From an optimization exercise on the open Yosys and OpenROAD flow, aimed at small area; shortcuts taken in it are not production practice.
RTL that was checked went through simulation tests only; none was proved equivalent to the original.
Not every run is shown, and edits may drop behaviour that the tests do not exercise.
For runs 2, 3 and 5, only the layout was checked, not whether the RTL still works.
The clock cells of runs 6 to 10 come from the design's own scripts or RTL, not from TritonCTS.
The flow treats the clock pin as an ideal source. Dropping or thinning the clock tree relies on that and would not hold on a real chip.
No activity file was given, so power comes from the tool's default toggle rates.

<file path="flow/config.mk">
export PLATFORM = sky130hd
export DESIGN_NAME = i2s
export DESIGN_NICKNAME = i2s
export VERILOG_FILES = /design/flow/design.v
export SDC_FILE = /design/flow/constraint.sdc
export NUM_CORES = 4
export LEC_CHECK = 0
export CAP_MARGIN = 20
export CORE_MARGIN = 2
export CORE_UTILIZATION = 40
export SLEW_MARGIN = 20
</file>
<file path="flow/constraint.sdc">
create_clock -name core_clock -period 10.0 [get_ports {bck_i}]
set_input_delay 2.0000 -clock core_clock [delete_from_list [all_inputs] [get_ports {bck_i}]]
set_output_delay 2.0000 -clock core_clock [all_outputs]
set_load 0.01 [all_outputs]
</file>
<file path="flow/design.v">
module i2s(
    input               rst_i,
    input               lrck_i,
    input               bck_i,
    input               data_i,
    output reg          sync,
    output              sync2,
    output reg          sdo,
    output reg          sdo1,
    output reg          sdo2,
    output reg          sdo3
);
localparam  BIT = 16;
localparam  B= 0;
localparam  E = B+BIT;
localparam  IDLE = 0;
localparam  R_START = 1;
localparam  R_TRANSFER = 2;
localparam  R_DONE = 3;
localparam  L_START = 4;
localparam  L_TRANSFER = 5;
localparam  L_DONE = 6;
localparam  FLASH = 7;
reg     lrck_r;
reg     lrck_rr;
wire    left_start;
wire    right_start;
assign  left_start = lrck_r & ~lrck_rr;
assign  right_start = ~lrck_r & lrck_rr;
always @(negedge bck_i) begin
    if (!rst_i) begin
        lrck_r <= 0;
        lrck_rr <= 0;
    end
    else begin
        lrck_r <= lrck_i;
        lrck_rr <= lrck_r;
    end
end
reg             data_r;
reg[3:0]        state;
reg[5:0]        count;
reg[BIT-1:0]    val;
reg[BIT-1:0]    val_r;
reg[BIT-1:0]    val_rr;
reg[BIT-1:0]    l_val;
reg[BIT-1:0]    l_val_reverse;
reg[BIT-1:0]    r_val;
reg[BIT-1:0]    r_val_reverse;
always @(negedge bck_i) begin
    if (!rst_i) begin
        state <= IDLE;
        count <= 0;
        val <= 0;
        val_r <= 0;
        val_rr <= 0;
        l_val <= 0;
        r_val <= 0;
        data_r <= 0;
    end
    else begin
        data_r <= data_i;
        if (right_start)
            state <= R_TRANSFER;
        else if (left_start)
            state <= L_TRANSFER;
        else begin
            case(state)
                IDLE:
                    val <= 0;
                R_TRANSFER: begin
                    if (count == E) begin
                        count <= 0;
                        state <= R_DONE;
                    end
                    else if (count < E) begin
                        val <= {val, data_r};
                        count <= count + 1;
                    end
                end
                R_DONE: begin
                    val_r <= val;
                    val_rr <= val_r;
                    r_val <= {!val[BIT-1], val[BIT-2:0]};
                    r_val_reverse <= ~{!val[BIT-1], val[BIT-2:0]};
                    state <= IDLE;
                end
                L_TRANSFER: begin
                    if (count == E) begin
                        count <= 0;
                        state <= L_DONE;
                    end
                    else if (count < E) begin
                        val <= {val, data_r};
                        count <= count + 1;
                    end
                end
                L_DONE: begin
                    l_val <= {!val[BIT-1], val[BIT-2:0]};
                    l_val_reverse <= ~{!val[BIT-1], val[BIT-2:0]};
                    state <= IDLE;
                end
            endcase
        end
    end
end
localparam  WORD = BIT + 8;
reg [3:0]       state_w;
reg [5:0]       count_w;
reg [WORD-1:0]      key;
reg [WORD-1:0]      key1;
reg [WORD-1:0]      key2;
reg [WORD-1:0]      key3;
assign sync2= sync;
always @(posedge bck_i) begin
    if (!rst_i)  begin
        key <= {8'h06, WORD-1'h0};
        key1 <= {8'h06, WORD-1'h0};
        key2 <= {8'h06, WORD-1'h0};
        key3 <= {8'h06, WORD-1'h0};
        count_w <= 0;
        state_w <= FLASH;
    end
    else if (left_start) begin
        key <= {8'h08, l_val};
        key1 <= {8'h08, ~l_val+1'h1};
        key2 <= {8'h08, r_val};
        key3 <= {8'h08, ~r_val+1'h1};
        sync <= 0;
        state_w <= FLASH;
    end
    else if (right_start) begin
        key <= {8'h09, l_val};
        key1 <= {8'h09, ~l_val+1'h1};
        key2 <= {8'h09, r_val};
        key3 <= {8'h09, ~r_val+1'h1};
        sync <= 0;
        state_w <= FLASH;
    end
    else if (state_w == FLASH) begin
        if (count_w == WORD) begin
            state_w <= IDLE;
            count_w <= 0;
            sdo <= 0;
            sdo1 <= 0;
            sdo2 <= 0;
            sdo3 <= 0;
            sync <= 1;
        end
        else begin
            sdo <= key[WORD-1 - count_w];
            sdo1 <= key1[WORD-1 - count_w];
            sdo2 <= key2[WORD-1 - count_w];
            sdo3 <= key3[WORD-1 - count_w];
            count_w <= count_w + 1;
            sync <= 0;
        end
    end
end
endmodule
</file>
<file path="flow/run.sh">
#!/bin/bash
# synth_recipe.tcl (not shown) runs the flow's synth.tcl, then flattens the netlist and writes it again
# the make line also repeats each setting of config.mk as NAME=value (left out here)
make -C /OpenROAD-flow-scripts/flow DESIGN_CONFIG=/design/flow/config.mk WORK_HOME=/design/flow/orfs CLKGATE_MAP_FILE= SYNTH_SCRIPT=/design/flow/synth_recipe.tcl finish
</file>
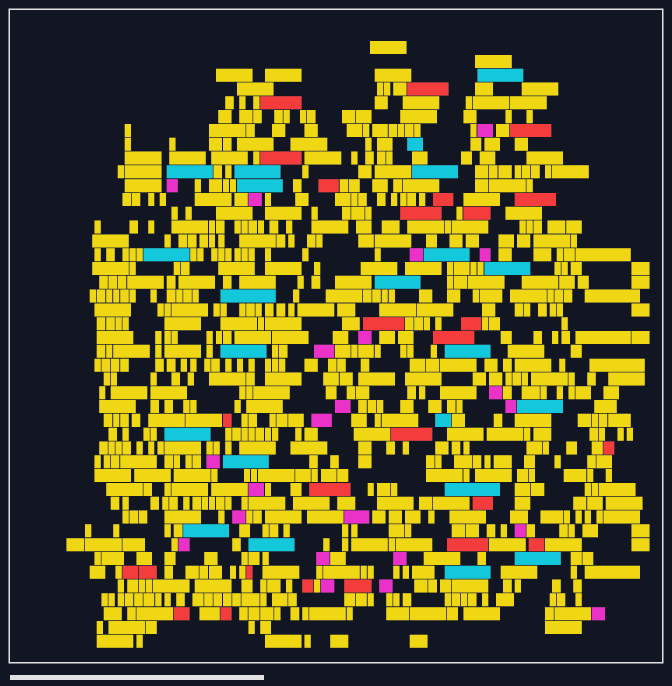
(run_1/sizes.png)
The bar under the picture is 50 µm long.
colour	size	cells	most used
yellow	_0 and _1 cells	721	nand2_1
red	_2 cells	26	mux4_2
magenta	_3 and _4 cells	22	buf_4
cyan	_6 and larger	22	clkbuf_16

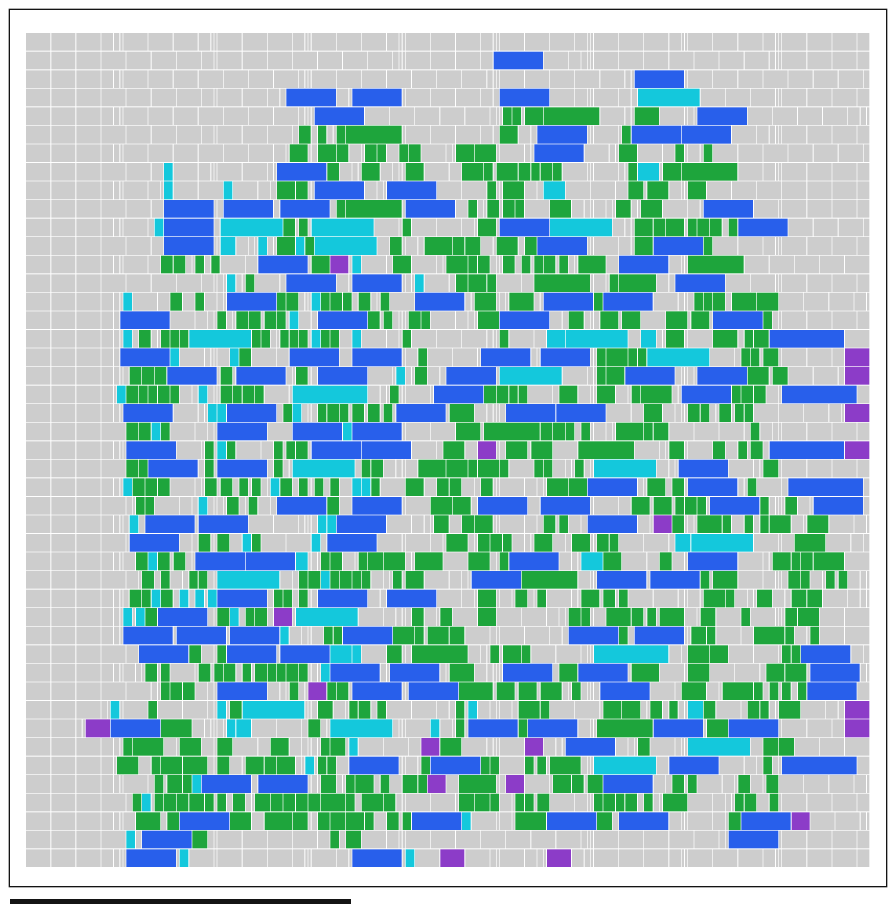
(run_1/placement_by_type.png)
The bar under the picture is 50 µm long. Fill, decap, tap and diode cells in grey.
colour	class	cells	share of their area
cyan	clock drivers and dummy loads	92	12%
blue	flops	136	40%
green	combinational and other logic	544	46%
purple	other buffers and delay cells	19	2.4%

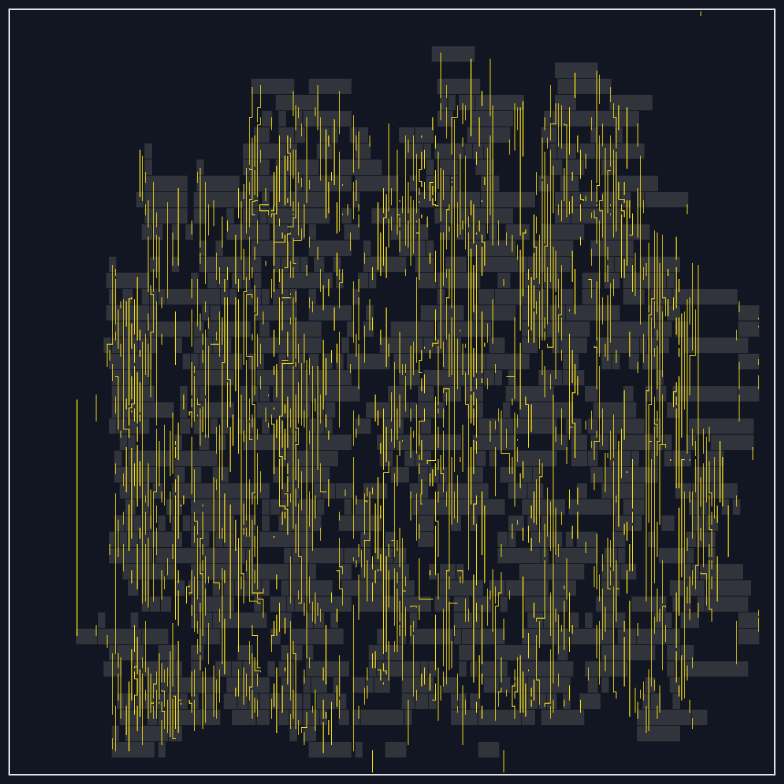
(run_1/layer_met2.png)
wire length on this layer	6950 µm
longest straight run	59.2 µm
nets with wire on the layer	633
main direction	vertical
share of all routed wire	47%

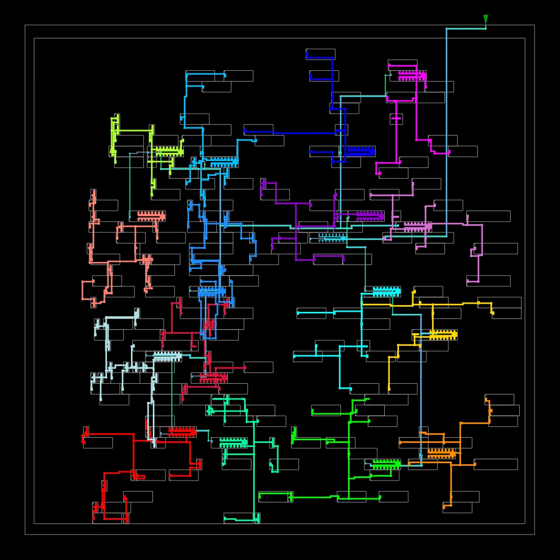
(run_1/clock_tree.png)
CTS sink cnt: 136
sequential cells: 136
total CTS buffers: 17
H-tree lvl count: 4
Root Buffer: clkbuf_16

==> summary.txt, run 1 <==
status timing/DRC/antenna clean; sequential share of the synthesized area 0.448; RSZ-0062 raised after global routing no; Post-Synthesis Net Count 749; Worst-Margin Slew 1.07 ns; largest family of logic cells by synthesized area simple AND/OR/NAND/NOR gates; Post-synth EDFFs 5; design area 7210 µm²; Final Instance Count excl. Fillers 979; worst clock skew 0.0404 ns; vias per inst 5.47; Antenna Nets Post-Route 0; largest net degree at the start of global routing 59; CTS tree yes; Switch Pwr 0.381 mW; Unique masters post-synth 55; placed cell area 6390 µm²; crit path cell chain clkdlybuf4s50_1 -> inv_2 -> a21oi_1; total track usage 0.189; Fillers 1430; mux cell area share after synthesis 0.0618; vias in the first global route 4968; core area 15100 µm²; worst skew pair latency 0.46 ns; First-pass DRT Iterations 5; Routed WL 14.8 mm; Port Buffer Count 9; Synth Area in Adders 0.0202; CP max stage cell inv_2; initial antenna violation count 0; Synth-to-Final Area Change 16.4%; Synth async-reset ratio 0; Die Y 128 µm; clock buffer depth 2; Avg Cell Area, Syn 8.43 µm²; Die W 128 µm; maximum capacitance violations 0; internal power 1.01 mW; sum of buffers and inverters on the critical path 2; Avg WL per Cell 15.1 µm; initial core utilization 0.409; Syn Std Cell Area 6190 µm²; critical-path maximum fanout 58; DRC errors left 0; final setup fails 0; synth warn 1; Cell Pwr Density 192 nW/µm²; Worst Hold Class reg2reg; Clock Pin Slew Worst Setup and Hold Paths 0.06 ns; routed via count 5352; IO Pins 10; crit start category primary input; Simple-Gate Fraction of Synth Area 0.233; power share of the combinational group 0.069; first-pass GRT wire length 24.7 mm; number of synthesized register bits 136; layout cells sized above 1 0.0885; cells after synthesis 735
## run 1: state kept, by name, summed over array words and instances (netlist names), 3 cells and up
| register | count |
|---|---|
| count_w | 6 |
| key1 | 16 |
| r_val | 16 |
| l_val | 16 |
| key3 | 17 |
| key2 | 15 |
| state | 3 |
| count | 6 |
| key | 16 |
| val | 16 |
## run 1: cells by family after synthesis
logic type / Yosys count
flip-flops: 136
adder cells (fa/ha/maj): 10
AND/OR/NAND/NOR: 305
AO/OA/AOI/OAI: 158
multiplexers: 24
buffers and inverters: 73
XOR/XNOR: 29
## run 1: layout by cell type, fill, tap and decap left out, types with 10 or more instances in the layout
| cell | count |
|---|---|
| nor2_1 | 47 |
| inv_1 | 78 |
| nand3b_1 | 28 |
| mux4_2 | 11 |
| buf_4 | 10 |
| xnor2_1 | 18 |
| dfxtp_1 | 131 |
| xor2_1 | 11 |
| clkbuf_16 | 18 |
| nor3_1 | 11 |
| nand3_1 | 23 |
| o21ai_0 | 18 |
| a21oi_1 | 92 |
| a22oi_1 | 10 |
| nand2_1 | 151 |
## run 1: worst paths after layout
check                              from                       to  slack [ns]  cells past startpoint
setup reg to reg      lrck_r$_SDFF_NN0_  count_w[5]$_SDFFE_PN0P_        2.49                      7
hold / removal    key3[19]$_SDFFE_PN0P_    key3[19]$_SDFFE_PN0P_        0.45                      2
setup / recovery                  rst_i   r_val[13]$_SDFFE_NN0P_        1.87                      3
hold reg to reg   key3[19]$_SDFFE_PN0P_    key3[19]$_SDFFE_PN0P_        0.45                      2
## run 1: area by class of cell
cell class	instances	area [µm²]	area share
timing repair buffer	19	165	0.0229
sequential	136	2770	0.385
tap	188	235	0.0326
clock inverter	74	368	0.0510
multi-input combinational	526	3150	0.437
clock buffer	18	450	0.0625
inverter	18	67.6	0.00937
## run 1: cells in the mapped netlist, types with 5 or more instances
| cell type | number | area (µm²) |
|---|---|---|
| nand3_1 | 23 | 115 |
| a31oi_1 | 5 | 31.3 |
| nand2_1 | 151 | 567 |
| and2_1 | 6 | 37.5 |
| nand3b_1 | 28 | 210 |
| dfxtp_1 | 131 | 2620 |
| xor2_1 | 11 | 96.3 |
| nor2_1 | 47 | 176 |
| mux4_2 | 11 | 248 |
| mux2i_1 | 9 | 90.1 |
| edfxtp_1 | 5 | 150 |
| ha_1 | 10 | 125 |
| xnor2_1 | 18 | 158 |
| o21ai_0 | 18 | 90.1 |
| nor3_1 | 11 | 55.1 |
| inv_1 | 19 | 71.3 |
| or3_1 | 9 | 56.3 |
| a22oi_1 | 10 | 75.1 |
| clkbuf_1 | 46 | 173 |
| a21oi_1 | 92 | 460 |
## run 1: metrics by stage
step           utilization  power (mW)  hold WS [ns]  setup slack (ns)
6_report             0.476        1.39         0.452              1.87
3_3_place_gp         0.422       0.710         0.429              1.46
4_1_cts              0.476        1.40         0.453              1.88
2_1_floorplan            -       0.688         0.420              2.03
5_1_grt              0.476        1.45         0.478              1.76
3_5_place_dp         0.422       0.712         0.443              1.42
## run 1: power groups by stage
stage / Sequential, mW / Clock (mW) / Combinational (mW)
after floorplan: 0.570 / 0.0371 / 0.0802
after global placement: 0.579 / 0.0371 / 0.0941
after detailed placement: 0.579 / 0.0371 / 0.0955
after CTS: 0.570 / 0.735 / 0.0960
after global routing: 0.571 / 0.774 / 0.106
final: 0.570 / 0.722 / 0.0955
## run 1: tightest hold or removal path: cells and delay by family, from the launching register on
family,cells,cell delay [ns]
DFF,1,0.31
buffers and inverters,1,0.05
AOI/OAI and AO/OA,1,0.05
## run 1: routing by layer
metal | vias up | GRT usage | wire length [µm]
met1 | 2555 | 0.249 | 6850
li1 | 2637 | - | -
met3 | 19 | 0.0520 | 797
met2 | 141 | 0.296 | 6950
met4 | 0 | 0.0698 | 217
met5 | - | 0 | 0
==> run 2, diff against run 1 <==
==> flow/design.v (replaced) <==
module i2s(
    input               rst_i,
    input               lrck_i,
    input               bck_i,
    input               data_i,
    output              sync,
    output              sync2,
    output              sdo,
    output              sdo1,
    output              sdo2,
    output              sdo3
);
reg         lr;          
reg         rmode;       
reg [4:0]   cnt;
reg [8:0]   dl;          
reg [15:0]  ra;
reg [15:0]  rb;
wire        start = lrck_i ^ lr;
wire        data  = cnt[4];
wire [3:0]  m     = cnt[3:0];
wire [14:0] th;
assign th[0]  = ~(m[3] | m[2] | m[1] | m[0]);
assign th[1]  = ~(m[3] | m[2] | m[1]);
assign th[2]  = ~(m[3] | m[2] | (m[1] & m[0]));
assign th[3]  = ~(m[3] | m[2]);
assign th[4]  = ~(m[3] | (m[2] & (m[1] | m[0])));
assign th[5]  = ~(m[3] | (m[2] & m[1]));
assign th[6]  = ~(m[3] | (m[2] & m[1] & m[0]));
assign th[7]  = ~m[3];
assign th[8]  = ~(m[3] & (m[2] | m[1] | m[0]));
assign th[9]  = ~(m[3] & (m[2] | m[1]));
assign th[10] = ~(m[3] & (m[2] | (m[1] & m[0])));
assign th[11] = ~(m[3] & m[2]);
assign th[12] = ~(m[3] & m[2] & (m[1] | m[0]));
assign th[13] = ~(m[3] & m[2] & m[1]);
assign th[14] = ~(m[3] & m[2] & m[1] & m[0]);
wire        nza = |(ra[14:0] & th);
wire        nzb = |(rb[14:0] & th);
wire        din = dl[8] ^ (m == 4'd0);
wire        ra_in = !rmode & (lr ? din : ra[15]);
wire        rb_in = !rmode & (lr ? rb[15] : din);
always @(posedge bck_i) begin
    lr <= lrck_i;
    dl <= {dl[7:0], data_i};
    if (!rst_i) begin
        cnt <= 5'd7;
        rmode <= 1'b1;
    end else if (start) begin
        cnt <= 5'd7;
        rmode <= 1'b0;
    end else if (cnt != 5'd0) begin
        cnt <= cnt + 5'd1;
    end
    if (data) begin
        ra <= {ra[14:0], ra_in};
        rb <= {rb[14:0], rb_in};
    end
end
wire        hdr = rmode ? (cnt == 5'd27 || cnt == 5'd28)
                        : (cnt == 5'd12 || (cnt == 5'd15 && !lr));
wire        den = !rmode & data;
assign sync  = (cnt == 5'd0);
assign sync2 = sync;
assign sdo   = hdr | (den & ra[15]);
assign sdo1  = hdr | (den & (ra[15] ^ nza));
assign sdo2  = hdr | (den & rb[15]);
assign sdo3  = hdr | (den & (rb[15] ^ nzb));
endmodule
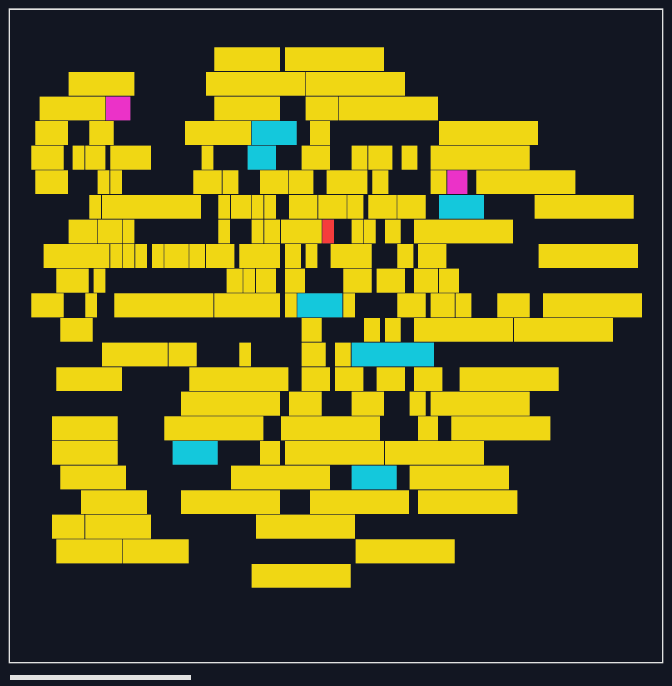
(run_2/sizes.png)
The bar under the picture is 20 µm long.
colour	size	cells
magenta	_3 and _4 cells	2
cyan	_6 and larger	7
yellow	_0 and _1 cells	140
red	_2 cells	1

==> run 2 against run 1 <==
  * Still clean on timing, DRC and antenna
  * Synthesized cell count fell by 81%
  * Clock skew fell by 0.036 ns
  * Combinational power fell by about 70%
  * Sequential power fell by about 60%
  * Hold slack got worse by 0.12 ns
  * Clock-buffer cell count fell by 12
  * Area after synthesis fell by 70%
  * Register-to-register slack improved by 5.9 ns
  * Die area fell by 69%
  * Critical path type is now reg2out
  * Critical endpoint is now sdo1
==> summary.txt, run 2 <==
Die W 72.1 µm (was 128 µm); number of synthesized register bits 48 (was 136); CTS sink cnt 48 (was 136); placed cell count 194 (was 888); Max-slew headroom 0.674 (was 0.285); Final min period 4.89 ns; IO Pins 10 (unchanged); Routed WL 3.29 mm (was 14.8 mm); Syn Std Cell Area 1850 µm² (was 6190 µm²); Post-synth EDFFs 32 (was 5); most frequent cells after synthesis 32 x edfxtp_1, 16 x dfxtp_1, 13 x nand2_1 (was 151 x nand2_1, 131 x dfxtp_1, 92 x a21oi_1); final setup fails 0 (unchanged); post-cts resize count 0 (unchanged); Max VDD drop 114 µV (was 131 µV); core area 4410 µm² (was 15100 µm²); Final Instance Count excl. Fillers 202 (was 979); Avg WL per Cell 16.3 µm (was 15.1 µm); total CTS buffers 5 (was 17); layout cells sized above 1 0.0667 (was 0.0885); critical-path maximum fanout 8 (was 58); cts hold-fix bufs 0 (unchanged); die area 5200 µm² (was 16500 µm²); total track usage 0.142 (was 0.189); routed via count 1141 (was 5352); synth warn 1 (unchanged); cells after synthesis 137 (was 735); CTS tree yes (unchanged); Die Y 72.1 µm (was 128 µm); initial antenna violation count 0 (unchanged); vias per inst 5.65 (was 5.47); commonest non-fill, non-tap cell in the layout edfxtp_1 (was nand2_1); top cells by area, synth edfxtp_1 52%, dfxtp_1 17%, ha_1 3.4%, nand2_1 2.6%, o21ai_0 2.4% (was dfxtp_1 42%, nand2_1 9.1%, a21oi_1 7.4%, mux4_2 4.0%, nand3b_1 3.4%); Worst-Margin Slew 0.482 ns (was 1.07 ns); DRC errors left 0 (unchanged); Final TNS setup 0 ns (unchanged); Cell Pwr Density 184 nW/µm² (was 192 nW/µm²); status timing/DRC/antenna clean (unchanged); Synth top area share 0.518 (was 0.423); Avg Cell Area, Syn 13.5 µm² (was 8.43 µm²); Final Hold Vio Count 0 (unchanged); vias in the first global route 1131 (was 4968); Final period util 0.489; largest net degree at the start of global routing 36 (was 59); initial core utilization 0.420 (was 0.409); Peak Freq 204 MHz; RSZ-0062 raised after global routing no (unchanged); layout net count 158 (was 792); sequential share of the synthesized area 0.691 (was 0.448); Antenna Nets Post-Route 0 (unchanged); Worst EP arrival 2.89 ns (was 3.40 ns); final core occ 0.473 (was 0.476); commonest non-fill, non-tap cells in the layout 32 x edfxtp_1, 16 x dfxtp_1, 13 x nand2_1 (was 151 x nand2_1, 131 x dfxtp_1, 92 x a21oi_1); worst skew pair latency 0.30 ns (was 0.46 ns); iteration-0 DRC count of the detailed router 85 (was 528); Post-Synthesis Net Count 146 (was 749); Synth async-reset ratio 0 (unchanged); H-tree lvl count 2 (was 4); Worst R2R Setup Slack 8.39 ns (was 2.49 ns); Leak 0.728 nW (was 2.78 nW); Clock Pin Slew Worst Setup and Hold Paths 0.09 ns (was 0.06 ns); Detail Placement HPWL 2.30 mm (was 10.0 mm); Root Buffer clkbuf_8 (was clkbuf_16); Post-CTS Setup Inserts 0 (unchanged); Fillers 398 (was 1430); Most used DFF post-synth edfxtp_1 (was dfxtp_1); clock buffer depth 2 (unchanged); maximum capacitance violations 0 (unchanged); Setup CP Type reg2out (was in2reg); Top Registers ra: 16 flops, rb: 16 flops, dl: 9 flops; gpl congestion 0.904 (was 0.855); most frequent cell after synthesis edfxtp_1 (was nand2_1); Unique masters post-synth 36 (was 55); Worst Hold Class reg2reg (unchanged); Synth-to-Final Area Change 12.6% (was 16.4%); Final Max Tran Viols 0 (unchanged); first-pass GRT wire length 5.58 mm (was 24.7 mm); First-pass DRT Iterations 4 (was 5); biggest area consumer among synthesized cells edfxtp_1 (was dfxtp_1); placed cell area 1980 µm² (was 6390 µm²); worst clock skew 0.00415 ns (was 0.0404 ns); Port Buffer Count 9 (unchanged); design area 2090 µm² (was 7210 µm²); crit start category flip-flop (was primary input); Critical Path Sink Type output pin (was flip-flop)
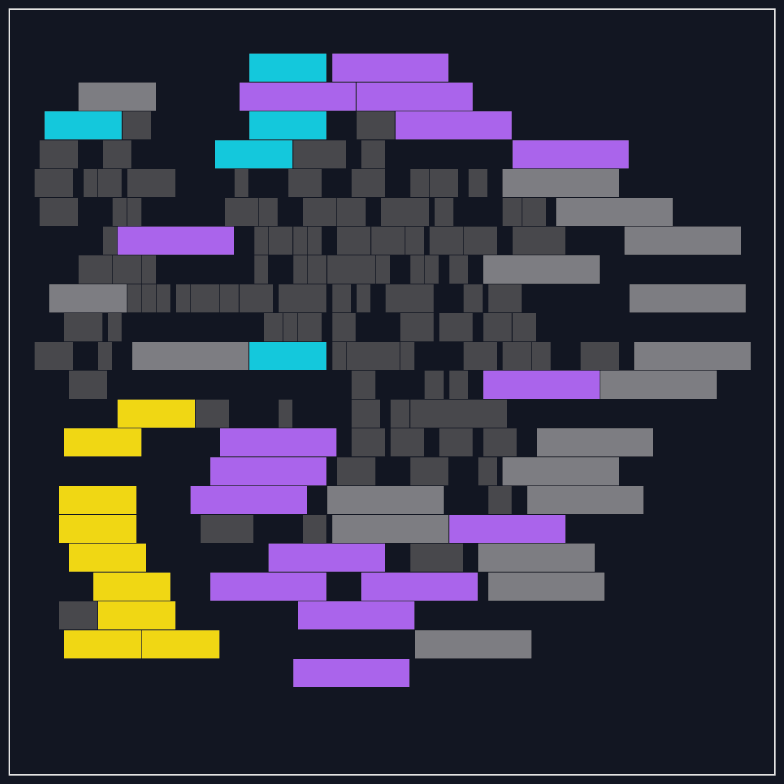
(run_2/flops_by_reg.png)
Other sequential cells in the stronger grey, the rest of the logic in the fainter grey.
colour	name in the netlist	sequential cells
purple	rb	16
yellow	dl	9
cyan	cnt	5
not coloured	18

[run 2: cell count changes after synthesis, moves of 11 or more]
cell	delta
inv_1	-13
xnor2_1	-15
dfxtp_1	-115
nand3_1	-21
nand3b_1	-28
nor2_1	-42
nand2_1	-138
clkbuf_1	-45
a21oi_1	-89
edfxtp_1	+27
mux4_2	-11
[run 2: worst paths after layout]
path,cells after the start,from,end
max,8,cnt[1]$_SDFFE_PP1N_,sdo1
min,0,dl[0]$_DFF_P_,dl[1]$_DFF_P_
max reg2reg,6,cnt[1]$_SDFFE_PP1N_,cnt[1]$_SDFFE_PP1N_
min reg2reg,0,dl[0]$_DFF_P_,dl[1]$_DFF_P_
[run 2: per-stage QoR]
step           hold slack (ns)  power [mW]  worst slack, ns
2_1_floorplan            0.310       0.250             5.99
3_3_place_gp             0.316       0.259             5.44
3_5_place_dp             0.312       0.259             5.45
4_1_cts                  0.335       0.390             5.10
5_1_grt                  0.344       0.401             4.92
6_report                 0.332       0.384             5.11
[run 2: critical path: stages, from the launching register on]
cell	delay, ns
dfxtp_1	0.46
inv_2	0.13
ha_1	0.30
a22o_1	0.23
a221oi_1	0.20
o21ai_0	0.16
o31a_1	0.32
o31ai_1	0.21
clkdlybuf4s50_1	0.59
[run 2: logic make-up (layout without fill, tap and decap cells)]
group / Yosys count / in the layout / synth area share
simple gates: 35 / 35 / 0.0931
flops: 48 / 48 / 0.691
buf+inv: 12 / 25 / 0.0344
xor+xnor: 4 / 4 / 0.0189
fa+ha+maj: 5 / 5 / 0.0337
compound gates: 33 / 33 / 0.129
[run 2: where the power goes]
part / switching (mW) / internal (mW)
Sequential: 0.00798 / 0.219
Clock: 0.0639 / 0.0654
Combinational: 0.0159 / 0.0123
[run 2: final cells by class]
| type | instances | area (µm²) | share of cell area |
|---|---|---|---|
| flip-flops and latches | 48 | 1280 | 0.614 |
| multi-input cells | 77 | 509 | 0.244 |
| repair buffers | 10 | 97.6 | 0.0467 |
| clock buffers | 6 | 93.8 | 0.0449 |
| well taps | 52 | 65.1 | 0.0312 |
| inverters | 7 | 26.3 | 0.0126 |
| clock inverters | 2 | 15.0 | 0.00719 |
[run 2: routing by layer]
metal  share of wire  track usage  vias to the layer above  wire length [µm]
li1                -            -                      542                 -
met1            0.49        0.201                      553              1600
met2            0.44        0.205                       40              1460
met3           0.055       0.0431                        6               180
met5               0            0                        -                 0
met4           0.017       0.0566                        0                55
==> run 3, diff against run 2 <==
--- a/flow/config.mk
+++ b/flow/config.mk
@@ -8,4 +8,5 @@
 export CAP_MARGIN = 20
 export CORE_MARGIN = 2
 export CORE_UTILIZATION = 40
+export CTS_BUF_LIST = sky130_fd_sc_hd__clkbuf_4 sky130_fd_sc_hd__clkbuf_8
 export SLEW_MARGIN = 20
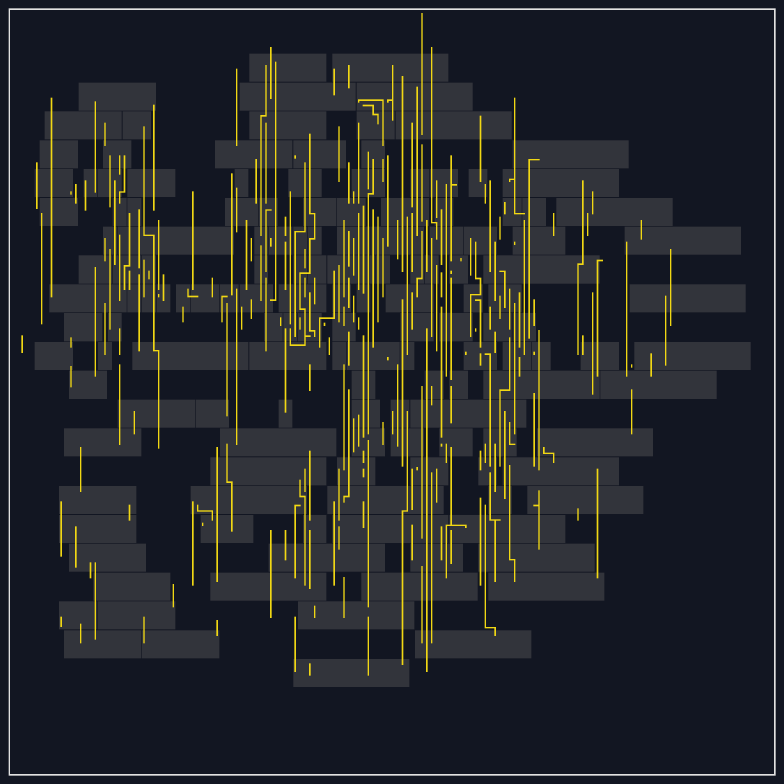
(run_3/layer_met2.png)
share of all routed wire	44%
wire length on this layer	1460 µm

==> run 3 against run 2 <==
  * Still clean on timing, DRC and antenna
  * Area after synthesis unchanged
  * Sequential cell count unchanged
  * Maximum frequency unchanged
  * Cell count unchanged
  * Die area unchanged
  * Cell area up 0.24%
  * Global-route usage unchanged
  * Power up 2.5%
  * Sequential power about the same
  * Routed wire length about the same
  * Largest cell class unchanged
==> summary.txt, run 3 <==
status timing/DRC/antenna clean (unchanged); layout cells sized above 1 0.0667 (unchanged); Worst-Margin Slew 0.482 ns (unchanged); synth warn 1 (unchanged); largest net degree at the start of global routing 36 (unchanged); sequential share of the synthesized area 0.691 (unchanged); initial antenna violation count 0 (unchanged); Fillers 397 (was 398); Synth-to-Final Area Change 12.9% (was 12.6%); Avg WL per Cell 16.3 µm (about the same); pre-CTS setup slack 5.45 ns (unchanged); most frequent cell after synthesis edfxtp_1 (unchanged); Antenna Nets Post-Route 0 (unchanged); Max-slew headroom 0.674 (unchanged); critical-path maximum fanout 8 (unchanged); Post-synth EDFFs 32 (unchanged); crit start category flip-flop (unchanged); Final Hold Vio Count 0 (unchanged); total CTS buffers 5 (unchanged); Avg Cell Area, Syn 13.5 µm² (unchanged); top cells by area, synth edfxtp_1 52%, dfxtp_1 17%, ha_1 3.4%, nand2_1 2.6%, o21ai_0 2.4% (unchanged); cells after synthesis 137 (unchanged); post-cts resize count 0 (unchanged); Syn Std Cell Area 1850 µm² (unchanged); worst skew pair latency 0.30 ns (about the same); vias per inst 5.65 (unchanged); Peak Freq 204 MHz (unchanged); RSZ-0062 raised after global routing no (unchanged); Top Registers ra: 16 flops, rb: 16 flops, dl: 9 flops (unchanged); ant diodes 0 (unchanged); clock buffer depth 2 (unchanged); Leak 0.730 nW (was 0.728 nW); First-pass DRT Iterations 4 (unchanged); Final TNS setup 0 ns (unchanged); first-pass GRT wire length 5.58 mm (unchanged); Worst EP arrival 2.89 ns (about the same); routed via count 1141 (unchanged); Root Buffer clkbuf_8 (unchanged); Unique masters post-synth 36 (unchanged); core area 4410 µm² (unchanged); Most used DFF post-synth edfxtp_1 (unchanged); Die W 72.1 µm (unchanged); reg-to-reg startpoint cnt[1]$_SDFFE_PP1N_ (unchanged); Synth top area share 0.518 (unchanged); total track usage 0.142 (unchanged); iteration-0 DRC count of the detailed router 85 (unchanged); final setup fails 0 (unchanged); Max VDD drop 114 µV (about the same); commonest non-fill, non-tap cells in the layout 32 x edfxtp_1, 16 x dfxtp_1, 13 x nand2_1 (unchanged); CTS tree yes (unchanged); row count 24 (unchanged); biggest area consumer among synthesized cells edfxtp_1 (unchanged); cts hold-fix bufs 0 (unchanged); Synth async-reset ratio 0 (unchanged); initial core utilization 0.420 (unchanged); Post-Synthesis Net Count 146 (unchanged); die area 5200 µm² (unchanged); Port Buffer Count 9 (unchanged); final setup margin 5.11 ns (unchanged); DRC errors left 0 (unchanged); H-tree lvl count 2 (unchanged); CTS sink cnt 48 (unchanged); Detail Placement HPWL 2.30 mm (unchanged); Routed WL 3.29 mm (about the same); most frequent cells after synthesis 32 x edfxtp_1, 16 x dfxtp_1, 13 x nand2_1 (unchanged); Hold Startpoint dl[0]$_DFF_P_ (unchanged); Final period util 0.489 (unchanged); commonest non-fill, non-tap cell in the layout edfxtp_1 (unchanged); Post-CTS Setup Inserts 0 (unchanged); layout net count 158 (unchanged); Critical Path Start cnt[1]$_SDFFE_PP1N_ (unchanged); worst clock skew 0.00415 ns (unchanged); Setup CP Type reg2out (unchanged); IO Pins 10 (unchanged); Clock Pin Slew Worst Setup and Hold Paths 0.09 ns (about the same); number of synthesized register bits 48 (unchanged); Worst EP required 8.00 ns (about the same); Final min period 4.89 ns (unchanged); Final Max Tran Viols 0 (unchanged); Critical Path Sink Type output pin (unchanged); remaining global-route overflow 0 (unchanged); vias in the first global route 1131 (unchanged); gpl congestion 0.904 (unchanged); Die Y 72.1 µm (unchanged); maximum capacitance violations 0 (unchanged); Worst Hold Class reg2reg (unchanged); Cell Pwr Density 188 nW/µm² (was 184 nW/µm²)
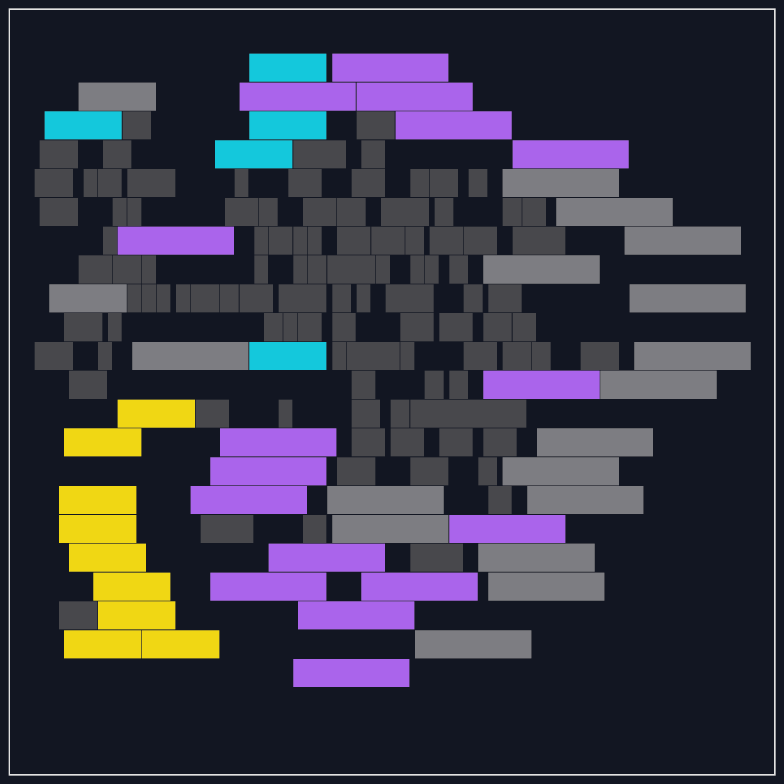
(run_3/flops_by_reg.png)
Other sequential cells in the stronger grey, the rest of the logic in the fainter grey.
colour	name in the netlist	sequential cells
purple	rb	16
yellow	dl	9
cyan	cnt	5

==> run 3: cell counts after synthesis <==
Identical to the previous run, type by type.
==> run 3: final cells by class <==
| class | count | area, µm² | area share |
|---|---|---|---|
| multi-input combinational | 77 | 509 | 0.243 |
| clock inverter | 3 | 45.0 | 0.0215 |
| sequential | 48 | 1280 | 0.612 |
| inverter | 7 | 26.3 | 0.0126 |
| clock buffer | 5 | 68.8 | 0.0329 |
| timing repair buffer | 10 | 97.6 | 0.0466 |
| tap | 52 | 65.1 | 0.0311 |
==> run 3: where the power goes <==
group,switching (mW),internal [mW]
registers,0.00798,0.219
clock network,0.0636,0.0755
logic,0.0159,0.0123
==> run 3: through the flow <==
| step | cells | hold WS [ns] | utilization | total power [mW] | area [µm²] |
|---|---|---|---|---|---|
| finish | 202 | 0.332 | 0.474 | 0.394 | 2090 |
| global route | 202 | 0.344 | 0.474 | 0.411 | 2090 |
| CTS | 202 | 0.335 | 0.474 | 0.400 | 2090 |
| floorplan | 137 | 0.310 | - | 0.250 | 1850 |
| global placement | 194 | 0.316 | 0.448 | 0.259 | 1980 |
| detailed placement | 194 | 0.312 | 0.448 | 0.259 | 1980 |
==> run 3: path summary, 6_finish.rpt <==
kind	to	slack, ns	cells past startpoint
max	sdo1	5.11	8
max reg2reg	cnt[1]$_SDFFE_PP1N_	8.39	6
min	dl[1]$_DFF_P_	0.33	0
min reg2reg	dl[1]$_DFF_P_	0.33	0
==> run 3: per-layer routing <==
metal,track usage,vias up,share of wire
met5,0,-,0
met1,0.201,553,0.49
li1,-,542,-
met4,0.0566,0,0.017
met2,0.205,40,0.44
met3,0.0431,6,0.055
==> run 3: logic make-up after synthesis <==
family | Yosys count | share of synthesized area
buffers and inverters | 12 | 0.0344
xor gates and xnor gates | 4 | 0.0189
DFF | 48 | 0.691
AOI/OAI and AO/OA | 33 | 0.129
adders and majority gates | 5 | 0.0337
and+or+nand+nor | 35 | 0.0931
==> run 3: critical path: stages (launching register included) <==
cell             delay (ns)
dfxtp_1                0.46
inv_2                  0.13
ha_1                   0.30
a22o_1                 0.23
a221oi_1               0.20
o21ai_0                0.16
o31a_1                 0.32
o31ai_1                0.21
clkdlybuf4s50_1        0.59
==> run 4, diff against run 3 <==
--- a/flow/design.v
+++ b/flow/design.v
@@ -37,7 +37,7 @@
 assign th[14] = ~(m[3] & m[2] & m[1] & m[0]);
 wire        nza = |(ra[14:0] & th);
 wire        nzb = |(rb[14:0] & th);
-wire        din = dl[8] ^ (m == 4'd0);
+wire        din = dl[8] ^ th[0];
 wire        ra_in = !rmode & (lr ? din : ra[15]);
 wire        rb_in = !rmode & (lr ? rb[15] : din);
 always @(posedge bck_i) begin
==> flow/flow/run.sh (new file) <==
#!/bin/bash
# The standard layout (standard.sh: standard synthesis and the ORFS steps),
# with smaller port buffers and a clock tree without dummy loads.
set -euo pipefail
bash standard.sh \
  "BUFFER_PORTS_ARGS=-buffer_cell sky130_fd_sc_hd__buf_1" \
  "CTS_ARGS=-sink_clustering_enable -repair_clock_nets -dont_use_dummy_load -sink_clustering_size 50 -sink_clustering_max_diameter 300 -buf_list sky130_fd_sc_hd__clkbuf_8 -root_buf sky130_fd_sc_hd__clkbuf_8" \
  finish > standard_flow.log 2>&1
==> flow/standard.sh (new file) <==
#!/bin/bash
# synth_recipe.tcl (not shown) runs the flow's synth.tcl, then flattens the netlist and writes it again
# the make line also repeats each setting of config.mk as NAME=value (left out here)
make -C /OpenROAD-flow-scripts/flow DESIGN_CONFIG=/design/flow/config.mk WORK_HOME=/design/flow/orfs CLKGATE_MAP_FILE= SYNTH_SCRIPT=/design/flow/synth_recipe.tcl "${@:-finish}"
--- a/flow/config.mk
+++ b/flow/config.mk
@@ -8,5 +8,4 @@
 export CAP_MARGIN = 20
 export CORE_MARGIN = 2
 export CORE_UTILIZATION = 40
-export CTS_BUF_LIST = sky130_fd_sc_hd__clkbuf_4 sky130_fd_sc_hd__clkbuf_8
 export SLEW_MARGIN = 20
removed: flow/run.sh
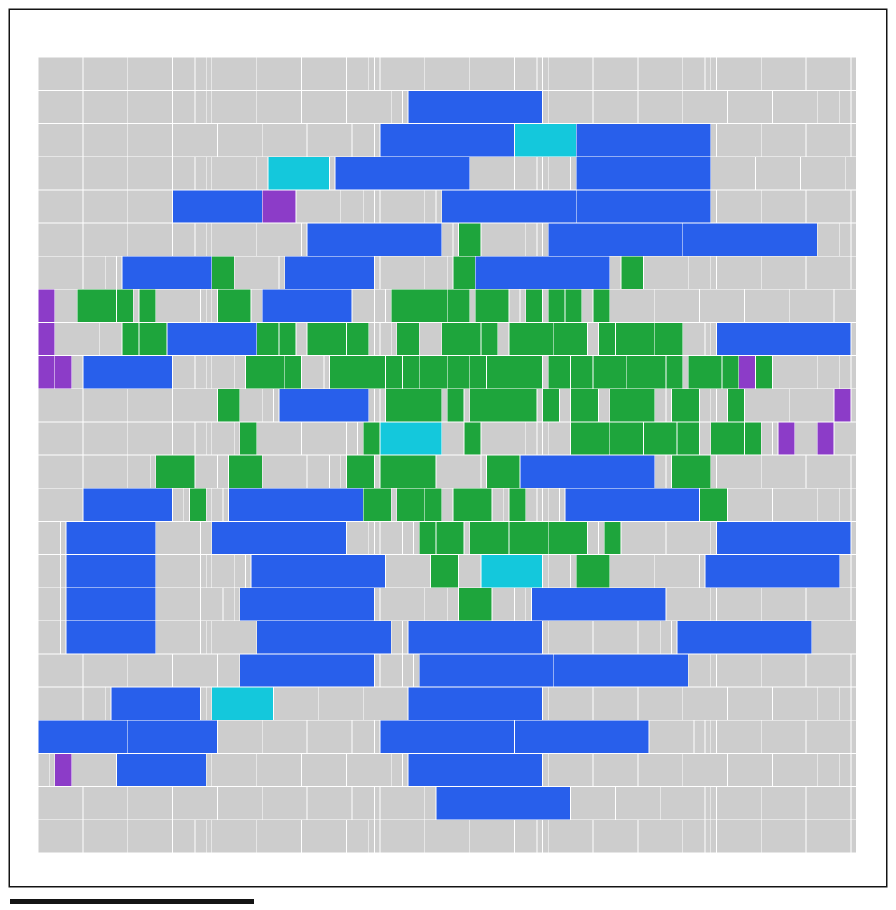
(run_4/placement_by_type.png)
The bar under the picture is 20 µm long. Fill, decap, tap and diode cells in grey.
colour	class	cells	share of their area
green	combinational and other logic	86	28%
purple	other buffers and delay cells	10	2.1%
blue	flops	48	66%
cyan	clock drivers	5	3.6%

==> run 4 against run 3 <==
  * Largest cell class unchanged
  * Highest routed layer unchanged
  * Still clean on timing, DRC and antenna
  * Clock power shrank 29%
  * Clock skew grew 0.015 ns
  * Largest power group unchanged
  * Register-to-register slack lost 0.28 ns
  * Hold slack lost 0.0023 ns
  * Routed wire length shrank 2.1%
==> summary.txt, run 4 <==
number of synthesized register bits 48 (unchanged); cts hold-fix bufs 0 (unchanged); Final Hold Vio Count 0 (unchanged); gpl congestion 0.867 (was 0.904); met1 Track Usage GR 0.199 (was 0.201); reg-to-reg startpoint cnt[0]$_SDFFE_PP1N_ (was cnt[1]$_SDFFE_PP1N_); core area 4380 µm² (was 4410 µm²); Max-slew headroom 0.504 (was 0.674); RSZ-0062 raised after global routing no (unchanged); most frequent cells after synthesis 32 x edfxtp_1, 18 x nand2_1, 16 x dfxtp_1 (was 32 x edfxtp_1, 16 x dfxtp_1, 13 x nand2_1); largest net degree at the start of global routing 37 (was 36); Die W 71.9 µm (was 72.1 µm); largest family of logic cells by synthesized area compound AO/OA/AOI/OAI gates (unchanged); Worst EP required 8.00 ns (about the same); remaining global-route overflow 0 (unchanged); Simple-Gate Fraction of Synth Area 0.113 (was 0.0931); sequential share of the synthesized area 0.695 (was 0.691); layout net count 160 (was 158); layout cells sized above 1 0.0537 (was 0.0667); Post-CTS Setup Inserts 0 (unchanged); final setup fails 0 (unchanged); Clock Pin Slew Worst Setup and Hold Paths 0.07 ns (was 0.09 ns); Worst Hold Depth 0 (unchanged); cells after synthesis 137 (unchanged); power share of the combinational group 0.077 (was 0.072); Unique masters post-synth 30 (was 36); Worst R2R Setup Slack 8.11 ns (was 8.39 ns); synth warn 1 (unchanged); internal power 0.275 mW (was 0.306 mW); Fillers 400 (was 397); post-cts resize count 0 (unchanged); vias per inst 5.73 (was 5.65); routed via count 1152 (was 1141); CTS tree yes (unchanged); Avg Cell Area, Syn 13.5 µm² (about the same); Most Crowded Layer GR met1 (was met2); DRC errors left 0 (unchanged); global-route met3 utilization 0.0436 (was 0.0431); Final TNS setup 0 ns (unchanged); Synth top area share 0.521 (was 0.518); final core occ 0.456 (was 0.474); Setup CP Type reg2out (unchanged); Post-synth EDFFs 32 (unchanged); Synth-to-Final Area Change 8.55% (was 12.9%); most frequent cell after synthesis edfxtp_1 (unchanged); Antenna Nets Post-Route 0 (unchanged); Syn Std Cell Area 1840 µm² (was 1850 µm²); row count 24 (unchanged); Clock power frac 0.280 (was 0.353); Compound-Gate Fraction of Synth Area 0.117 (was 0.129); Port Buffer Count 9 (unchanged); CTS sink cnt 48 (unchanged); ant diodes 0 (unchanged); crit start category flip-flop (unchanged); Max VDD drop 92.4 µV (was 114 µV); Avg WL per Cell 16.0 µm (was 16.3 µm); XOR/XNOR share of the synthesized area 0.0190 (was 0.0189); Detail Placement HPWL 2.30 mm (about the same); critical-path maximum fanout 13 (was 8); Final min period 4.46 ns (was 4.89 ns); biggest area consumer among synthesized cells edfxtp_1 (unchanged); commonest non-fill, non-tap cell in the layout edfxtp_1 (unchanged); initial core utilization 0.420 (about the same); first-pass GRT wire length 5.32 mm (was 5.58 mm); mux cell area share after synthesis 0 (unchanged); Synth Area in Adders 0.0339 (was 0.0337); grt met2 use 0.192 (was 0.205); clock buffer depth 2 (unchanged); worst skew pair latency 0.30 ns (about the same); H-tree lvl count 2 (unchanged); top cells by area, synth edfxtp_1 52%, dfxtp_1 17%, nand2_1 3.7%, ha_1 3.4%, xnor2_1 1.9% (was edfxtp_1 52%, dfxtp_1 17%, ha_1 3.4%, nand2_1 2.6%, o21ai_0 2.4%); total CTS buffers 5 (unchanged); Synth async-reset ratio 0 (unchanged); Peak Freq 224 MHz (was 204 MHz); Worst Hold Class reg2reg (unchanged); Cell Pwr Density 177 nW/µm² (was 188 nW/µm²); Worst EP arrival 2.46 ns (was 2.89 ns); R2R cell count 6 (unchanged); Worst R2R End cnt[1]$_SDFFE_PP1N_ (unchanged); IO Pins 10 (unchanged); maximum capacitance violations 0 (unchanged); status timing/DRC/antenna clean (unchanged); Reg power frac 0.643 (was 0.575); Worst-Margin Slew 0.743 ns (was 0.482 ns); First-pass DRT Iterations 6 (was 4); initial antenna violation count 0 (unchanged); Die Y 71.9 µm (was 72.1 µm); Final Max Tran Viols 0 (unchanged); vias in the first global route 1081 (was 1131); total track usage 0.140 (was 0.142); Leak 0.660 nW (was 0.730 nW); worst clock skew 0.0193 ns (was 0.00415 ns); Worst Hold End dl[1]$_DFF_P_ (unchanged)
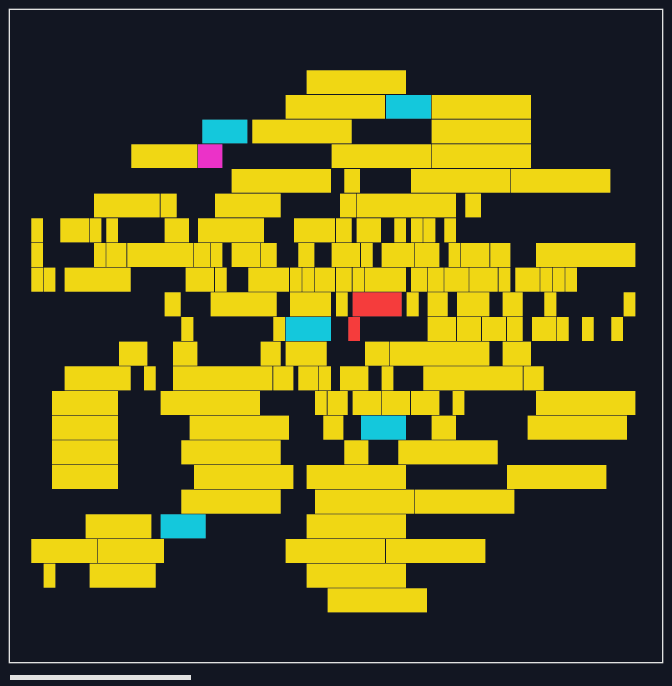
(run_4/sizes.png)
The bar under the picture is 20 µm long.
colour	size	cells
red	_2 cells	2
yellow	_0 and _1 cells	141
cyan	_6 and larger	5
magenta	_3 and _4 cells	1

## run 4: routing by layer
metal / share of wire / vias up
li1: - / 546
met1: 0.47 / 536
met2: 0.40 / 59
met3: 0.087 / 11
met4: 0.040 / 0
met5: 0 / -
## run 4: power by group through the flow
stage               combinational [mW]  clock, mW  sequential (mW)
finish                          0.0274     0.0990            0.228
global route                    0.0310      0.110            0.229
CTS                             0.0271      0.103            0.228
detailed placement              0.0271          0            0.232
global placement                0.0271          0            0.232
floorplan                       0.0218          0            0.229
## run 4: critical path, cell delays in order (launching register included)
cell and delay (ns):
dfxtp_1 0.61, nand3_1 0.14, ha_1 0.23, a222oi_1 0.33, o211ai_1 0.17, o31a_1 0.33, o31ai_1 0.19, buf_1 0.18
## run 4: cell families (layout without fill, tap and decap cells)
family / count (synthesis) / count (layout)
AOI/OAI and AO/OA: 29 / 29
DFF: 48 / 48
and+or+nand+nor: 42 / 42
buffers and inverters: 9 / 21
adders and majority gates: 5 / 5
xor gates and xnor gates: 4 / 4
## run 4: how the worst max path moves through the flow
stage                                   start  slack (ns)  cells after the start   end
after detailed placement  cnt[2]$_SDFFE_PP1N_        5.87                      7  sdo1
after global routing      cnt[2]$_SDFFE_PP1N_        5.36                      7  sdo3
final                     cnt[2]$_SDFFE_PP1N_        5.54                      7  sdo3
after global placement    cnt[2]$_SDFFE_PP1N_        5.90                      7  sdo3
after floorplan           cnt[4]$_SDFFE_PP0N_        5.98                      6  sdo1
after CTS                 cnt[2]$_SDFFE_PP1N_        5.56                      7  sdo1
## run 4: through the flow
stage	hold WS, ns	instance area [µm²]	total power, mW	worst slack, ns	cells
detailed placement	0.313	1930	0.259	5.87	196
CTS	0.334	2000	0.357	5.56	201
finish	0.330	2000	0.354	5.54	201
floorplan	0.310	1840	0.251	5.98	137
global route	0.337	2000	0.369	5.36	201
global placement	0.316	1930	0.259	5.90	196
## run 4: cell type report
class,count,area (µm²),share of cell area
Clock buffer,5,68.8,0.0344
Multi-Input combinational cell,80,522,0.261
Inverter,6,22.5,0.0113
Sequential cell,48,1280,0.640
Tap cell,52,65.1,0.0325
Timing Repair Buffer,10,41.3,0.0206
==> run 5, diff against run 4 <==
==> flow/design.v (replaced) <==
module i2s(input rst_i, input lrck_i, input bck_i, input data_i,
    output sync, output sync2, output sdo, output sdo1, output sdo2, output sdo3);
reg lr; reg rmode; reg [4:0] cnt; reg [8:0] dl; reg [15:0] ra; reg [15:0] rb;
wire start = lrck_i ^ lr;
wire data = cnt[4];
wire [3:0] m = cnt[3:0];
wire [14:0] th;
assign th[0]  = ~(m[3] | m[2] | m[1] | m[0]);
assign th[1]  = ~(m[3] | m[2] | m[1]);
assign th[2]  = ~(m[3] | m[2] | (m[1] & m[0]));
assign th[3]  = ~(m[3] | m[2]);
assign th[4]  = ~(m[3] | (m[2] & (m[1] | m[0])));
assign th[5]  = ~(m[3] | (m[2] & m[1]));
assign th[6]  = ~(m[3] | (m[2] & m[1] & m[0]));
assign th[7]  = ~m[3];
assign th[8]  = ~(m[3] & (m[2] | m[1] | m[0]));
assign th[9]  = ~(m[3] & (m[2] | m[1]));
assign th[10] = ~(m[3] & (m[2] | (m[1] & m[0])));
assign th[11] = ~(m[3] & m[2]);
assign th[12] = ~(m[3] & m[2] & (m[1] | m[0]));
assign th[13] = ~(m[3] & m[2] & m[1]);
assign th[14] = ~(m[3] & m[2] & m[1] & m[0]);
wire nza = |(ra[14:0] & th);
wire nzb = |(rb[14:0] & th);
wire din = dl[8] ^ th[0];
wire ra_in = !rmode & (lr ? din : ra[15]);
wire rb_in = !rmode & (lr ? rb[15] : din);
always @(posedge bck_i) begin
    lr <= lrck_i;
    dl <= {dl[7:0], data_i};
    if (!rst_i) begin cnt <= 5'd7; rmode <= 1'b1; end
    else if (start) begin cnt <= 5'd7; rmode <= 1'b0; end
    else if (cnt != 5'd0) cnt <= cnt + 5'd1;
    if (data) begin ra <= {ra[14:0], ra_in}; rb <= {rb[14:0], rb_in}; end
end
wire hdr = rmode ? (cnt == 5'd27 || cnt == 5'd28) : (cnt == 5'd12 || (cnt == 5'd15 && !lr));
wire den = !rmode & data;
assign sync = (cnt == 5'd0);
assign sync2 = sync;
assign sdo  = hdr | (den & ra[15]);
assign sdo1 = hdr | (den & (ra[15] ^ nza));
assign sdo2 = hdr | (den & rb[15]);
assign sdo3 = hdr | (den & (rb[15] ^ nzb));
endmodule
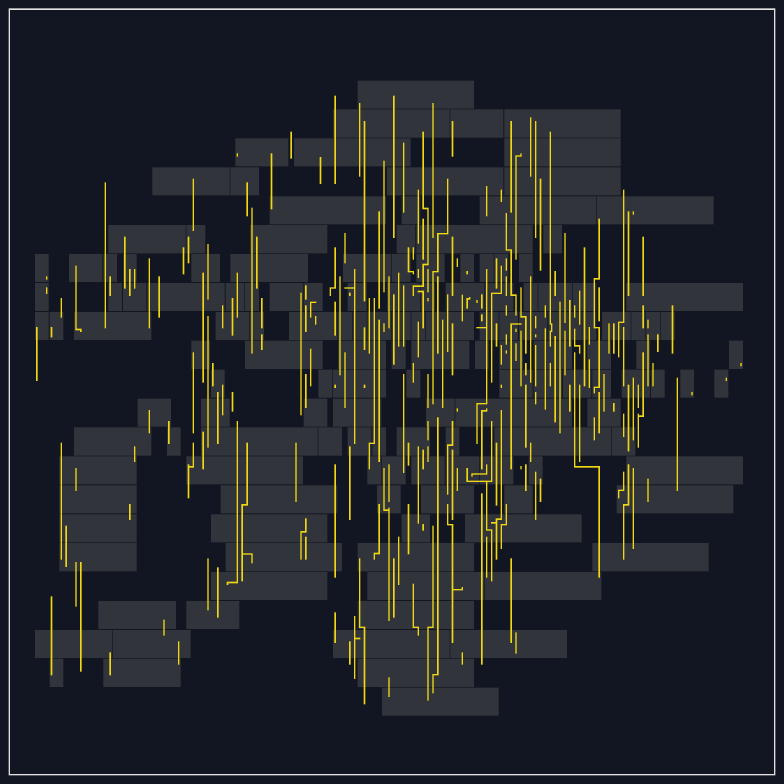
(run_5/layer_met2.png)
wire length on this layer	1280 µm
main direction	vertical
longest straight run	24.1 µm

==> run 5 against run 4 <==
  * Critical path depth unchanged
  * Cell count unchanged
  * Cell area unchanged
  * Die area unchanged
  * Critical path type unchanged
  * Largest cell class unchanged
  * Largest power group unchanged
==> summary.txt, run 5 <==
Cell Pwr Density 177 nW/µm² (unchanged); final setup fails 0 (unchanged); Final Max Tran Viols 0 (unchanged); Post-Synthesis Net Count 146 (unchanged); overall power 0.354 mW (unchanged); status timing/DRC/antenna clean (unchanged); layout net count 160 (unchanged); pre-CTS setup slack 5.87 ns (unchanged); Final TNS setup 0 ns (unchanged); iteration-0 DRC count of the detailed router 159 (unchanged); post-cts resize count 0 (unchanged); Port Buffer Count 9 (unchanged); First-pass DRT Iterations 6 (unchanged); die area 5170 µm² (unchanged); routed via count 1152 (unchanged); Routed WL 3.23 mm (unchanged); Antenna Nets Post-Route 0 (unchanged); Avg WL per Cell 16.0 µm (unchanged); placed cell area 1930 µm² (unchanged); most frequent cells after synthesis 32 x edfxtp_1, 18 x nand2_1, 16 x dfxtp_1 (unchanged); Die W 71.9 µm (unchanged); first-pass GRT wire length 5.32 mm (unchanged); design area 2000 µm² (unchanged); core area 4380 µm² (unchanged); crit start category flip-flop (unchanged); Max VDD drop 92.4 µV (unchanged); worst clock skew 0.0193 ns (unchanged); worst skew pair latency 0.30 ns (about the same); Root Buffer clkbuf_8 (unchanged); Worst-Margin Slew 0.743 ns (unchanged); Synth async-reset ratio 0 (unchanged); CTS tree yes (unchanged); row count 24 (unchanged); Detail Placement HPWL 2.30 mm (unchanged); Final Hold Vio Count 0 (unchanged); Worst EP required 8.00 ns (about the same); Hold WS 0.330 ns (unchanged); synth warn 1 (unchanged); Final min period 4.46 ns (unchanged); vias per inst 5.73 (unchanged); clock buffer depth 2 (unchanged); vias in the first global route 1081 (unchanged); sum of buffers and inverters on the critical path 1 (unchanged); final core occ 0.456 (unchanged); Most used DFF post-synth edfxtp_1 (unchanged); CP peak stage delay 0.61 ns (about the same); Worst Hold Class reg2reg (unchanged); placed cell count 196 (unchanged); Critical Path Sink Type output pin (unchanged); family with the most delay on the worst path compound AO/OA/AOI/OAI gates (unchanged); ant diodes 0 (unchanged); initial core utilization 0.420 (unchanged); biggest area consumer among synthesized cells edfxtp_1 (unchanged); largest net degree at the start of global routing 37 (unchanged); Die Y 71.9 µm (unchanged); Synth-to-Final Area Change 8.55% (unchanged); commonest non-fill, non-tap cell in the layout edfxtp_1 (unchanged); crit path cell chain nand3_1 -> ha_1 -> a222oi_1 -> o211ai_1 -> o31a_1 -> o31ai_1 -> buf_1 (unchanged); Final Instance Count excl. Fillers 201 (unchanged); Leak 0.660 nW (unchanged); Final period util 0.446 (unchanged); top cells by area, synth edfxtp_1 52%, dfxtp_1 17%, nand2_1 3.7%, ha_1 3.4%, xnor2_1 1.9% (unchanged); total track usage 0.140 (unchanged); CTS sink cnt 48 (unchanged); layout cells sized above 1 0.0537 (unchanged); most frequent cell after synthesis edfxtp_1 (unchanged); Avg Cell Area, Syn 13.5 µm² (unchanged); Worst EP arrival 2.46 ns (about the same); Max-slew headroom 0.504 (unchanged); H-tree lvl count 2 (unchanged); Syn Std Cell Area 1840 µm² (unchanged); gpl congestion 0.867 (unchanged); Synth top area share 0.521 (unchanged); Post-synth EDFFs 32 (unchanged); IO Pins 10 (unchanged); cts hold-fix bufs 0 (unchanged); CP max stage cell dfxtp_1 (unchanged); Post-CTS Setup Inserts 0 (unchanged); DRC errors left 0 (unchanged); Clock Pin Slew Worst Setup and Hold Paths 0.07 ns (about the same); Unique masters post-synth 30 (unchanged); initial antenna violation count 0 (unchanged); Setup CP Type reg2out (unchanged); number of synthesized register bits 48 (unchanged)
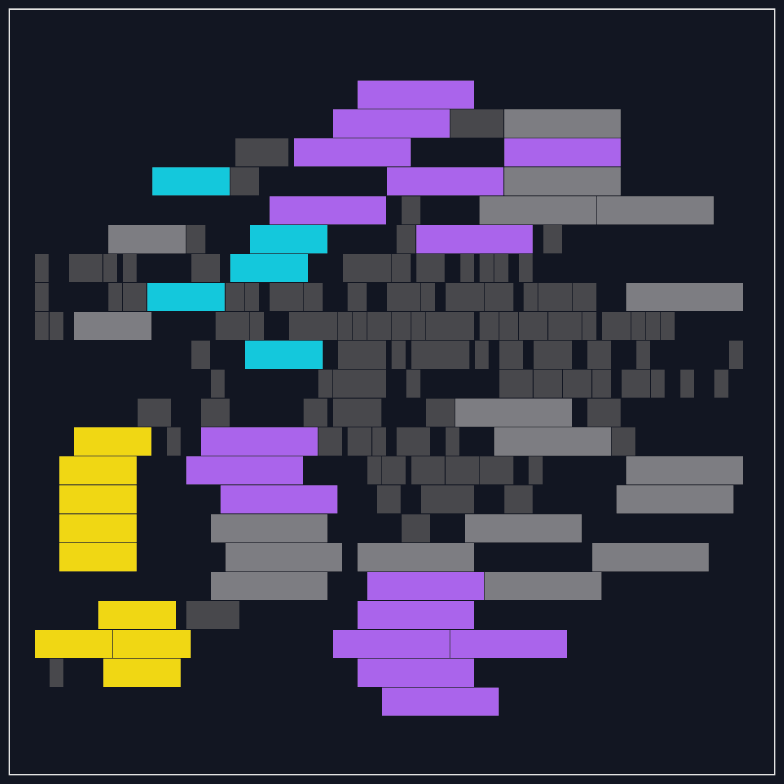
(run_5/flops_by_reg.png)
Other sequential cells in the stronger grey, the rest of the logic in the fainter grey.
colour	name in the netlist	sequential cells
yellow	dl	9
cyan	cnt	5
purple	rb	16

[run 5: cell counts in the layout (fill, tap and decap cells not counted)]
No cell type changed its count.
[run 5: cell type report]
class,count,area (µm²)
multi-input cells,80,522
repair buffers,10,41.3
clock buffers,5,68.8
flip-flops and latches,48,1280
well taps,52,65.1
inverters,6,22.5
fillers,400,2380
[run 5: worst register-to-register path: stages (launching register included)]
cell	delay (ns)
dfxtp_1	0.36
inv_1	0.17
ha_1	0.30
nor4b_2	0.66
nand2_1	0.10
o21ai_0	0.12
nand2_1	0.07
[run 5: path summary, 6_finish.rpt]
path / cells after the start / slack (ns) / end / start
max: 7 / 5.54 / sdo3 / cnt[2]$_SDFFE_PP1N_
min: 0 / 0.33 / dl[1]$_DFF_P_ / dl[0]$_DFF_P_
max reg2reg: 6 / 8.11 / cnt[1]$_SDFFE_PP1N_ / cnt[0]$_SDFFE_PP1N_
min reg2reg: 0 / 0.33 / dl[1]$_DFF_P_ / dl[0]$_DFF_P_
[run 5: layer usage]
metal	global-route usage	routed length, µm
met1	0.199	1530
met2	0.192	1280
met3	0.0436	282
met4	0.0734	129
met5	0	0
[run 5: cells by family after synthesis]
family          share of synthesized area
compound gates                      0.117
xor+xnor                           0.0190
fa+ha+maj                          0.0339
buf+inv                            0.0217
flops                               0.695
simple gates                        0.113
[run 5: where the power goes]
group	internal, mW	switching [mW]
Clock	0.0450	0.0540
Sequential	0.219	0.00910
Combinational	0.0115	0.0159
Total	0.275	0.0790
## Run 6: files that changed since run 5, shown whole
==> flow/design.v <==
module i2s(
    input               rst_i,
    input               lrck_i,
    input               bck_i,
    input               data_i,
    output              sync,
    output              sync2,
    output              sdo,
    output              sdo1,
    output              sdo2,
    output              sdo3
);
reg         lr;          
reg         rmode;       
reg [4:0]   cnt;
reg [8:0]   dl;          
reg [15:0]  ra;
reg [15:0]  rb;
wire        start = lrck_i ^ lr;
wire        data  = cnt[4];
wire [3:0]  m     = cnt[3:0];
wire [14:0] th;
assign th[0]  = ~(m[3] | m[2] | m[1] | m[0]);
assign th[1]  = ~(m[3] | m[2] | m[1]);
assign th[2]  = ~(m[3] | m[2] | (m[1] & m[0]));
assign th[3]  = ~(m[3] | m[2]);
assign th[4]  = ~(m[3] | (m[2] & (m[1] | m[0])));
assign th[5]  = ~(m[3] | (m[2] & m[1]));
assign th[6]  = ~(m[3] | (m[2] & m[1] & m[0]));
assign th[7]  = ~m[3];
assign th[8]  = ~(m[3] & (m[2] | m[1] | m[0]));
assign th[9]  = ~(m[3] & (m[2] | m[1]));
assign th[10] = ~(m[3] & (m[2] | (m[1] & m[0])));
assign th[11] = ~(m[3] & m[2]);
assign th[12] = ~(m[3] & m[2] & (m[1] | m[0]));
assign th[13] = ~(m[3] & m[2] & m[1]);
assign th[14] = ~(m[3] & m[2] & m[1] & m[0]);
wire        nza = |(ra[14:0] & th);
wire        nzb = |(rb[14:0] & th);
wire        din = dl[8] ^ th[0];
wire        ra_in = !rmode & (lr ? din : ra[15]);
wire        rb_in = !rmode & (lr ? rb[15] : din);
always @(posedge bck_i) begin
    lr <= lrck_i;
    dl <= {dl[7:0], data_i};
    if (!rst_i) begin
        cnt <= 5'd7;
        rmode <= 1'b1;
    end else if (start) begin
        cnt <= 5'd7;
        rmode <= 1'b0;
    end else if (cnt != 5'd0) begin
        cnt <= cnt + 5'd1;
    end
    if (data) begin
        ra <= {ra[14:0], ra_in};
        rb <= {rb[14:0], rb_in};
    end
end
wire        hdr = rmode ? (cnt == 5'd27 || cnt == 5'd28)
                        : (cnt == 5'd12 || (cnt == 5'd15 && !lr));
wire        den = !rmode & data;
assign sync  = (cnt == 5'd0);
assign sync2 = sync;
assign sdo   = hdr | (den & ra[15]);
assign sdo1  = hdr | (den & (ra[15] ^ nza));
assign sdo2  = hdr | (den & rb[15]);
assign sdo3  = hdr | (den & (rb[15] ^ nzb));
endmodule
==> flow/flow/run.sh <==
#!/bin/bash
# Own layout flow: the standard flow (standard.sh), with
#  - the standard synthesis, whose combinational logic is then mapped again
#    for area (flow/resyn.sh; flip-flops, their names and cell types kept),
#  - buf_1 port buffers instead of the default cell,
#  - a hand-made clock buffering (flow/pre_cts.tcl) in place of TritonCTS.
# Each tool's output goes to a log file in the work folder.
set -euo pipefail
work=$(pwd)
res=$work/orfs/results/$FLOW_PLATFORM/i2s/base
bash standard.sh synth > log_standard_synth.log 2>&1
cp "$res/1_2_yosys.v" "$work/standard_1_2_yosys.v"
bash flow/resyn.sh "$work/standard_1_2_yosys.v" "$work/resyn.v" > log_resyn.log 2>&1
cp "$work/resyn.v" "$res/1_2_yosys.v"
rm -f "$res/1_synth.odb"
bash standard.sh \
  "BUFFER_PORTS_ARGS=-buffer_cell sky130_fd_sc_hd__buf_1" \
  "PRE_CTS_TCL=$work/flow/pre_cts.tcl" \
  finish > log_standard_layout.log 2>&1
==> flow/flow/clkbuf.tcl <==
# Clock buffering for a small design: the clock port drives a few buffers,
# one per group of flip-flops (groups split by position), each buffer placed
# at its group's centre.
proc split_groups { items n } {
  # items: list of {x y obj}; split into n groups (n = 1, 2, 3, 4, 6, 8)
  if { $n <= 1 } { return [list $items] }
  set xs [lmap i $items {lindex $i 0}]
  set ys [lmap i $items {lindex $i 1}]
  set w [expr {[tcl::mathfunc::max {*}$xs] - [tcl::mathfunc::min {*}$xs]}]
  set h [expr {[tcl::mathfunc::max {*}$ys] - [tcl::mathfunc::min {*}$ys]}]
  set axis [expr {$w >= $h ? 0 : 1}]
  set sorted [lsort -integer -index $axis $items]
  set na [expr {$n / 2}]
  set nb [expr {$n - $na}]
  set cut [expr {int(round([llength $sorted] * double($na) / $n))}]
  return [concat [split_groups [lrange $sorted 0 [expr {$cut - 1}]] $na] \
                 [split_groups [lrange $sorted $cut end] $nb]]
}

proc my_clock_buffers { clk_port buf_cell n } {
  set block [ord::get_db_block]
  set clknet [[$block findBTerm $clk_port] getNet]
  set master [[ord::get_db] findMaster $buf_cell]
  set items {}
  foreach it [$clknet getITerms] {
    set inst [$it getInst]
    set bb [$inst getBBox]
    lappend items [list [expr {([$bb xMin] + [$bb xMax]) / 2}] [expr {([$bb yMin] + [$bb yMax]) / 2}] $it]
  }
  set i 0
  foreach grp [split_groups $items $n] {
    set net [odb::dbNet_create $block "clknet_leaf_$i"]
    $net setSigType CLOCK
    set b [odb::dbInst_create $block $master "clkbuf_leaf_$i"]
    set sx 0
    set sy 0
    foreach g $grp {
      set it [lindex $g 2]
      $it disconnect
      $it connect $net
      incr sx [lindex $g 0]
      incr sy [lindex $g 1]
    }
    set k [llength $grp]
    $b setLocation [expr {$sx / $k}] [expr {$sy / $k}]
    $b setPlacementStatus PLACED
    [$b findITerm A] connect $clknet
    [$b findITerm X] connect $net
    puts "clkbuf_leaf_$i: $buf_cell drives $k sinks"
    incr i
  }
}
==> flow/flow/pre_cts.tcl <==
# PRE_CTS hook: buffer the clock by hand (see clkbuf.tcl) and skip TritonCTS,
# which for this small design builds a two-level tree of five buffers.
source [file join [file dirname [info script]] clkbuf.tcl]
my_clock_buffers bck_i sky130_fd_sc_hd__clkbuf_8 3
proc clock_tree_synthesis { args } {
  puts "clock_tree_synthesis skipped: the clock is buffered by pre_cts.tcl"
}
==> flow/flow/resyn.sh <==
#!/bin/bash
# Re-maps the combinational logic of the standard synthesis netlist ($1) with
# an area-oriented ABC script and writes the result to $2. The flip-flops are
# kept as they are (same instances, names and cell types); every other cell is
# read as its liberty function and mapped again. Several ABC scripts are tried
# and the smallest result is kept.
set -euo pipefail
in=$1
out=$2
lib=$FLOW_HOME/platforms/sky130hd/lib/sky130_fd_sc_hd__tt_025C_1v80.lib
flops=$(grep -o 'sky130_fd_sc_hd__[a-z0-9]*df[a-z0-9]*_[0-9]*' "$in" | sort -u | tr '\n' ' ')
scripts=(
  "strash; dc2; dch -f; amap; topo"
  "strash; dch; amap; topo"
  "strash; balance; dc2; dch -f; amap; topo"
  "strash; irw; dc2; dch -f; amap; topo"
  "strash; dc2; dch -f; amap -m; topo"
)
best=""
best_area=""
i=0
for s in "${scripts[@]}"; do
  echo "$s" | tr ';' '\n' > resyn_$i.abc
  cat > resyn_$i.ys <<EOY
read_liberty -ignore_miss_func $lib
read_verilog $in
hierarchy -top $FLOW_TOP
blackbox $flops
flatten
opt_clean -purge
abc -liberty $lib -script resyn_$i.abc
opt_clean -purge
hilomap -singleton -hicell sky130_fd_sc_hd__conb_1 HI -locell sky130_fd_sc_hd__conb_1 LO
insbuf -buf sky130_fd_sc_hd__buf_4 A X
splitnets
opt_clean -purge
select $FLOW_TOP
write_verilog -noattr -nohex -nodec -selected resyn_$i.v
tee -o resyn_$i.stat stat -liberty $lib
EOY
  yosys -q resyn_$i.ys > resyn_$i.log 2>&1
  area=$(grep -o "Chip area for module.*: [0-9.]*" resyn_$i.stat | awk '{print $NF}')
  echo "script $i ($s): area $area"
  if [[ -z "$best_area" ]] || awk "BEGIN{exit !($area < $best_area)}"; then
    best=$i
    best_area=$area
  fi
  i=$((i + 1))
done
echo "kept script $best: area $best_area"
cp resyn_$best.v "$out"
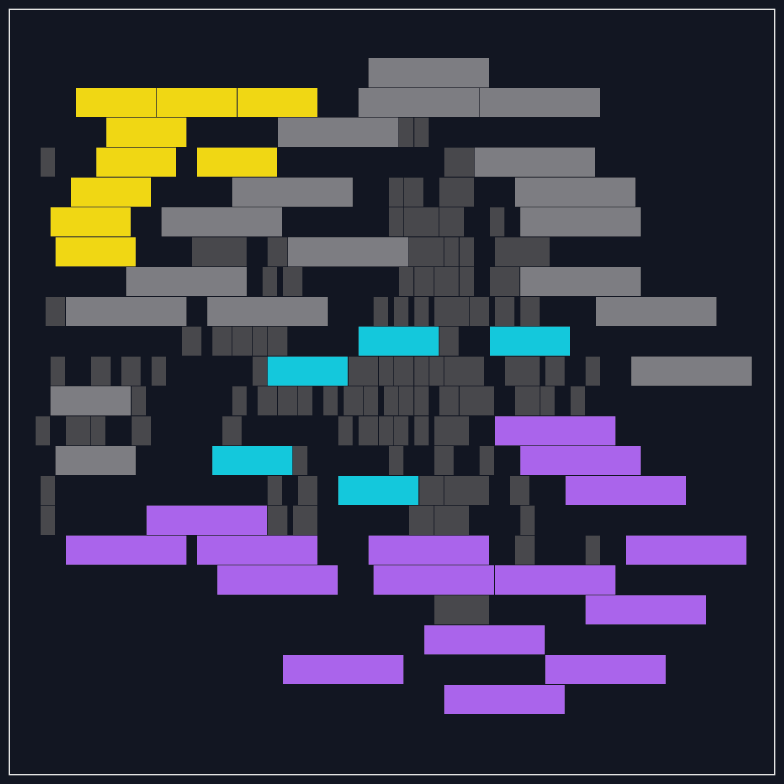
(run_6/flops_by_reg.png)
Other sequential cells in the stronger grey, the rest of the logic in the fainter grey.
colour	name in the netlist	sequential cells
cyan	cnt	5
purple	rb	16
yellow	dl	9
not coloured	18

==> run 6 against run 5 <==
  * Sequential power fell by 4%
  * First-iteration DRC count fell by 8.2%
  * Sequential cell count did not move
  * Global-route usage fell by 1.5 points
  * Cell area fell by 7.0%
  * Hold slack improved by 0.0042 ns
  * Highest routed layer unchanged
  * Die area fell by 6.2%
  * Clock power fell by 25%
  * Still clean on timing, DRC and antenna
  * Utilization fell by 0.10 points
  * Power fell by 12%
  * Register-to-register slack improved by 0.13 ns
  * Area after synthesis fell by 6.5%
==> summary.txt, run 6 <==
Post-CTS Setup Inserts 0 (unchanged); CP max stage cell a2111oi_0 (was dfxtp_1); row count 23 (was 24); Critical Path Sink Type output pin (unchanged); RSZ-0062 raised after global routing no (unchanged); worst clock skew 0.00702 ns (was 0.0193 ns); Setup CP Type reg2out (unchanged); post-cts resize count 0 (unchanged); Avg Cell Area, Syn 12.9 µm² (was 13.5 µm²); maximum capacitance violations 0 (unchanged); final setup fails 0 (unchanged); largest net degree at the start of global routing 23 (was 37); critical-path maximum fanout 7 (was 13); layout cells sized above 1 0.0274 (was 0.0537); synth warn 1 (unchanged); Post-Synthesis Net Count 138 (was 146); routed via count 1082 (was 1152); Detail Placement HPWL 2.20 mm (was 2.30 mm); first-pass GRT wire length 5.09 mm (was 5.32 mm); Avg WL per Cell 15.4 µm (was 16.0 µm); Port Buffer Count 9 (unchanged); Final Max Tran Viols 0 (unchanged); WL met2 1.41 mm (was 1.28 mm); IO Pins 10 (unchanged); met1 WL 1.47 mm (was 1.53 mm); Antenna Nets Post-Route 0 (unchanged); DRC errors left 0 (unchanged); CP peak stage delay 0.46 ns (was 0.61 ns); layout net count 152 (was 160); Worst-Margin Slew 0.787 ns (was 0.743 ns); Final min period 4.70 ns (was 4.46 ns); commonest non-fill, non-tap cell in the layout edfxtp_1 (unchanged); iteration-0 DRC count of the detailed router 146 (was 159); First-pass DRT Iterations 4 (was 6); Worst EP arrival 2.70 ns (was 2.46 ns); Leak 0.578 nW (was 0.660 nW); Worst EP required 8.00 ns (about the same); Synth-to-Final Area Change 7.99% (was 8.55%); crit path cell chain clkinv_1 -> nor2_1 -> clkinv_1 -> nor2_1 -> nor2_1 -> a222oi_1 -> o221ai_1 -> a2111oi_0 -> nand4_1 -> o311ai_0 -> buf_1 (was nand3_1 -> ha_1 -> a222oi_1 -> o211ai_1 -> o31a_1 -> o31ai_1 -> buf_1); commonest non-fill, non-tap cells in the layout 32 x edfxtp_1, 16 x dfxtp_1, 15 x nor2_1 (was 32 x edfxtp_1, 18 x nand2_1, 16 x dfxtp_1); sum of buffers and inverters on the critical path 3 (was 1); vias in the first global route 1070 (was 1081); R2R cell count 3 (was 6); cts hold-fix bufs 0 (unchanged); Peak Freq 213 MHz (was 224 MHz); vias per inst 5.52 (was 5.73); Syn Std Cell Area 1720 µm² (was 1840 µm²); family with the most delay on the worst path compound AO/OA/AOI/OAI gates (unchanged); Top Registers ra: 16 flops, rb: 16 flops, dl: 9 flops (unchanged); Die Y 69.6 µm (was 71.9 µm); initial antenna violation count 0 (unchanged); remaining global-route overflow 0 (unchanged); Worst R2R End cnt[3]$_SDFFE_PP0N_ (was cnt[1]$_SDFFE_PP1N_); Met3 Wirelength 109 µm (was 282 µm); worst skew pair latency 0.16 ns (was 0.30 ns); Cell Pwr Density 167 nW/µm² (was 177 nW/µm²); crit start category flip-flop (unchanged); core area 4090 µm² (was 4380 µm²); total track usage 0.125 (was 0.140); Clock Pin Slew Worst Setup and Hold Paths 0.10 ns (was 0.07 ns); die area 4850 µm² (was 5170 µm²); Worst R2R Setup Slack 8.24 ns (was 8.11 ns); Final Hold Vio Count 0 (unchanged); cell mode on critical path nor2_1; ant diodes 0 (unchanged); overall power 0.310 mW (was 0.354 mW); Max-slew headroom 0.475 (was 0.504); Worst Hold Class reg2reg (unchanged); initial core utilization 0.422 (was 0.420); Final TNS setup 0 ns (unchanged); Routed WL 3.03 mm (was 3.23 mm); Fillers 391 (was 400); Final period util 0.470 (was 0.446); top sig layer met4 (unchanged); Max VDD drop 120 µV (was 92.4 µV); gpl congestion 0.853 (was 0.867); cells after synthesis 134 (was 137); Worst Hold Depth 0 (unchanged); Die W 69.6 µm (was 71.9 µm); status timing/DRC/antenna clean (unchanged); Hold Startpoint dl[5]$_DFF_P_ (was dl[0]$_DFF_P_); reg-to-reg startpoint cnt[4]$_SDFFE_PP0N_ (was cnt[0]$_SDFFE_PP1N_); Worst Hold End dl[6]$_DFF_P_ (was dl[1]$_DFF_P_)
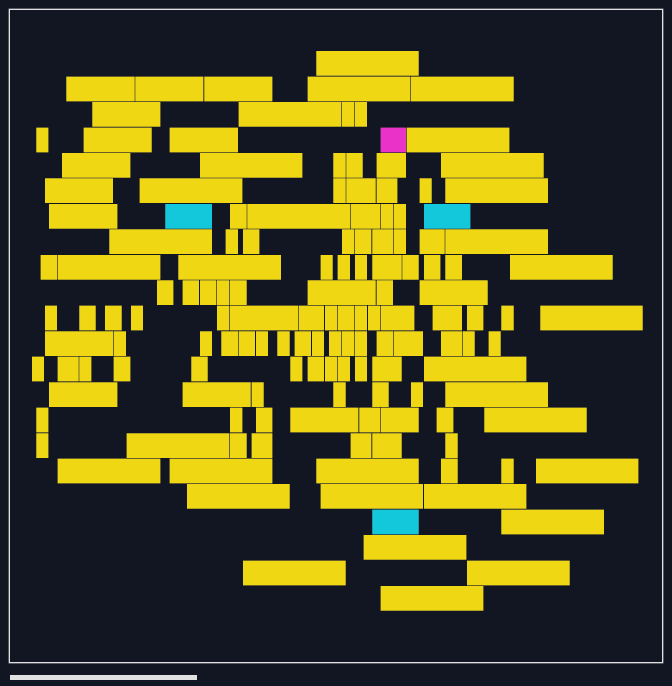
(run_6/sizes.png)
The bar under the picture is 20 µm long.
colour	size	cells	most used
cyan	_6 and larger	3	clkbuf_8
magenta	_3 and _4 cells	1	buf_4
yellow	_0 and _1 cells	142	edfxtp_1

## run 6: worst max path at each step
stage,to,depth (start not counted),startpoint,slack [ns]
after floorplan,sdo1,10,cnt[1]$_SDFFE_PP1N_,5.94
after global placement,sdo1,11,cnt[1]$_SDFFE_PP1N_,5.64
after detailed placement,sdo1,11,cnt[1]$_SDFFE_PP1N_,5.50
after CTS,sdo1,11,cnt[1]$_SDFFE_PP1N_,5.50
after global routing,sdo1,11,cnt[1]$_SDFFE_PP1N_,4.97
final,sdo1,11,cnt[1]$_SDFFE_PP1N_,5.30
## run 6: per-stage QoR
stage          cells  worst slack (ns)  cell area, µm²  hold WS, ns   util
2_1_floorplan    134              5.94            1720        0.310      -
3_3_place_gp     193              5.64            1820        0.315  0.445
3_5_place_dp     193              5.50            1820        0.312  0.445
4_1_cts          196              5.50            1860        0.312  0.455
5_1_grt          196              4.97            1860        0.347  0.455
6_report         196              5.30            1860        0.334  0.455
## run 6: report_power, final
group | leakage [nW] | total, mW | internal [mW] | switching, mW
Sequential | 0.423 | 0.220 | 0.216 | 0.00386
Clock | 0.0216 | 0.0747 | 0.0278 | 0.0469
Combinational | 0.133 | 0.0157 | 0.00507 | 0.0107
Total | 0.578 | 0.310 | 0.249 | 0.0615
## run 6: layout make-up
type / count / area, µm² / area share
Inverter: 14 / 52.6 / 0.0282
Buffer: 3 / 41.3 / 0.0222
Sequential cell: 48 / 1280 / 0.689
Timing Repair Buffer: 10 / 41.3 / 0.0222
Tap cell: 50 / 62.6 / 0.0336
Multi-Input combinational cell: 71 / 382 / 0.205
## run 6: per-layer routing
layer | track usage | up-vias
li1 | - | 523
met1 | 0.198 | 531
met2 | 0.197 | 24
met3 | 0.00872 | 4
met4 | 0.0128 | 0
met5 | 0 | -
## run 6: worst reg2reg max path, stage by stage (launching register included)
cell,delay [ns]
dfxtp_1,0.85
buf_4,0.42
o21ai_0,0.20
nor3_1,0.22
==> run 7, diff against run 6 <==
--- a/flow/design.v
+++ b/flow/design.v
@@ -19,25 +19,21 @@
 wire        start = lrck_i ^ lr;
 wire        data  = cnt[4];
 wire [3:0]  m     = cnt[3:0];
-wire [14:0] th;
-assign th[0]  = ~(m[3] | m[2] | m[1] | m[0]);
-assign th[1]  = ~(m[3] | m[2] | m[1]);
-assign th[2]  = ~(m[3] | m[2] | (m[1] & m[0]));
-assign th[3]  = ~(m[3] | m[2]);
-assign th[4]  = ~(m[3] | (m[2] & (m[1] | m[0])));
-assign th[5]  = ~(m[3] | (m[2] & m[1]));
-assign th[6]  = ~(m[3] | (m[2] & m[1] & m[0]));
-assign th[7]  = ~m[3];
-assign th[8]  = ~(m[3] & (m[2] | m[1] | m[0]));
-assign th[9]  = ~(m[3] & (m[2] | m[1]));
-assign th[10] = ~(m[3] & (m[2] | (m[1] & m[0])));
-assign th[11] = ~(m[3] & m[2]);
-assign th[12] = ~(m[3] & m[2] & (m[1] | m[0]));
-assign th[13] = ~(m[3] & m[2] & m[1]);
-assign th[14] = ~(m[3] & m[2] & m[1] & m[0]);
-wire        nza = |(ra[14:0] & th);
-wire        nzb = |(rb[14:0] & th);
-wire        din = dl[8] ^ th[0];
+function automatic mor2(input [1:0] v, input s);
+    mor2 = s ? v[1] : (v[1] | v[0]);
+endfunction
+function automatic mor4(input [3:0] v, input [1:0] s);
+    mor4 = s[1] ? mor2(v[3:2], s[0]) : ((|v[3:2]) | mor2(v[1:0], s[0]));
+endfunction
+function automatic mor8(input [7:0] v, input [2:0] s);
+    mor8 = s[2] ? mor4(v[7:4], s[1:0]) : ((|v[7:4]) | mor4(v[3:0], s[1:0]));
+endfunction
+function automatic mor16(input [15:0] v, input [3:0] s);
+    mor16 = s[3] ? mor8(v[15:8], s[2:0]) : ((|v[15:8]) | mor8(v[7:0], s[2:0]));
+endfunction
+wire        nza = mor16({1'b0, ra[14:0]}, m);
+wire        nzb = mor16({1'b0, rb[14:0]}, m);
+wire        din = dl[8] ^ (m == 4'd0);
 wire        ra_in = !rmode & (lr ? din : ra[15]);
 wire        rb_in = !rmode & (lr ? rb[15] : din);
 always @(posedge bck_i) begin
==> flow/flow/pre_cts.tcl (replaced) <==
# PRE_CTS hook: buffer the clock by hand (see clkbuf.tcl) and skip TritonCTS,
# which for this small design builds a two-level tree of five buffers.
source [file join [file dirname [info script]] clkbuf.tcl]
my_clock_buffers bck_i sky130_fd_sc_hd__clkbuf_4 4
proc clock_tree_synthesis { args } {
  puts "clock_tree_synthesis skipped: the clock is buffered by pre_cts.tcl"
}
--- a/flow/flow/resyn.sh
+++ b/flow/flow/resyn.sh
@@ -27,6 +27,7 @@
 hierarchy -top $FLOW_TOP
 blackbox $flops
 flatten
+rename -hide w:*.* w:_*
 opt_clean -purge
 abc -liberty $lib -script resyn_$i.abc
 opt_clean -purge
--- a/flow/config.mk
+++ b/flow/config.mk
@@ -7,5 +7,5 @@
 export LEC_CHECK = 0
 export CAP_MARGIN = 20
 export CORE_MARGIN = 2
-export CORE_UTILIZATION = 40
+export CORE_UTILIZATION = 70
 export SLEW_MARGIN = 20
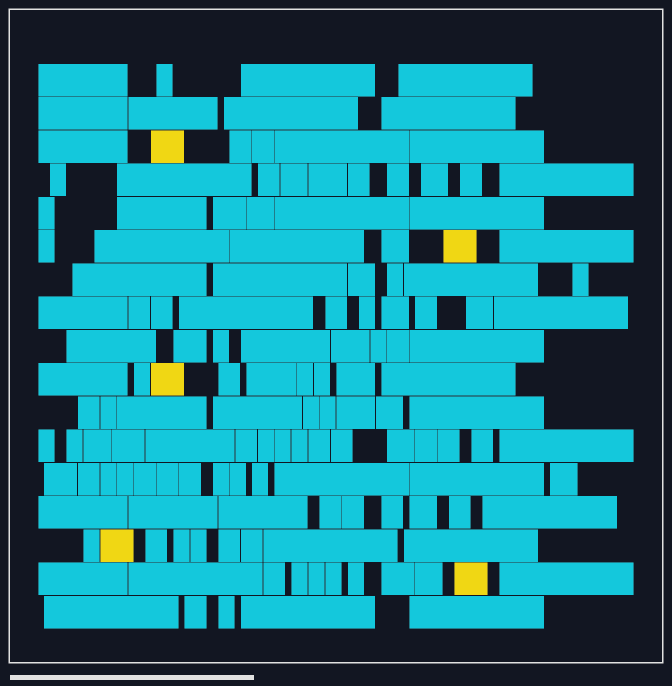
(run_7/sizes.png)
The bar under the picture is 20 µm long.
colour	size	cells	most used
cyan	_0 and _1 cells	136	edfxtp_1
yellow	_3 and _4 cells	5	clkbuf_4

==> run 7 against run 6 <==
  * Power fell by 1.6%
  * Sequential share of layout area rose by 2.2 points
  * Via count rose by 8.4%
  * Global-route usage rose by 14 points
  * First-iteration DRC count fell by 50%
  * Still clean on timing, DRC and antenna
  * Largest cell class unchanged
  * Cell area fell by 3.1%
  * Maximum frequency rose by 5.4%
  * Synthesized cell count fell by 4.5%
  * Clock power fell by 17%
  * Utilization rose by 34 points
  * Die area fell by 41%
  * Area after synthesis fell by 1.1%
==> summary.txt, run 7 <==
Cell Pwr Density 169 nW/µm² (was 167 nW/µm²); initial antenna violation count 0 (unchanged); reg-to-reg startpoint cnt[1]$_SDFFE_PP1N_ (was cnt[4]$_SDFFE_PP0N_); vias per inst 6.94 (was 5.52); final setup margin 5.54 ns (was 5.30 ns); Worst R2R Setup Slack 7.89 ns (was 8.24 ns); ant diodes 0 (unchanged); Post-CTS Setup Inserts 0 (unchanged); die area 2850 µm² (was 4850 µm²); Avg WL per Cell 19.8 µm (was 15.4 µm); sum of buffers and inverters on the critical path 2 (was 3); first-pass GRT wire length 5.42 mm (was 5.09 mm); Worst EP required 8.00 ns (about the same); Port Buffer Count 9 (unchanged); Worst Hold Depth 0 (unchanged); Avg Cell Area, Syn 13.3 µm² (was 12.9 µm²); R2R cell count 7 (was 3); status timing/DRC/antenna clean (unchanged); Max-slew headroom 0.612 (was 0.475); largest net degree at the start of global routing 39 (was 23); Post-Synthesis Net Count 132 (was 138); initial core utilization 0.756 (was 0.422); crit path cell chain clkinv_1 -> nor2_1 -> a22oi_1 -> or4_1 -> o41a_1 -> o21ai_0 -> buf_1 (was clkinv_1 -> nor2_1 -> clkinv_1 -> nor2_1 -> nor2_1 -> a222oi_1 -> o221ai_1 -> a2111oi_0 -> nand4_1 -> o311ai_0 -> buf_1); post-cts resize count 0 (unchanged); Synth-to-Final Area Change 5.80% (was 7.99%); Final period util 0.446 (was 0.470); Worst EP arrival 2.46 ns (was 2.70 ns); RSZ-0062 raised after global routing no (unchanged); Clock Pin Slew Worst Setup and Hold Paths 0.11 ns (was 0.10 ns); Worst Hold Class reg2reg (unchanged); worst skew pair latency 0.17 ns (was 0.16 ns); worst clock skew 0.00617 ns (was 0.00702 ns); row count 17 (was 23); Final min period 4.46 ns (was 4.70 ns); Top Registers ra: 16 flops, rb: 16 flops, dl: 9 flops (unchanged); critical-path maximum fanout 13 (was 7); commonest non-fill, non-tap cell in the layout edfxtp_1 (unchanged); cts hold-fix bufs 0 (unchanged); pre-CTS setup slack 5.80 ns (was 5.50 ns); Peak Freq 224 MHz (was 213 MHz); cells after synthesis 128 (was 134); remaining global-route overflow 0 (unchanged); gpl congestion 0.788 (was 0.853); Hold Startpoint dl[3]$_DFF_P_ (was dl[5]$_DFF_P_); First-pass DRT Iterations 4 (unchanged); layout cells sized above 1 0.0355 (was 0.0274); Final TNS setup 0 ns (unchanged); Fillers 134 (was 391); CP peak stage delay 0.55 ns (was 0.46 ns); Leak 0.568 nW (was 0.578 nW); maximum capacitance violations 0 (unchanged); Worst-Margin Slew 0.577 ns (was 0.787 ns); CP max stage cell dfxtp_1 (was a2111oi_0); Worst Hold End dl[4]$_DFF_P_ (was dl[6]$_DFF_P_); commonest non-fill, non-tap cells in the layout 32 x edfxtp_1, 16 x dfxtp_1, 15 x o21ai_0, 15 x a21oi_1, 11 x clkinv_1 (was 32 x edfxtp_1, 16 x dfxtp_1, 15 x nor2_1); DRC errors left 0 (unchanged); Routed WL 3.35 mm (was 3.03 mm); vias in the first global route 1115 (was 1070); Detail Placement HPWL 2.25 mm (was 2.20 mm); Die W 53.3 µm (was 69.6 µm); Critical Path Sink Type output pin (unchanged); Setup CP Type reg2out (unchanged); routed via count 1173 (was 1082); overall power 0.305 mW (was 0.310 mW); family with the most delay on the worst path simple AND/OR/NAND/NOR gates (was compound AO/OA/AOI/OAI gates); Final Max Tran Viols 0 (unchanged); Syn Std Cell Area 1700 µm² (was 1720 µm²); synth warn 1 (unchanged); total track usage 0.266 (was 0.125); crit start category flip-flop (unchanged); core area 2250 µm² (was 4090 µm²); Die Y 53.3 µm (was 69.6 µm); Final Hold Vio Count 0 (unchanged); Worst R2R End ra[0]$_DFFE_PP_ (was cnt[3]$_SDFFE_PP0N_); layout net count 147 (was 152); final setup fails 0 (unchanged); Antenna Nets Post-Route 0 (unchanged); IO Pins 10 (unchanged); iteration-0 DRC count of the detailed router 73 (was 146)
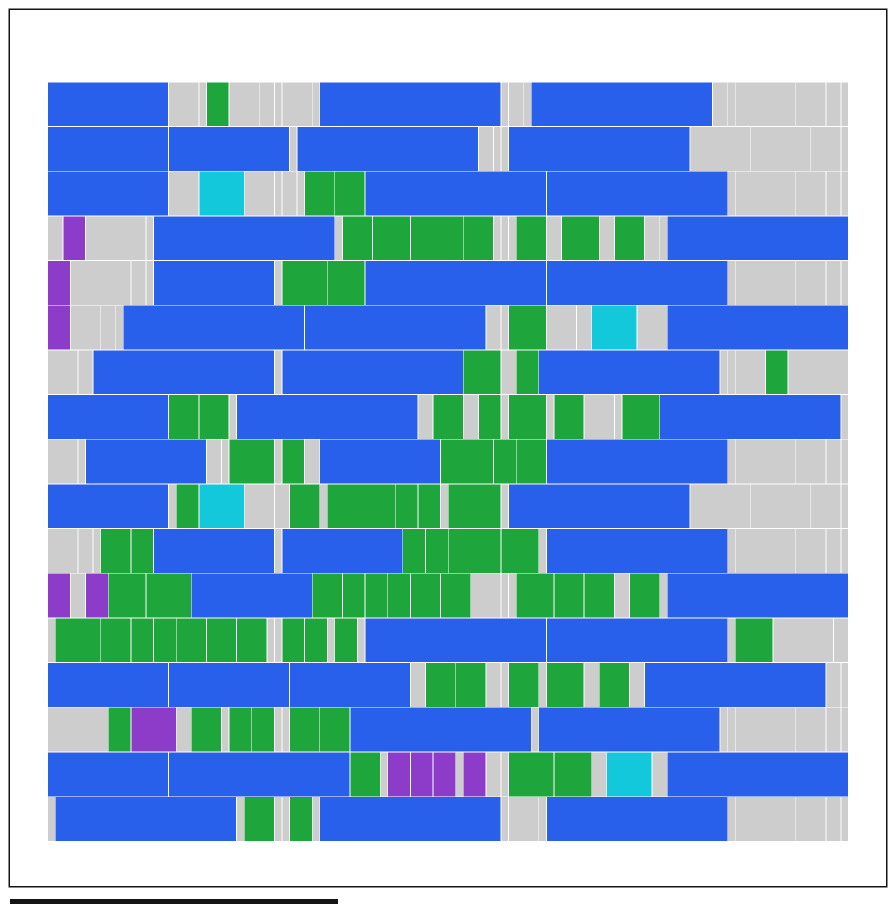
(run_7/placement_by_type.png)
The bar under the picture is 20 µm long. Fill, decap, tap and diode cells in grey.
colour	class	cells	share of their area
blue	flops	48	72%
purple	other buffers and delay cells	10	2.3%
cyan	clock drivers	4	1.7%
green	combinational and other logic	79	23%

-- run 7: routing by layer --
metal  GRT usage  share of wire  vias up
li1            -              -      524
met1       0.373           0.37      542
met2       0.447           0.50       91
met3      0.0254           0.11       16
met4      0.0726          0.032        0
met5           0              0        -
-- run 7: worst register-to-register path, stage by stage, from the launching register on --
cell and delay (ns):
dfxtp_1 0.39, nor2_1 0.36, clkinv_1 0.30, nor3_1 0.37, nor2_1 0.10, a21oi_1 0.17, o21ai_0 0.09, a21oi_1 0.17
-- run 7: how the worst max path moves through the flow --
stage          slack, ns  cells after the start   end                start
2_1_floorplan       6.16                      3   sdo  cnt[4]$_SDFFE_PP0N_
3_3_place_gp        6.05                      7  sdo1  cnt[2]$_SDFFE_PP1N_
3_5_place_dp        5.80                      7  sdo2  cnt[2]$_SDFFE_PP1N_
4_1_cts             5.81                      7  sdo2  cnt[2]$_SDFFE_PP1N_
5_1_grt             5.40                      7  sdo1  cnt[2]$_SDFFE_PP1N_
6_report            5.54                      7  sdo2  cnt[2]$_SDFFE_PP1N_
-- run 7: area by class of cell --
| cell class | count | area, µm² | share of cell area |
|---|---|---|---|
| plain buffers | 4 | 30.0 | 0.0167 |
| multi-input cells | 68 | 374 | 0.207 |
| repair buffers | 10 | 41.3 | 0.0229 |
| well taps | 28 | 35.0 | 0.0194 |
| inverters | 11 | 41.3 | 0.0229 |
| flip-flops and latches | 48 | 1280 | 0.711 |
-- run 7: power breakdown --
group	switching (mW)	total [mW]	internal, mW
Combinational	0.0137	0.0195	0.00582
Clock	0.0430	0.0623	0.0192
Sequential	0.00558	0.223	0.218
-- run 7: through the flow --
stage / utilization / std cells / hold slack (ns) / cell area, µm²
floorplan: - / 128 / 0.310 / 1700
global route: 0.800 / 169 / 0.352 / 1800
finish: 0.800 / 169 / 0.344 / 1800
CTS: 0.800 / 169 / 0.318 / 1800
detailed placement: 0.786 / 165 / 0.316 / 1770
global placement: 0.786 / 165 / 0.314 / 1770
==> run 8, diff against run 7 <==
==> flow/flow/pre_cts.tcl (replaced) <==
# PRE_CTS hook: buffer the clock by hand (see clkbuf.tcl) and skip TritonCTS,
# which for this small design builds a two-level tree of five buffers.
source [file join [file dirname [info script]] clkbuf.tcl]
my_clock_buffers bck_i sky130_fd_sc_hd__clkbuf_8 3
proc clock_tree_synthesis { args } {
  puts "clock_tree_synthesis skipped: the clock is buffered by pre_cts.tcl"
}
--- a/flow/config.mk
+++ b/flow/config.mk
@@ -7,5 +7,5 @@
 export LEC_CHECK = 0
 export CAP_MARGIN = 20
 export CORE_MARGIN = 2
-export CORE_UTILIZATION = 70
+export CORE_UTILIZATION = 40
 export SLEW_MARGIN = 20
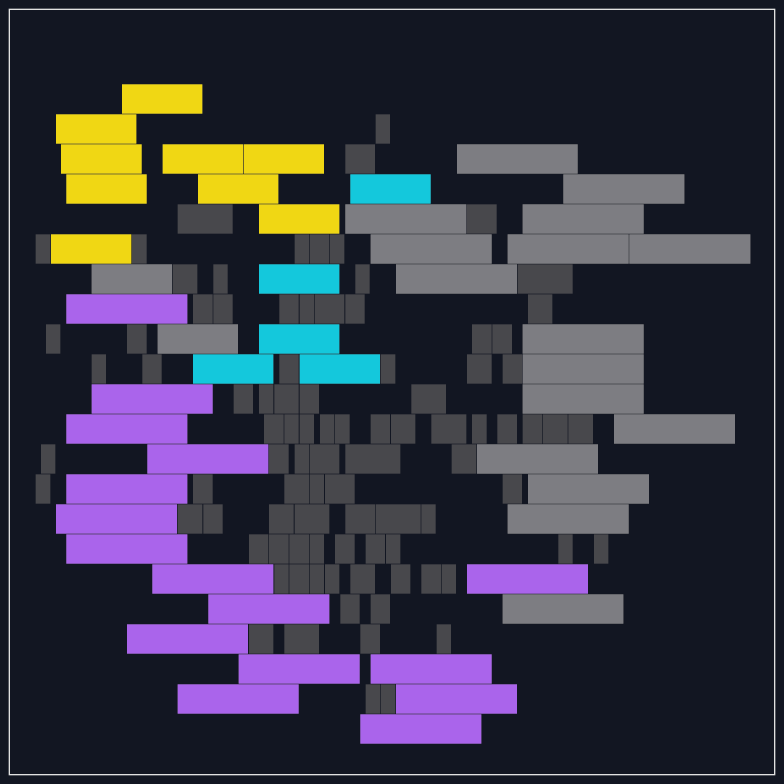
(run_8/flops_by_reg.png)
Other sequential cells in the stronger grey, the rest of the logic in the fainter grey.
colour	name in the netlist	sequential cells
cyan	cnt	5
yellow	dl	9
purple	rb	16
not coloured	18

==> run 8 against run 7 <==
  * Synthesized cell count unchanged
  * Sequential cell count unchanged
  * First-iteration DRC count grew 18%
  * Die area up 69%
  * Utilization is 35 points lower
  * Maximum frequency is 1.7% higher
==> summary.txt, run 8 <==
status timing/DRC/antenna clean (unchanged); crit start category flip-flop (unchanged); Critical Path Start cnt[2]$_SDFFE_PP1N_ (unchanged); CP peak stage delay 0.52 ns (was 0.55 ns); DRC errors left 0 (unchanged); Max VDD drop 98.5 µV (was 153 µV); routed via count 1081 (was 1173); Peak Freq 228 MHz (was 224 MHz); row count 23 (was 17); Worst R2R End cnt[4]$_SDFFE_PP0N_ (was ra[0]$_DFFE_PP_); total track usage 0.128 (was 0.266); Worst EP required 8.00 ns (about the same); Avg Cell Area, Syn 13.3 µm² (unchanged); final setup fails 0 (unchanged); Die Y 69.3 µm (was 53.3 µm); R2R cell count 6 (was 7); Worst-Margin Slew 0.695 ns (was 0.577 ns); largest net degree at the start of global routing 23 (was 39); First-pass DRT Iterations 4 (unchanged); gpl congestion 0.868 (was 0.788); Routed WL 3.09 mm (was 3.35 mm); Top Registers ra: 16 flops, rb: 16 flops, dl: 9 flops (unchanged); Antenna Nets Post-Route 0 (unchanged); Switch Pwr 0.0639 mW (was 0.0623 mW); Syn Std Cell Area 1700 µm² (unchanged); Port Buffer Count 9 (unchanged); ant diodes 0 (unchanged); Cell Pwr Density 171 nW/µm² (was 169 nW/µm²); initial antenna violation count 0 (unchanged); pre-CTS setup slack 5.85 ns (was 5.80 ns); worst skew pair latency 0.16 ns (was 0.17 ns); CP endpoint sdo (was sdo2); crit path cell chain clkinv_1 -> nor2_1 -> a22oi_1 -> or4_1 -> o41a_1 -> o21ai_0 -> buf_1 (unchanged); internal power 0.251 mW (was 0.243 mW); Avg WL per Cell 16.2 µm (was 19.8 µm); Final min period 4.39 ns (was 4.46 ns); cts hold-fix bufs 0 (unchanged); Reg power frac 0.709 (was 0.732); post-cts resize count 0 (unchanged); worst clock skew 0.00828 ns (was 0.00617 ns); Sw Ratio 0.203 (was 0.204); core area 4060 µm² (was 2250 µm²); Final period util 0.439 (was 0.446); Final TNS setup 0 ns (unchanged); Worst Hold Class reg2reg (unchanged); Clock power frac 0.233 (was 0.204); Worst EP arrival 2.39 ns (was 2.46 ns); synth warn 1 (unchanged); iteration-0 DRC count of the detailed router 86 (was 73); Post-Synthesis Net Count 132 (unchanged); layout cells sized above 1 0.0286 (was 0.0355); Detail Placement HPWL 2.23 mm (was 2.25 mm); IO Pins 10 (unchanged); initial core utilization 0.420 (was 0.756); commonest non-fill, non-tap cells in the layout 32 x edfxtp_1, 16 x dfxtp_1, 15 x o21ai_0, 15 x a21oi_1, 11 x clkinv_1 (unchanged); vias in the first global route 1069 (was 1115); Final Max Tran Viols 0 (unchanged); Final Hold Vio Count 0 (unchanged); Max-slew headroom 0.536 (was 0.612); design area 1840 µm² (was 1800 µm²)
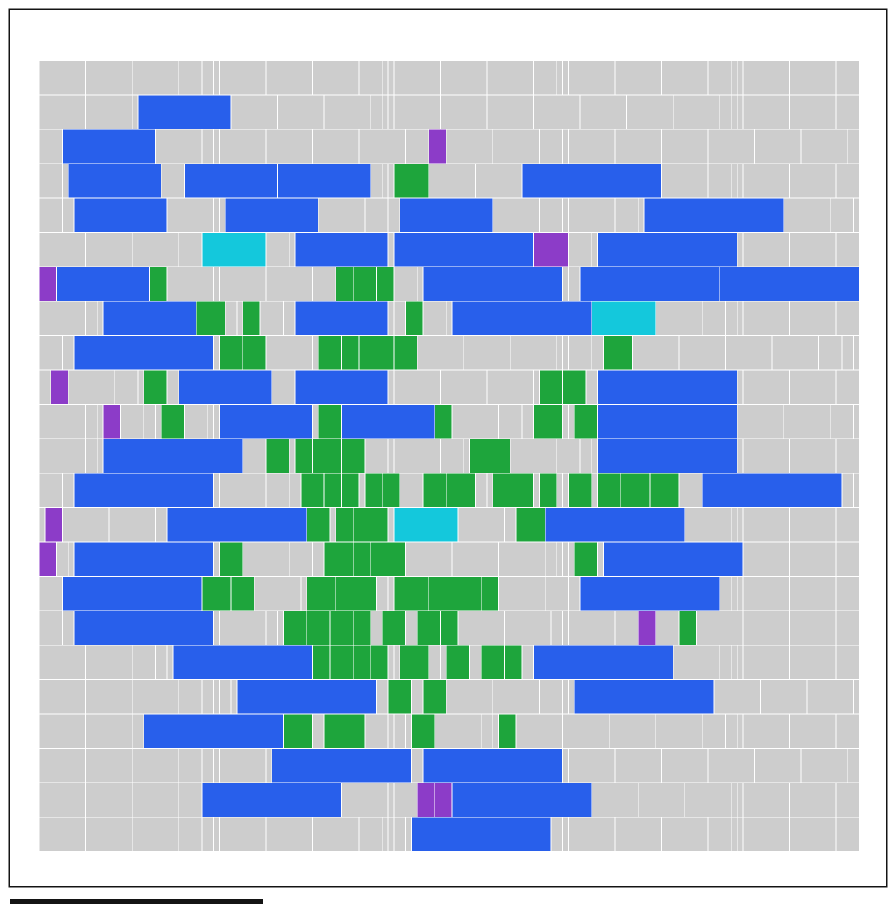
(run_8/placement_by_type.png)
The bar under the picture is 20 µm long. Fill, decap, tap and diode cells in grey.
colour	class	cells	share of their area
cyan	clock drivers	3	2.3%
blue	flops	48	72%
purple	other buffers and delay cells	10	2.3%
green	combinational and other logic	79	23%

run 8: layout make-up:
class                      instances  area [µm²]
fill                             359        2220
sequential                        48        1280
buffer                             3        41.3
inverter                          11        41.3
multi-input combinational         68         374
timing repair buffer              10        41.3
tap                               50        62.6
run 8: routing by layer:
metal / GRT usage / part of all wire / routed length [µm] / vias up
met5: 0 / 0 / 0 / -
li1: - / - / - / 513
met2: 0.202 / 0.46 / 1430 / 41
met1: 0.189 / 0.47 / 1460 / 521
met4: 0.0414 / 0.023 / 71 / 0
met3: 0.0116 / 0.040 / 124 / 6
run 8: worst min-delay path by stage:
| stage | cells after the start | end | slack (ns) | startpoint |
|---|---|---|---|---|
| 3_5_place_dp | 0 | dl[7]$_DFF_P_ | 0.31 | dl[6]$_DFF_P_ |
| 2_1_floorplan | 0 | dl[1]$_DFF_P_ | 0.31 | dl[0]$_DFF_P_ |
| 6_report | 0 | dl[8]$_DFF_P_ | 0.33 | dl[7]$_DFF_P_ |
| 3_3_place_gp | 0 | dl[6]$_DFF_P_ | 0.31 | dl[5]$_DFF_P_ |
| 4_1_cts | 0 | dl[7]$_DFF_P_ | 0.31 | dl[6]$_DFF_P_ |
| 5_1_grt | 0 | dl[4]$_DFF_P_ | 0.34 | dl[3]$_DFF_P_ |
run 8: worst max-delay path: cells and delay by family, from the launching register on:
kind                   cells  cell delay, ns
and+or+nand+nor            2            0.73
buffers and inverters      2            0.58
DFF                        1            0.52
AOI/OAI and AO/OA          3            0.40
run 8: per-stage QoR:
stage	power (mW)	hold slack [ns]	std cells	util
6_report	0.315	0.333	190	0.454
5_1_grt	0.329	0.343	190	0.454
4_1_cts	0.302	0.312	190	0.454
3_5_place_dp	0.246	0.312	187	0.444
3_3_place_gp	0.245	0.312	187	0.444
2_1_floorplan	0.239	0.310	128	-
run 8: power groups by stage:
stage	combinational, mW	sequential, mW	clock, mW
2_1_floorplan	0.0122	0.227	0
3_3_place_gp	0.0169	0.228	0
3_5_place_dp	0.0177	0.228	0
4_1_cts	0.0178	0.228	0.0561
5_1_grt	0.0206	0.225	0.0836
6_report	0.0180	0.224	0.0736
==> run 9, diff against run 8 <==
==> flow/flow/pre_cts.tcl (replaced) <==
# PRE_CTS hook: buffer the clock by hand (see clkbuf.tcl) and skip TritonCTS,
# which for this small design builds a two-level tree of five buffers.
source [file join [file dirname [info script]] clkbuf.tcl]
my_clock_buffers bck_i sky130_fd_sc_hd__clkbuf_4 4
proc clock_tree_synthesis { args } {
  puts "clock_tree_synthesis skipped: the clock is buffered by pre_cts.tcl"
}
--- a/flow/flow/resyn.sh
+++ b/flow/flow/resyn.sh
@@ -8,13 +8,18 @@
 in=$1
 out=$2
 lib=$FLOW_HOME/platforms/sky130hd/lib/sky130_fd_sc_hd__tt_025C_1v80.lib
+# the platform's don't-use cells (all lpflow and probe cells) stay out
+dont_use=$(grep -o 'cell *( *"sky130_fd_sc_hd__\(lpflow\|probe\)[a-z0-9_]*"' "$lib" | grep -o 'sky130_fd_sc_hd__[a-z0-9_]*' | sed 's/^/-dont_use /' | tr '\n' ' ')
 flops=$(grep -o 'sky130_fd_sc_hd__[a-z0-9]*df[a-z0-9]*_[0-9]*' "$in" | sort -u | tr '\n' ' ')
 scripts=(
   "strash; dc2; dch -f; amap; topo"
   "strash; dch; amap; topo"
+  "strash; dch; amap; strash; dch; amap; topo"
+  "strash; drw; drf; dch -f; amap; topo"
+  "strash; rewrite; refactor; dch -f; amap; topo"
+  "strash; dch -f; amap; mfs2 -a; strash; dch -f; amap; topo"
   "strash; balance; dc2; dch -f; amap; topo"
   "strash; irw; dc2; dch -f; amap; topo"
-  "strash; dc2; dch -f; amap -m; topo"
 )
 best=""
 best_area=""
@@ -29,7 +34,7 @@
 flatten
 rename -hide w:*.* w:_*
 opt_clean -purge
-abc -liberty $lib -script resyn_$i.abc
+abc -liberty $lib $dont_use -script resyn_$i.abc
 opt_clean -purge
 hilomap -singleton -hicell sky130_fd_sc_hd__conb_1 HI -locell sky130_fd_sc_hd__conb_1 LO
 insbuf -buf sky130_fd_sc_hd__buf_4 A X
@@ -49,4 +54,14 @@
   i=$((i + 1))
 done
 echo "kept script $best: area $best_area"
+# the flip-flops must be the same instances, and no don't-use cell may appear
+regs() { grep -o "sky130_fd_sc_hd__[a-z0-9]*df[a-z0-9]*_[0-9]* *[^ (]*" "$1" | sort; }
+if [[ "$(regs "$in")" != "$(regs resyn_$best.v)" ]]; then
+  echo "flip-flops differ" >&2
+  exit 1
+fi
+if grep -q 'sky130_fd_sc_hd__\(lpflow\|probe\)' resyn_$best.v; then
+  echo "don't-use cell in the result" >&2
+  exit 1
+fi
 cp resyn_$best.v "$out"
--- a/flow/config.mk
+++ b/flow/config.mk
@@ -7,5 +7,6 @@
 export LEC_CHECK = 0
 export CAP_MARGIN = 20
 export CORE_MARGIN = 2
-export CORE_UTILIZATION = 40
+export CORE_UTILIZATION = 80
+export GPL_TIMING_DRIVEN = 0
 export SLEW_MARGIN = 20
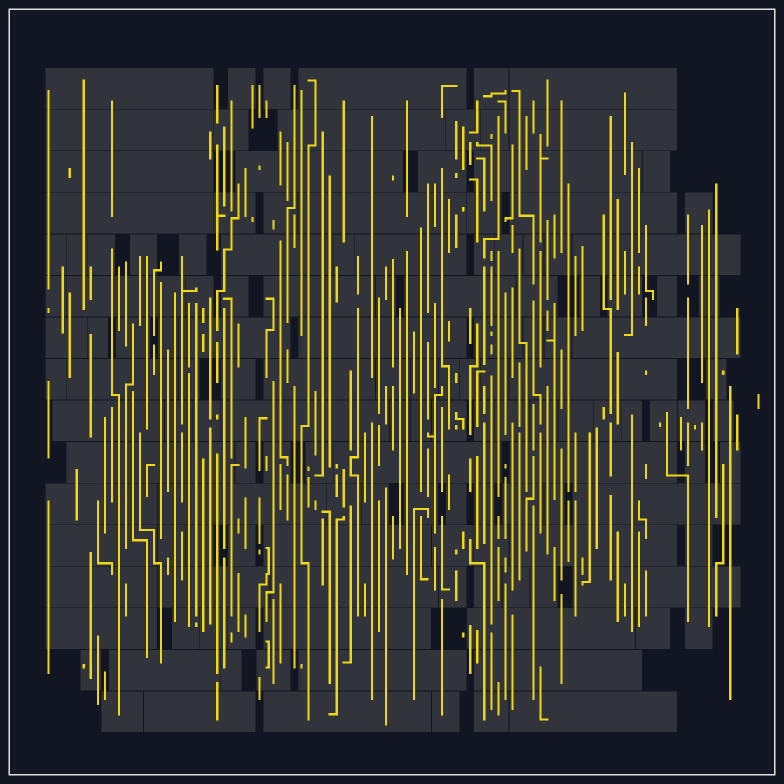
(run_9/layer_met2.png)
nets with wire on the layer	135
share of all routed wire	50%
longest straight run	27.2 µm
main direction	vertical
wire length on this layer	1740 µm

==> run 9 against run 8 <==
  * Hold slack gained 0.0037 ns
  * Critical path depth stayed put
  * Cell count decreased by 11%
  * Routed wire length is 12% higher
  * Sequential share of layout area grew 2.0 points
  * Clock power down 16%
  * Sequential cell count unchanged
  * First-iteration DRC count shrank 2.3%
  * Combinational power shrank 14%
  * Area after synthesis down 0.59%
  * Via count up 9.3%
  * Cell area is 2.6% lower
  * Largest cell class unchanged
==> summary.txt, run 9 <==
die area 2500 µm² (was 4800 µm²); Setup CP Type reg2out (unchanged); Final Hold Vio Count 0 (unchanged); Peak Freq 216 MHz (was 228 MHz); power share of the combinational group 0.052 (was 0.057); Final period util 0.463 (was 0.439); Critical Path Sink Type output pin (unchanged); Max VDD drop 157 µV (was 98.5 µV); Switch Pwr 0.0596 mW (was 0.0639 mW); core area 1980 µm² (was 4060 µm²); gpl congestion 0.840 (was 0.868); vias per inst 6.99 (was 5.69); maximum capacitance violations 0 (unchanged); Avg WL per Cell 20.5 µm (was 16.2 µm); Sw Ratio 0.199 (was 0.203); Clock Pin Slew Worst Setup and Hold Paths 0.11 ns (was 0.09 ns); Post-Synthesis Net Count 133 (was 132); Worst EP arrival 2.63 ns (was 2.39 ns); Top Registers ra: 16 flops, rb: 16 flops, dl: 9 flops (unchanged); routed via count 1181 (was 1081); First-pass DRT Iterations 5 (was 4); internal power 0.240 mW (was 0.251 mW); Clock power frac 0.207 (was 0.233); Final min period 4.63 ns (was 4.39 ns); iteration-0 DRC count of the detailed router 84 (was 86); IO Pins 10 (unchanged); status timing/DRC/antenna clean (unchanged); Die Y 50.0 µm (was 69.3 µm); Detail Placement HPWL 2.42 mm (was 2.23 mm); Worst-Margin Slew 0.809 ns (was 0.695 ns); remaining global-route overflow 0 (unchanged); row count 16 (was 23); worst skew pair latency 0.17 ns (was 0.16 ns); initial antenna violation count 0 (unchanged); Worst Hold Class reg2reg (unchanged); critical-path maximum fanout 12 (was 13); Final Max Tran Viols 0 (unchanged); total track usage 0.307 (was 0.128); commonest non-fill, non-tap cell in the layout edfxtp_1 (unchanged); RSZ-0062 raised after global routing no (unchanged); Cell Pwr Density 167 nW/µm² (was 171 nW/µm²); layout cells sized above 1 0.0423 (was 0.0286); largest net degree at the start of global routing 38 (was 23); Syn Std Cell Area 1690 µm² (was 1700 µm²); final core occ 0.905 (was 0.454); Max-slew headroom 0.461 (was 0.536); overall power 0.300 mW (was 0.315 mW); Avg Cell Area, Syn 13.1 µm² (was 13.3 µm²); Port Buffer Count 9 (unchanged); Die W 50.0 µm (was 69.3 µm); post-cts resize count 0 (unchanged); ant diodes 0 (unchanged); final setup fails 0 (unchanged); DRC errors left 0 (unchanged); vias in the first global route 1102 (was 1069); initial core utilization 0.855 (was 0.420); Reg power frac 0.742 (was 0.709); Routed WL 3.47 mm (was 3.09 mm); Final TNS setup 0 ns (unchanged); Hold WS 0.337 ns (was 0.333 ns); Post-CTS Setup Inserts 0 (unchanged); layout net count 148 (was 146); first-pass GRT wire length 5.71 mm (was 5.28 mm); worst clock skew 0.00887 ns (was 0.00828 ns)
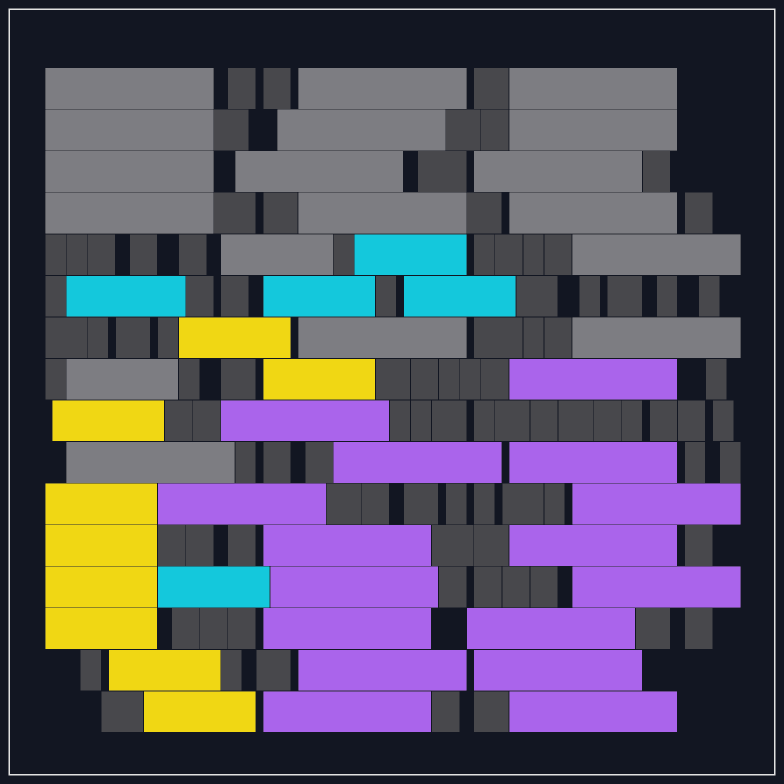
(run_9/flops_by_reg.png)
Other sequential cells in the stronger grey, the rest of the logic in the fainter grey.
colour	name in the netlist	sequential cells
yellow	dl	9
purple	rb	16
cyan	cnt	5
not coloured	18

-- run 9: final timing paths --
check / from / to / slack, ns / cells after the start
setup / recovery: cnt[2]$_SDFFE_PP1N_ / sdo1 / 5.37 / 7
hold / removal: dl[7]$_DFF_P_ / dl[8]$_DFF_P_ / 0.34 / 0
setup reg to reg: cnt[1]$_SDFFE_PP1N_ / ra[0]$_DFFE_PP_ / 8.07 / 7
hold reg to reg: dl[7]$_DFF_P_ / dl[8]$_DFF_P_ / 0.34 / 0
-- run 9: through the flow --
step	setup WS [ns]	instances	instance area, µm²
after floorplan	6.31	129	1690
after global placement	5.99	165	1760
after detailed placement	5.79	165	1760
after CTS	5.68	169	1790
after global routing	5.23	169	1790
final	5.37	169	1790
-- run 9: critical path, stage by stage (launching register included) --
cell and delay, ns:
dfxtp_1 0.58, clkinv_1 0.44, a21oi_1 0.33, nor2_1 0.09, o41ai_1 0.50, o21ai_0 0.14
o21ai_0 0.19, buf_1 0.17
-- run 9: power groups by stage --
| stage | sequential (mW) | clock [mW] | combinational (mW) |
|---|---|---|---|
| after floorplan | 0.224 | 0 | 0.0102 |
| after global placement | 0.226 | 0 | 0.0128 |
| after detailed placement | 0.226 | 0 | 0.0148 |
| after CTS | 0.226 | 0.0479 | 0.0150 |
| after global routing | 0.223 | 0.0679 | 0.0170 |
| final | 0.222 | 0.0619 | 0.0155 |
-- run 9: cell type report --
class | count | area (µm²)
Timing Repair Buffer | 9 | 33.8
Inverter | 9 | 33.8
Fill cell | 67 | 189
Sequential cell | 48 | 1280
Buffer | 5 | 37.5
Tap cell | 27 | 33.8
Multi-Input combinational cell | 71 | 372
-- run 9: layer usage --
metal  up-vias  GRT usage  wire [µm]
li1        525          -          -
met1       534      0.454       1220
met2       114      0.513       1740
met3         8     0.0182        454
met4         0     0.0648         45
met5         -          0          0
==> run 10, diff against run 9 <==
--- a/flow/config.mk
+++ b/flow/config.mk
@@ -6,7 +6,6 @@
 export NUM_CORES = 4
 export LEC_CHECK = 0
 export CAP_MARGIN = 20
-export CORE_MARGIN = 2
-export CORE_UTILIZATION = 80
-export GPL_TIMING_DRIVEN = 0
+export CORE_AREA = 2.3 2.72 61.64 59.84
+export DIE_AREA = 0 0 64 64
 export SLEW_MARGIN = 20
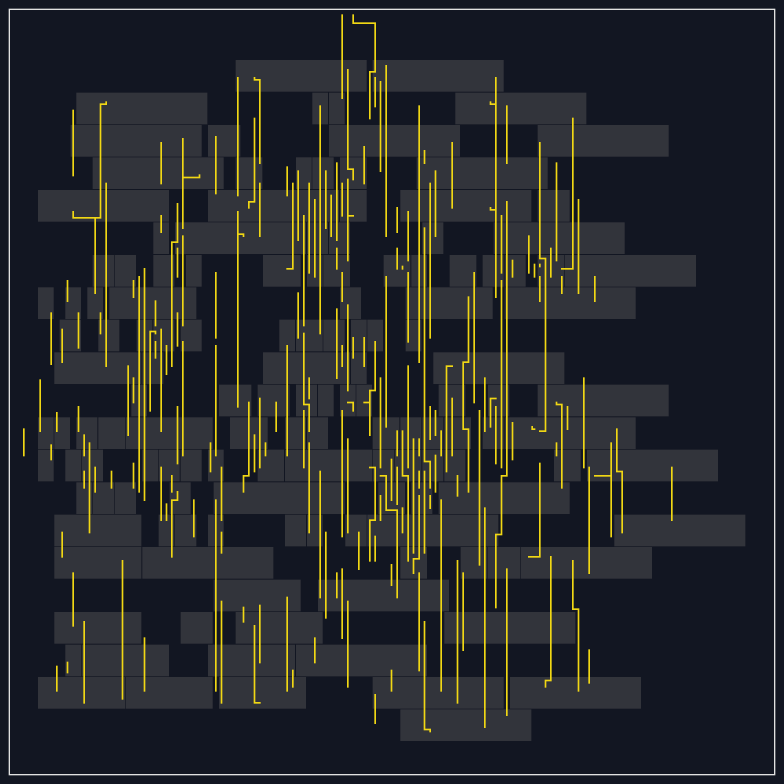
(run_10/layer_met2.png)
wire length on this layer	1240 µm
nets with wire on the layer	123

==> run 10 against run 9 <==
  * Die area is 64% higher
  * First-iteration DRC count decreased by 48%
  * Register-to-register slack better by 0.23 ns
  * Sequential power hardly changed
  * Synthesized cell count unchanged
  * Via count fell by 14%
  * Critical endpoint unchanged
==> summary.txt, run 10 <==
routed via count 1014 (was 1181); Reg power frac 0.739 (was 0.742); Post-Synthesis Net Count 133 (unchanged); final setup fails 0 (unchanged); crit start category flip-flop (unchanged); Final TNS setup 0 ns (unchanged); IO Pins 10 (unchanged); Detail Placement HPWL 1.93 mm (was 2.42 mm); synth warn 1 (unchanged); vias per inst 5.39 (was 6.99); Synth-to-Final Area Change 7.16% (was 5.83%); Max-slew headroom 0.629 (was 0.461); iteration-0 DRC count of the detailed router 44 (was 84); Avg Cell Area, Syn 13.1 µm² (unchanged); Cell Pwr Density 164 nW/µm² (was 167 nW/µm²); maximum capacitance violations 0 (unchanged); Avg WL per Cell 15.0 µm (was 20.5 µm); total track usage 0.147 (was 0.307); Antenna Nets Post-Route 0 (unchanged); Post-CTS Setup Inserts 0 (unchanged); final setup margin 5.74 ns (was 5.37 ns); worst skew pair latency 0.17 ns (about the same); die area 4100 µm² (was 2500 µm²); gpl congestion 0.794 (was 0.840); layout cells sized above 1 0.0352 (was 0.0423); initial core utilization 0.500 (was 0.855); power share of the combinational group 0.048 (was 0.052); overall power 0.298 mW (was 0.300 mW); status timing/DRC/antenna clean (unchanged); ant diodes 0 (unchanged); Final min period 4.26 ns (was 4.63 ns); First-pass DRT Iterations 4 (was 5); layout net count 148 (unchanged); DRC errors left 0 (unchanged); Top Registers ra: 16 flops, rb: 16 flops, dl: 9 flops (unchanged); Die Y 64 µm (was 50.0 µm); Setup CP Type reg2out (unchanged); pre-CTS setup slack 6.00 ns (was 5.79 ns); remaining global-route overflow 0 (unchanged); core area 3390 µm² (was 1980 µm²); vias in the first global route 1030 (was 1102); critical-path maximum fanout 12 (unchanged); Syn Std Cell Area 1690 µm² (unchanged); Final Hold Vio Count 0 (unchanged); Die W 64 µm (was 50.0 µm); Max VDD drop 115 µV (was 157 µV); first-pass GRT wire length 4.96 mm (was 5.71 mm); Worst EP arrival 2.26 ns (was 2.63 ns); Final period util 0.426 (was 0.463); Final Max Tran Viols 0 (unchanged); Port Buffer Count 9 (unchanged); Critical Path Sink Type output pin (unchanged); Routed WL 2.82 mm (was 3.47 mm); row count 21 (was 16); Switch Pwr 0.0582 mW (was 0.0596 mW); internal power 0.240 mW (about the same); Worst-Margin Slew 0.556 ns (was 0.809 ns); Worst EP required 8.00 ns (about the same)
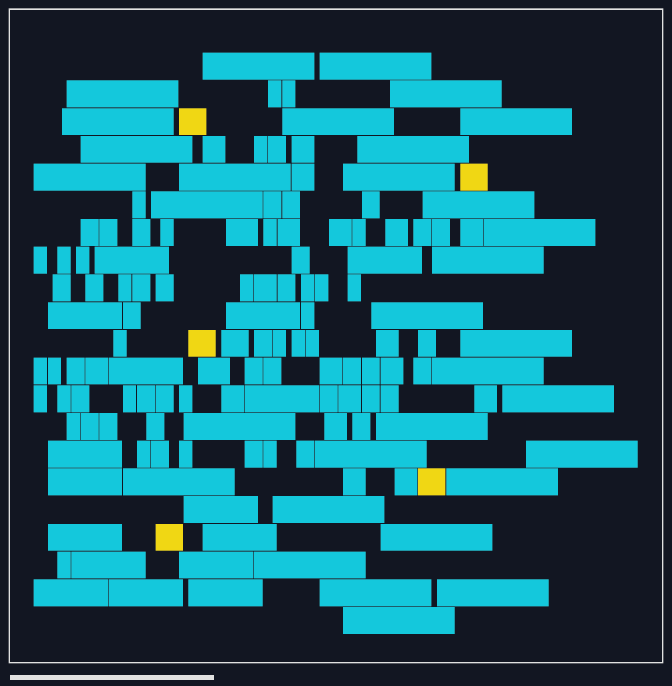
(run_10/sizes.png)
The bar under the picture is 20 µm long.
colour	size	cells	most used
cyan	_0 and _1 cells	137	edfxtp_1
yellow	_3 and _4 cells	5	clkbuf_4

-- run 10: power by group through the flow --
stage,registers [mW],clock network (mW),logic [mW]
floorplan,0.224,0,0.0102
finish,0.221,0.0634,0.0143
detailed placement,0.225,0,0.0142
global placement,0.225,0,0.0140
CTS,0.225,0.0479,0.0143
global route,0.222,0.0725,0.0167
-- run 10: routing by layer --
metal / global-route usage / up-vias / part of all wire
li1: - / 521 / -
met1: 0.233 / 475 / 0.52
met2: 0.225 / 18 / 0.44
met3: 0.0158 / 0 / 0.039
met4: 0.0163 / 0 / 0
met5: 0 / - / 0
-- run 10: path summary, 6_finish.rpt --
| check | from | to | slack [ns] | cells after the start |
|---|---|---|---|---|
| worst min-delay path | dl[3]$_DFF_P_ | dl[4]$_DFF_P_ | 0.34 | 0 |
| worst max-delay path | cnt[2]$_SDFFE_PP1N_ | sdo1 | 5.74 | 7 |
| worst min register to register | dl[3]$_DFF_P_ | dl[4]$_DFF_P_ | 0.34 | 0 |
| worst max register to register | cnt[2]$_SDFFE_PP1N_ | cnt[4]$_SDFFE_PP0N_ | 8.30 | 5 |
-- run 10: cell type report --
class                      instances  area, µm²
sequential                        48       1280
inverter                           9       33.8
multi-input combinational         71        372
timing repair buffer              10       41.3
tap                               46       57.6
buffer                             4       30.0
fill                             295       1570
-- run 10: metrics by stage --
stage	area, µm²	instances	hold WS (ns)
floorplan	1690	129	0.310
global placement	1790	184	0.312
detailed placement	1790	184	0.314
CTS	1820	188	0.318
global route	1820	188	0.348
finish	1820	188	0.340
-- run 10: critical path, stage by stage, from the launching register on --
cell      delay (ns)
dfxtp_1         0.53
clkinv_1        0.38
a21oi_1         0.24
nor2_1          0.06
o41ai_1         0.42
o21ai_0         0.13
o21ai_0         0.16
buf_1           0.17

## Gallery

Placed cells, one colour a class.
The bar under the picture is 20 µm long. Fill, decap, tap and diode cells in grey.
picture 1
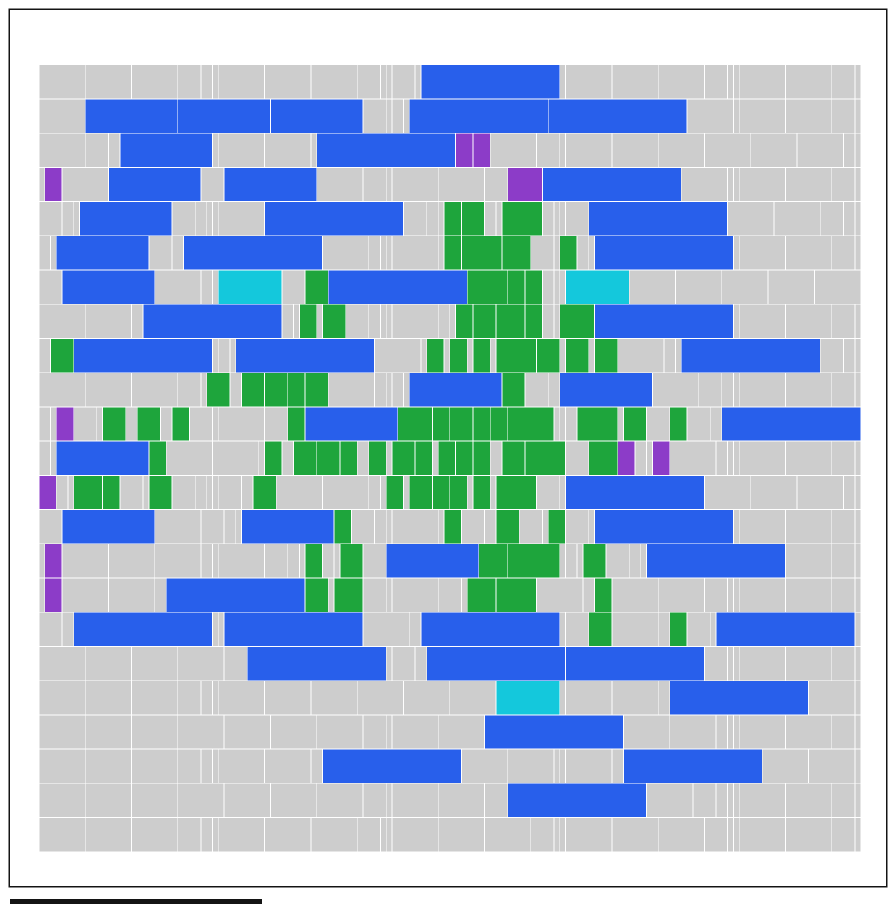
picture 2
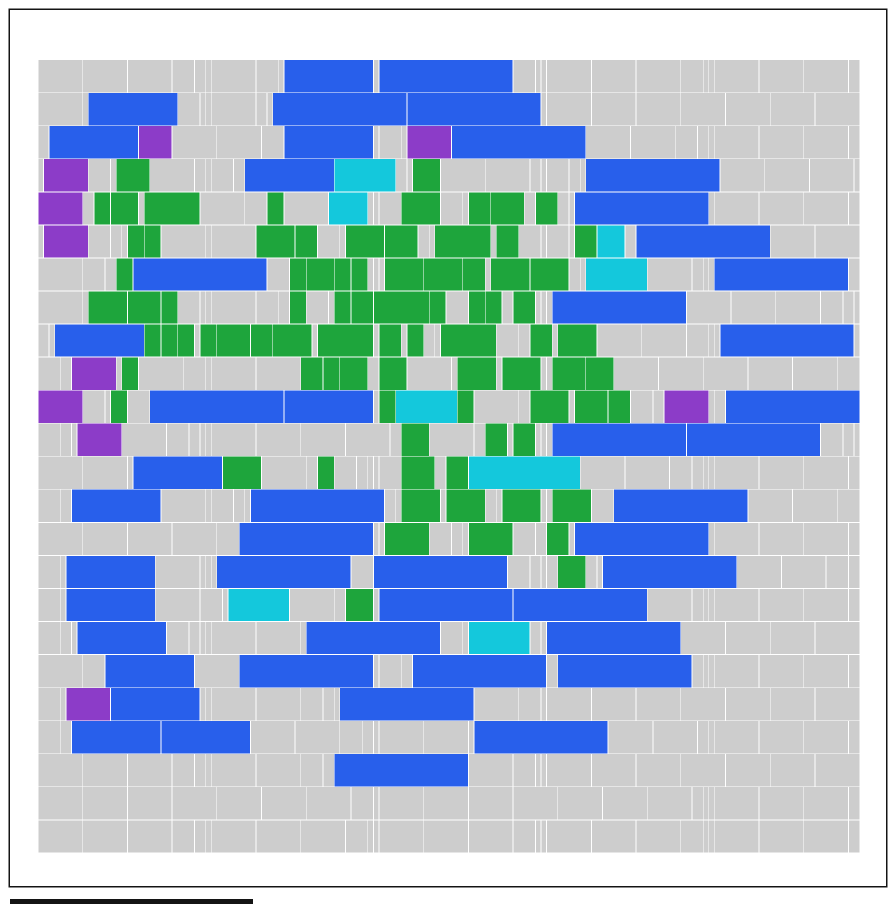
picture 3
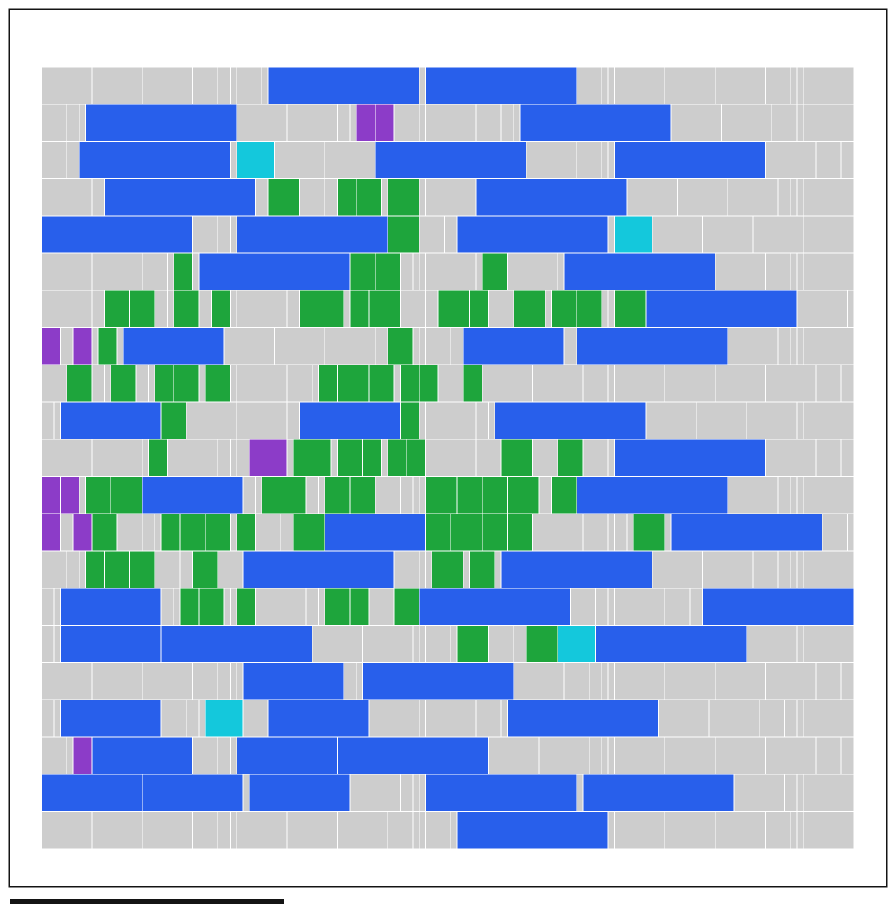
Picture 2 comes from run 2.
Picture 3 comes from run 10.
Picture 1 comes from run 6.
The one with the smallest die is picture 3.

Key to picture 2:
colour	class	cells	share of their area
blue	flops	48	63%
green	combinational and other logic	84	26%
purple	other buffers and delay cells	10	4.8%
cyan	clock drivers and dummy loads	8	5.4%

-- port drivers added, routing unchanged --
How much do the figures lean on ideal ports? The routed layouts below were timed once more, with nothing changed but the port constraints.
Step 1 sets driving cells, clkbuf_16 on the clock port and buf_2 on the other inputs (assumed; they add their load-dependent delay and slew).
Step 2 adds t to the input delays and takes it off the output delays; t is the mean of the earliest and latest rising clock arrival at the registers after step 1. Input paths then give back, and output paths get back, about the clock's delay inside the block.
Three values: ideal ports, drivers, drivers and shift; two values: the first two.
run | shift t [ns] | slack for setup (ns) | cell pins on the clock port's net
run 2 | 0.324 | 5.108 / 5.081 / 5.404 | 1
run 3 | 0.324 | 5.108 / 5.081 / 5.404 | 1
run 4 | 0.315 | 5.543 / 5.518 / 5.833 | 1
run 5 | 0.315 | 5.543 / 5.518 / 5.833 | 1
run 6 | 0.196 | 5.295 / 5.251 / 5.447 | 3
run 7 | 0.209 | 5.537 / 5.495 / 5.704 | 4
run 8 | 0.192 | 5.612 / 5.570 / 5.762 | 3
run 9 | 0.208 | 5.372 / 5.331 / 5.539 | 4
run 10 | 0.213 | 5.740 / 5.697 / 5.910 | 4
After both steps every run listed still meets setup and hold.
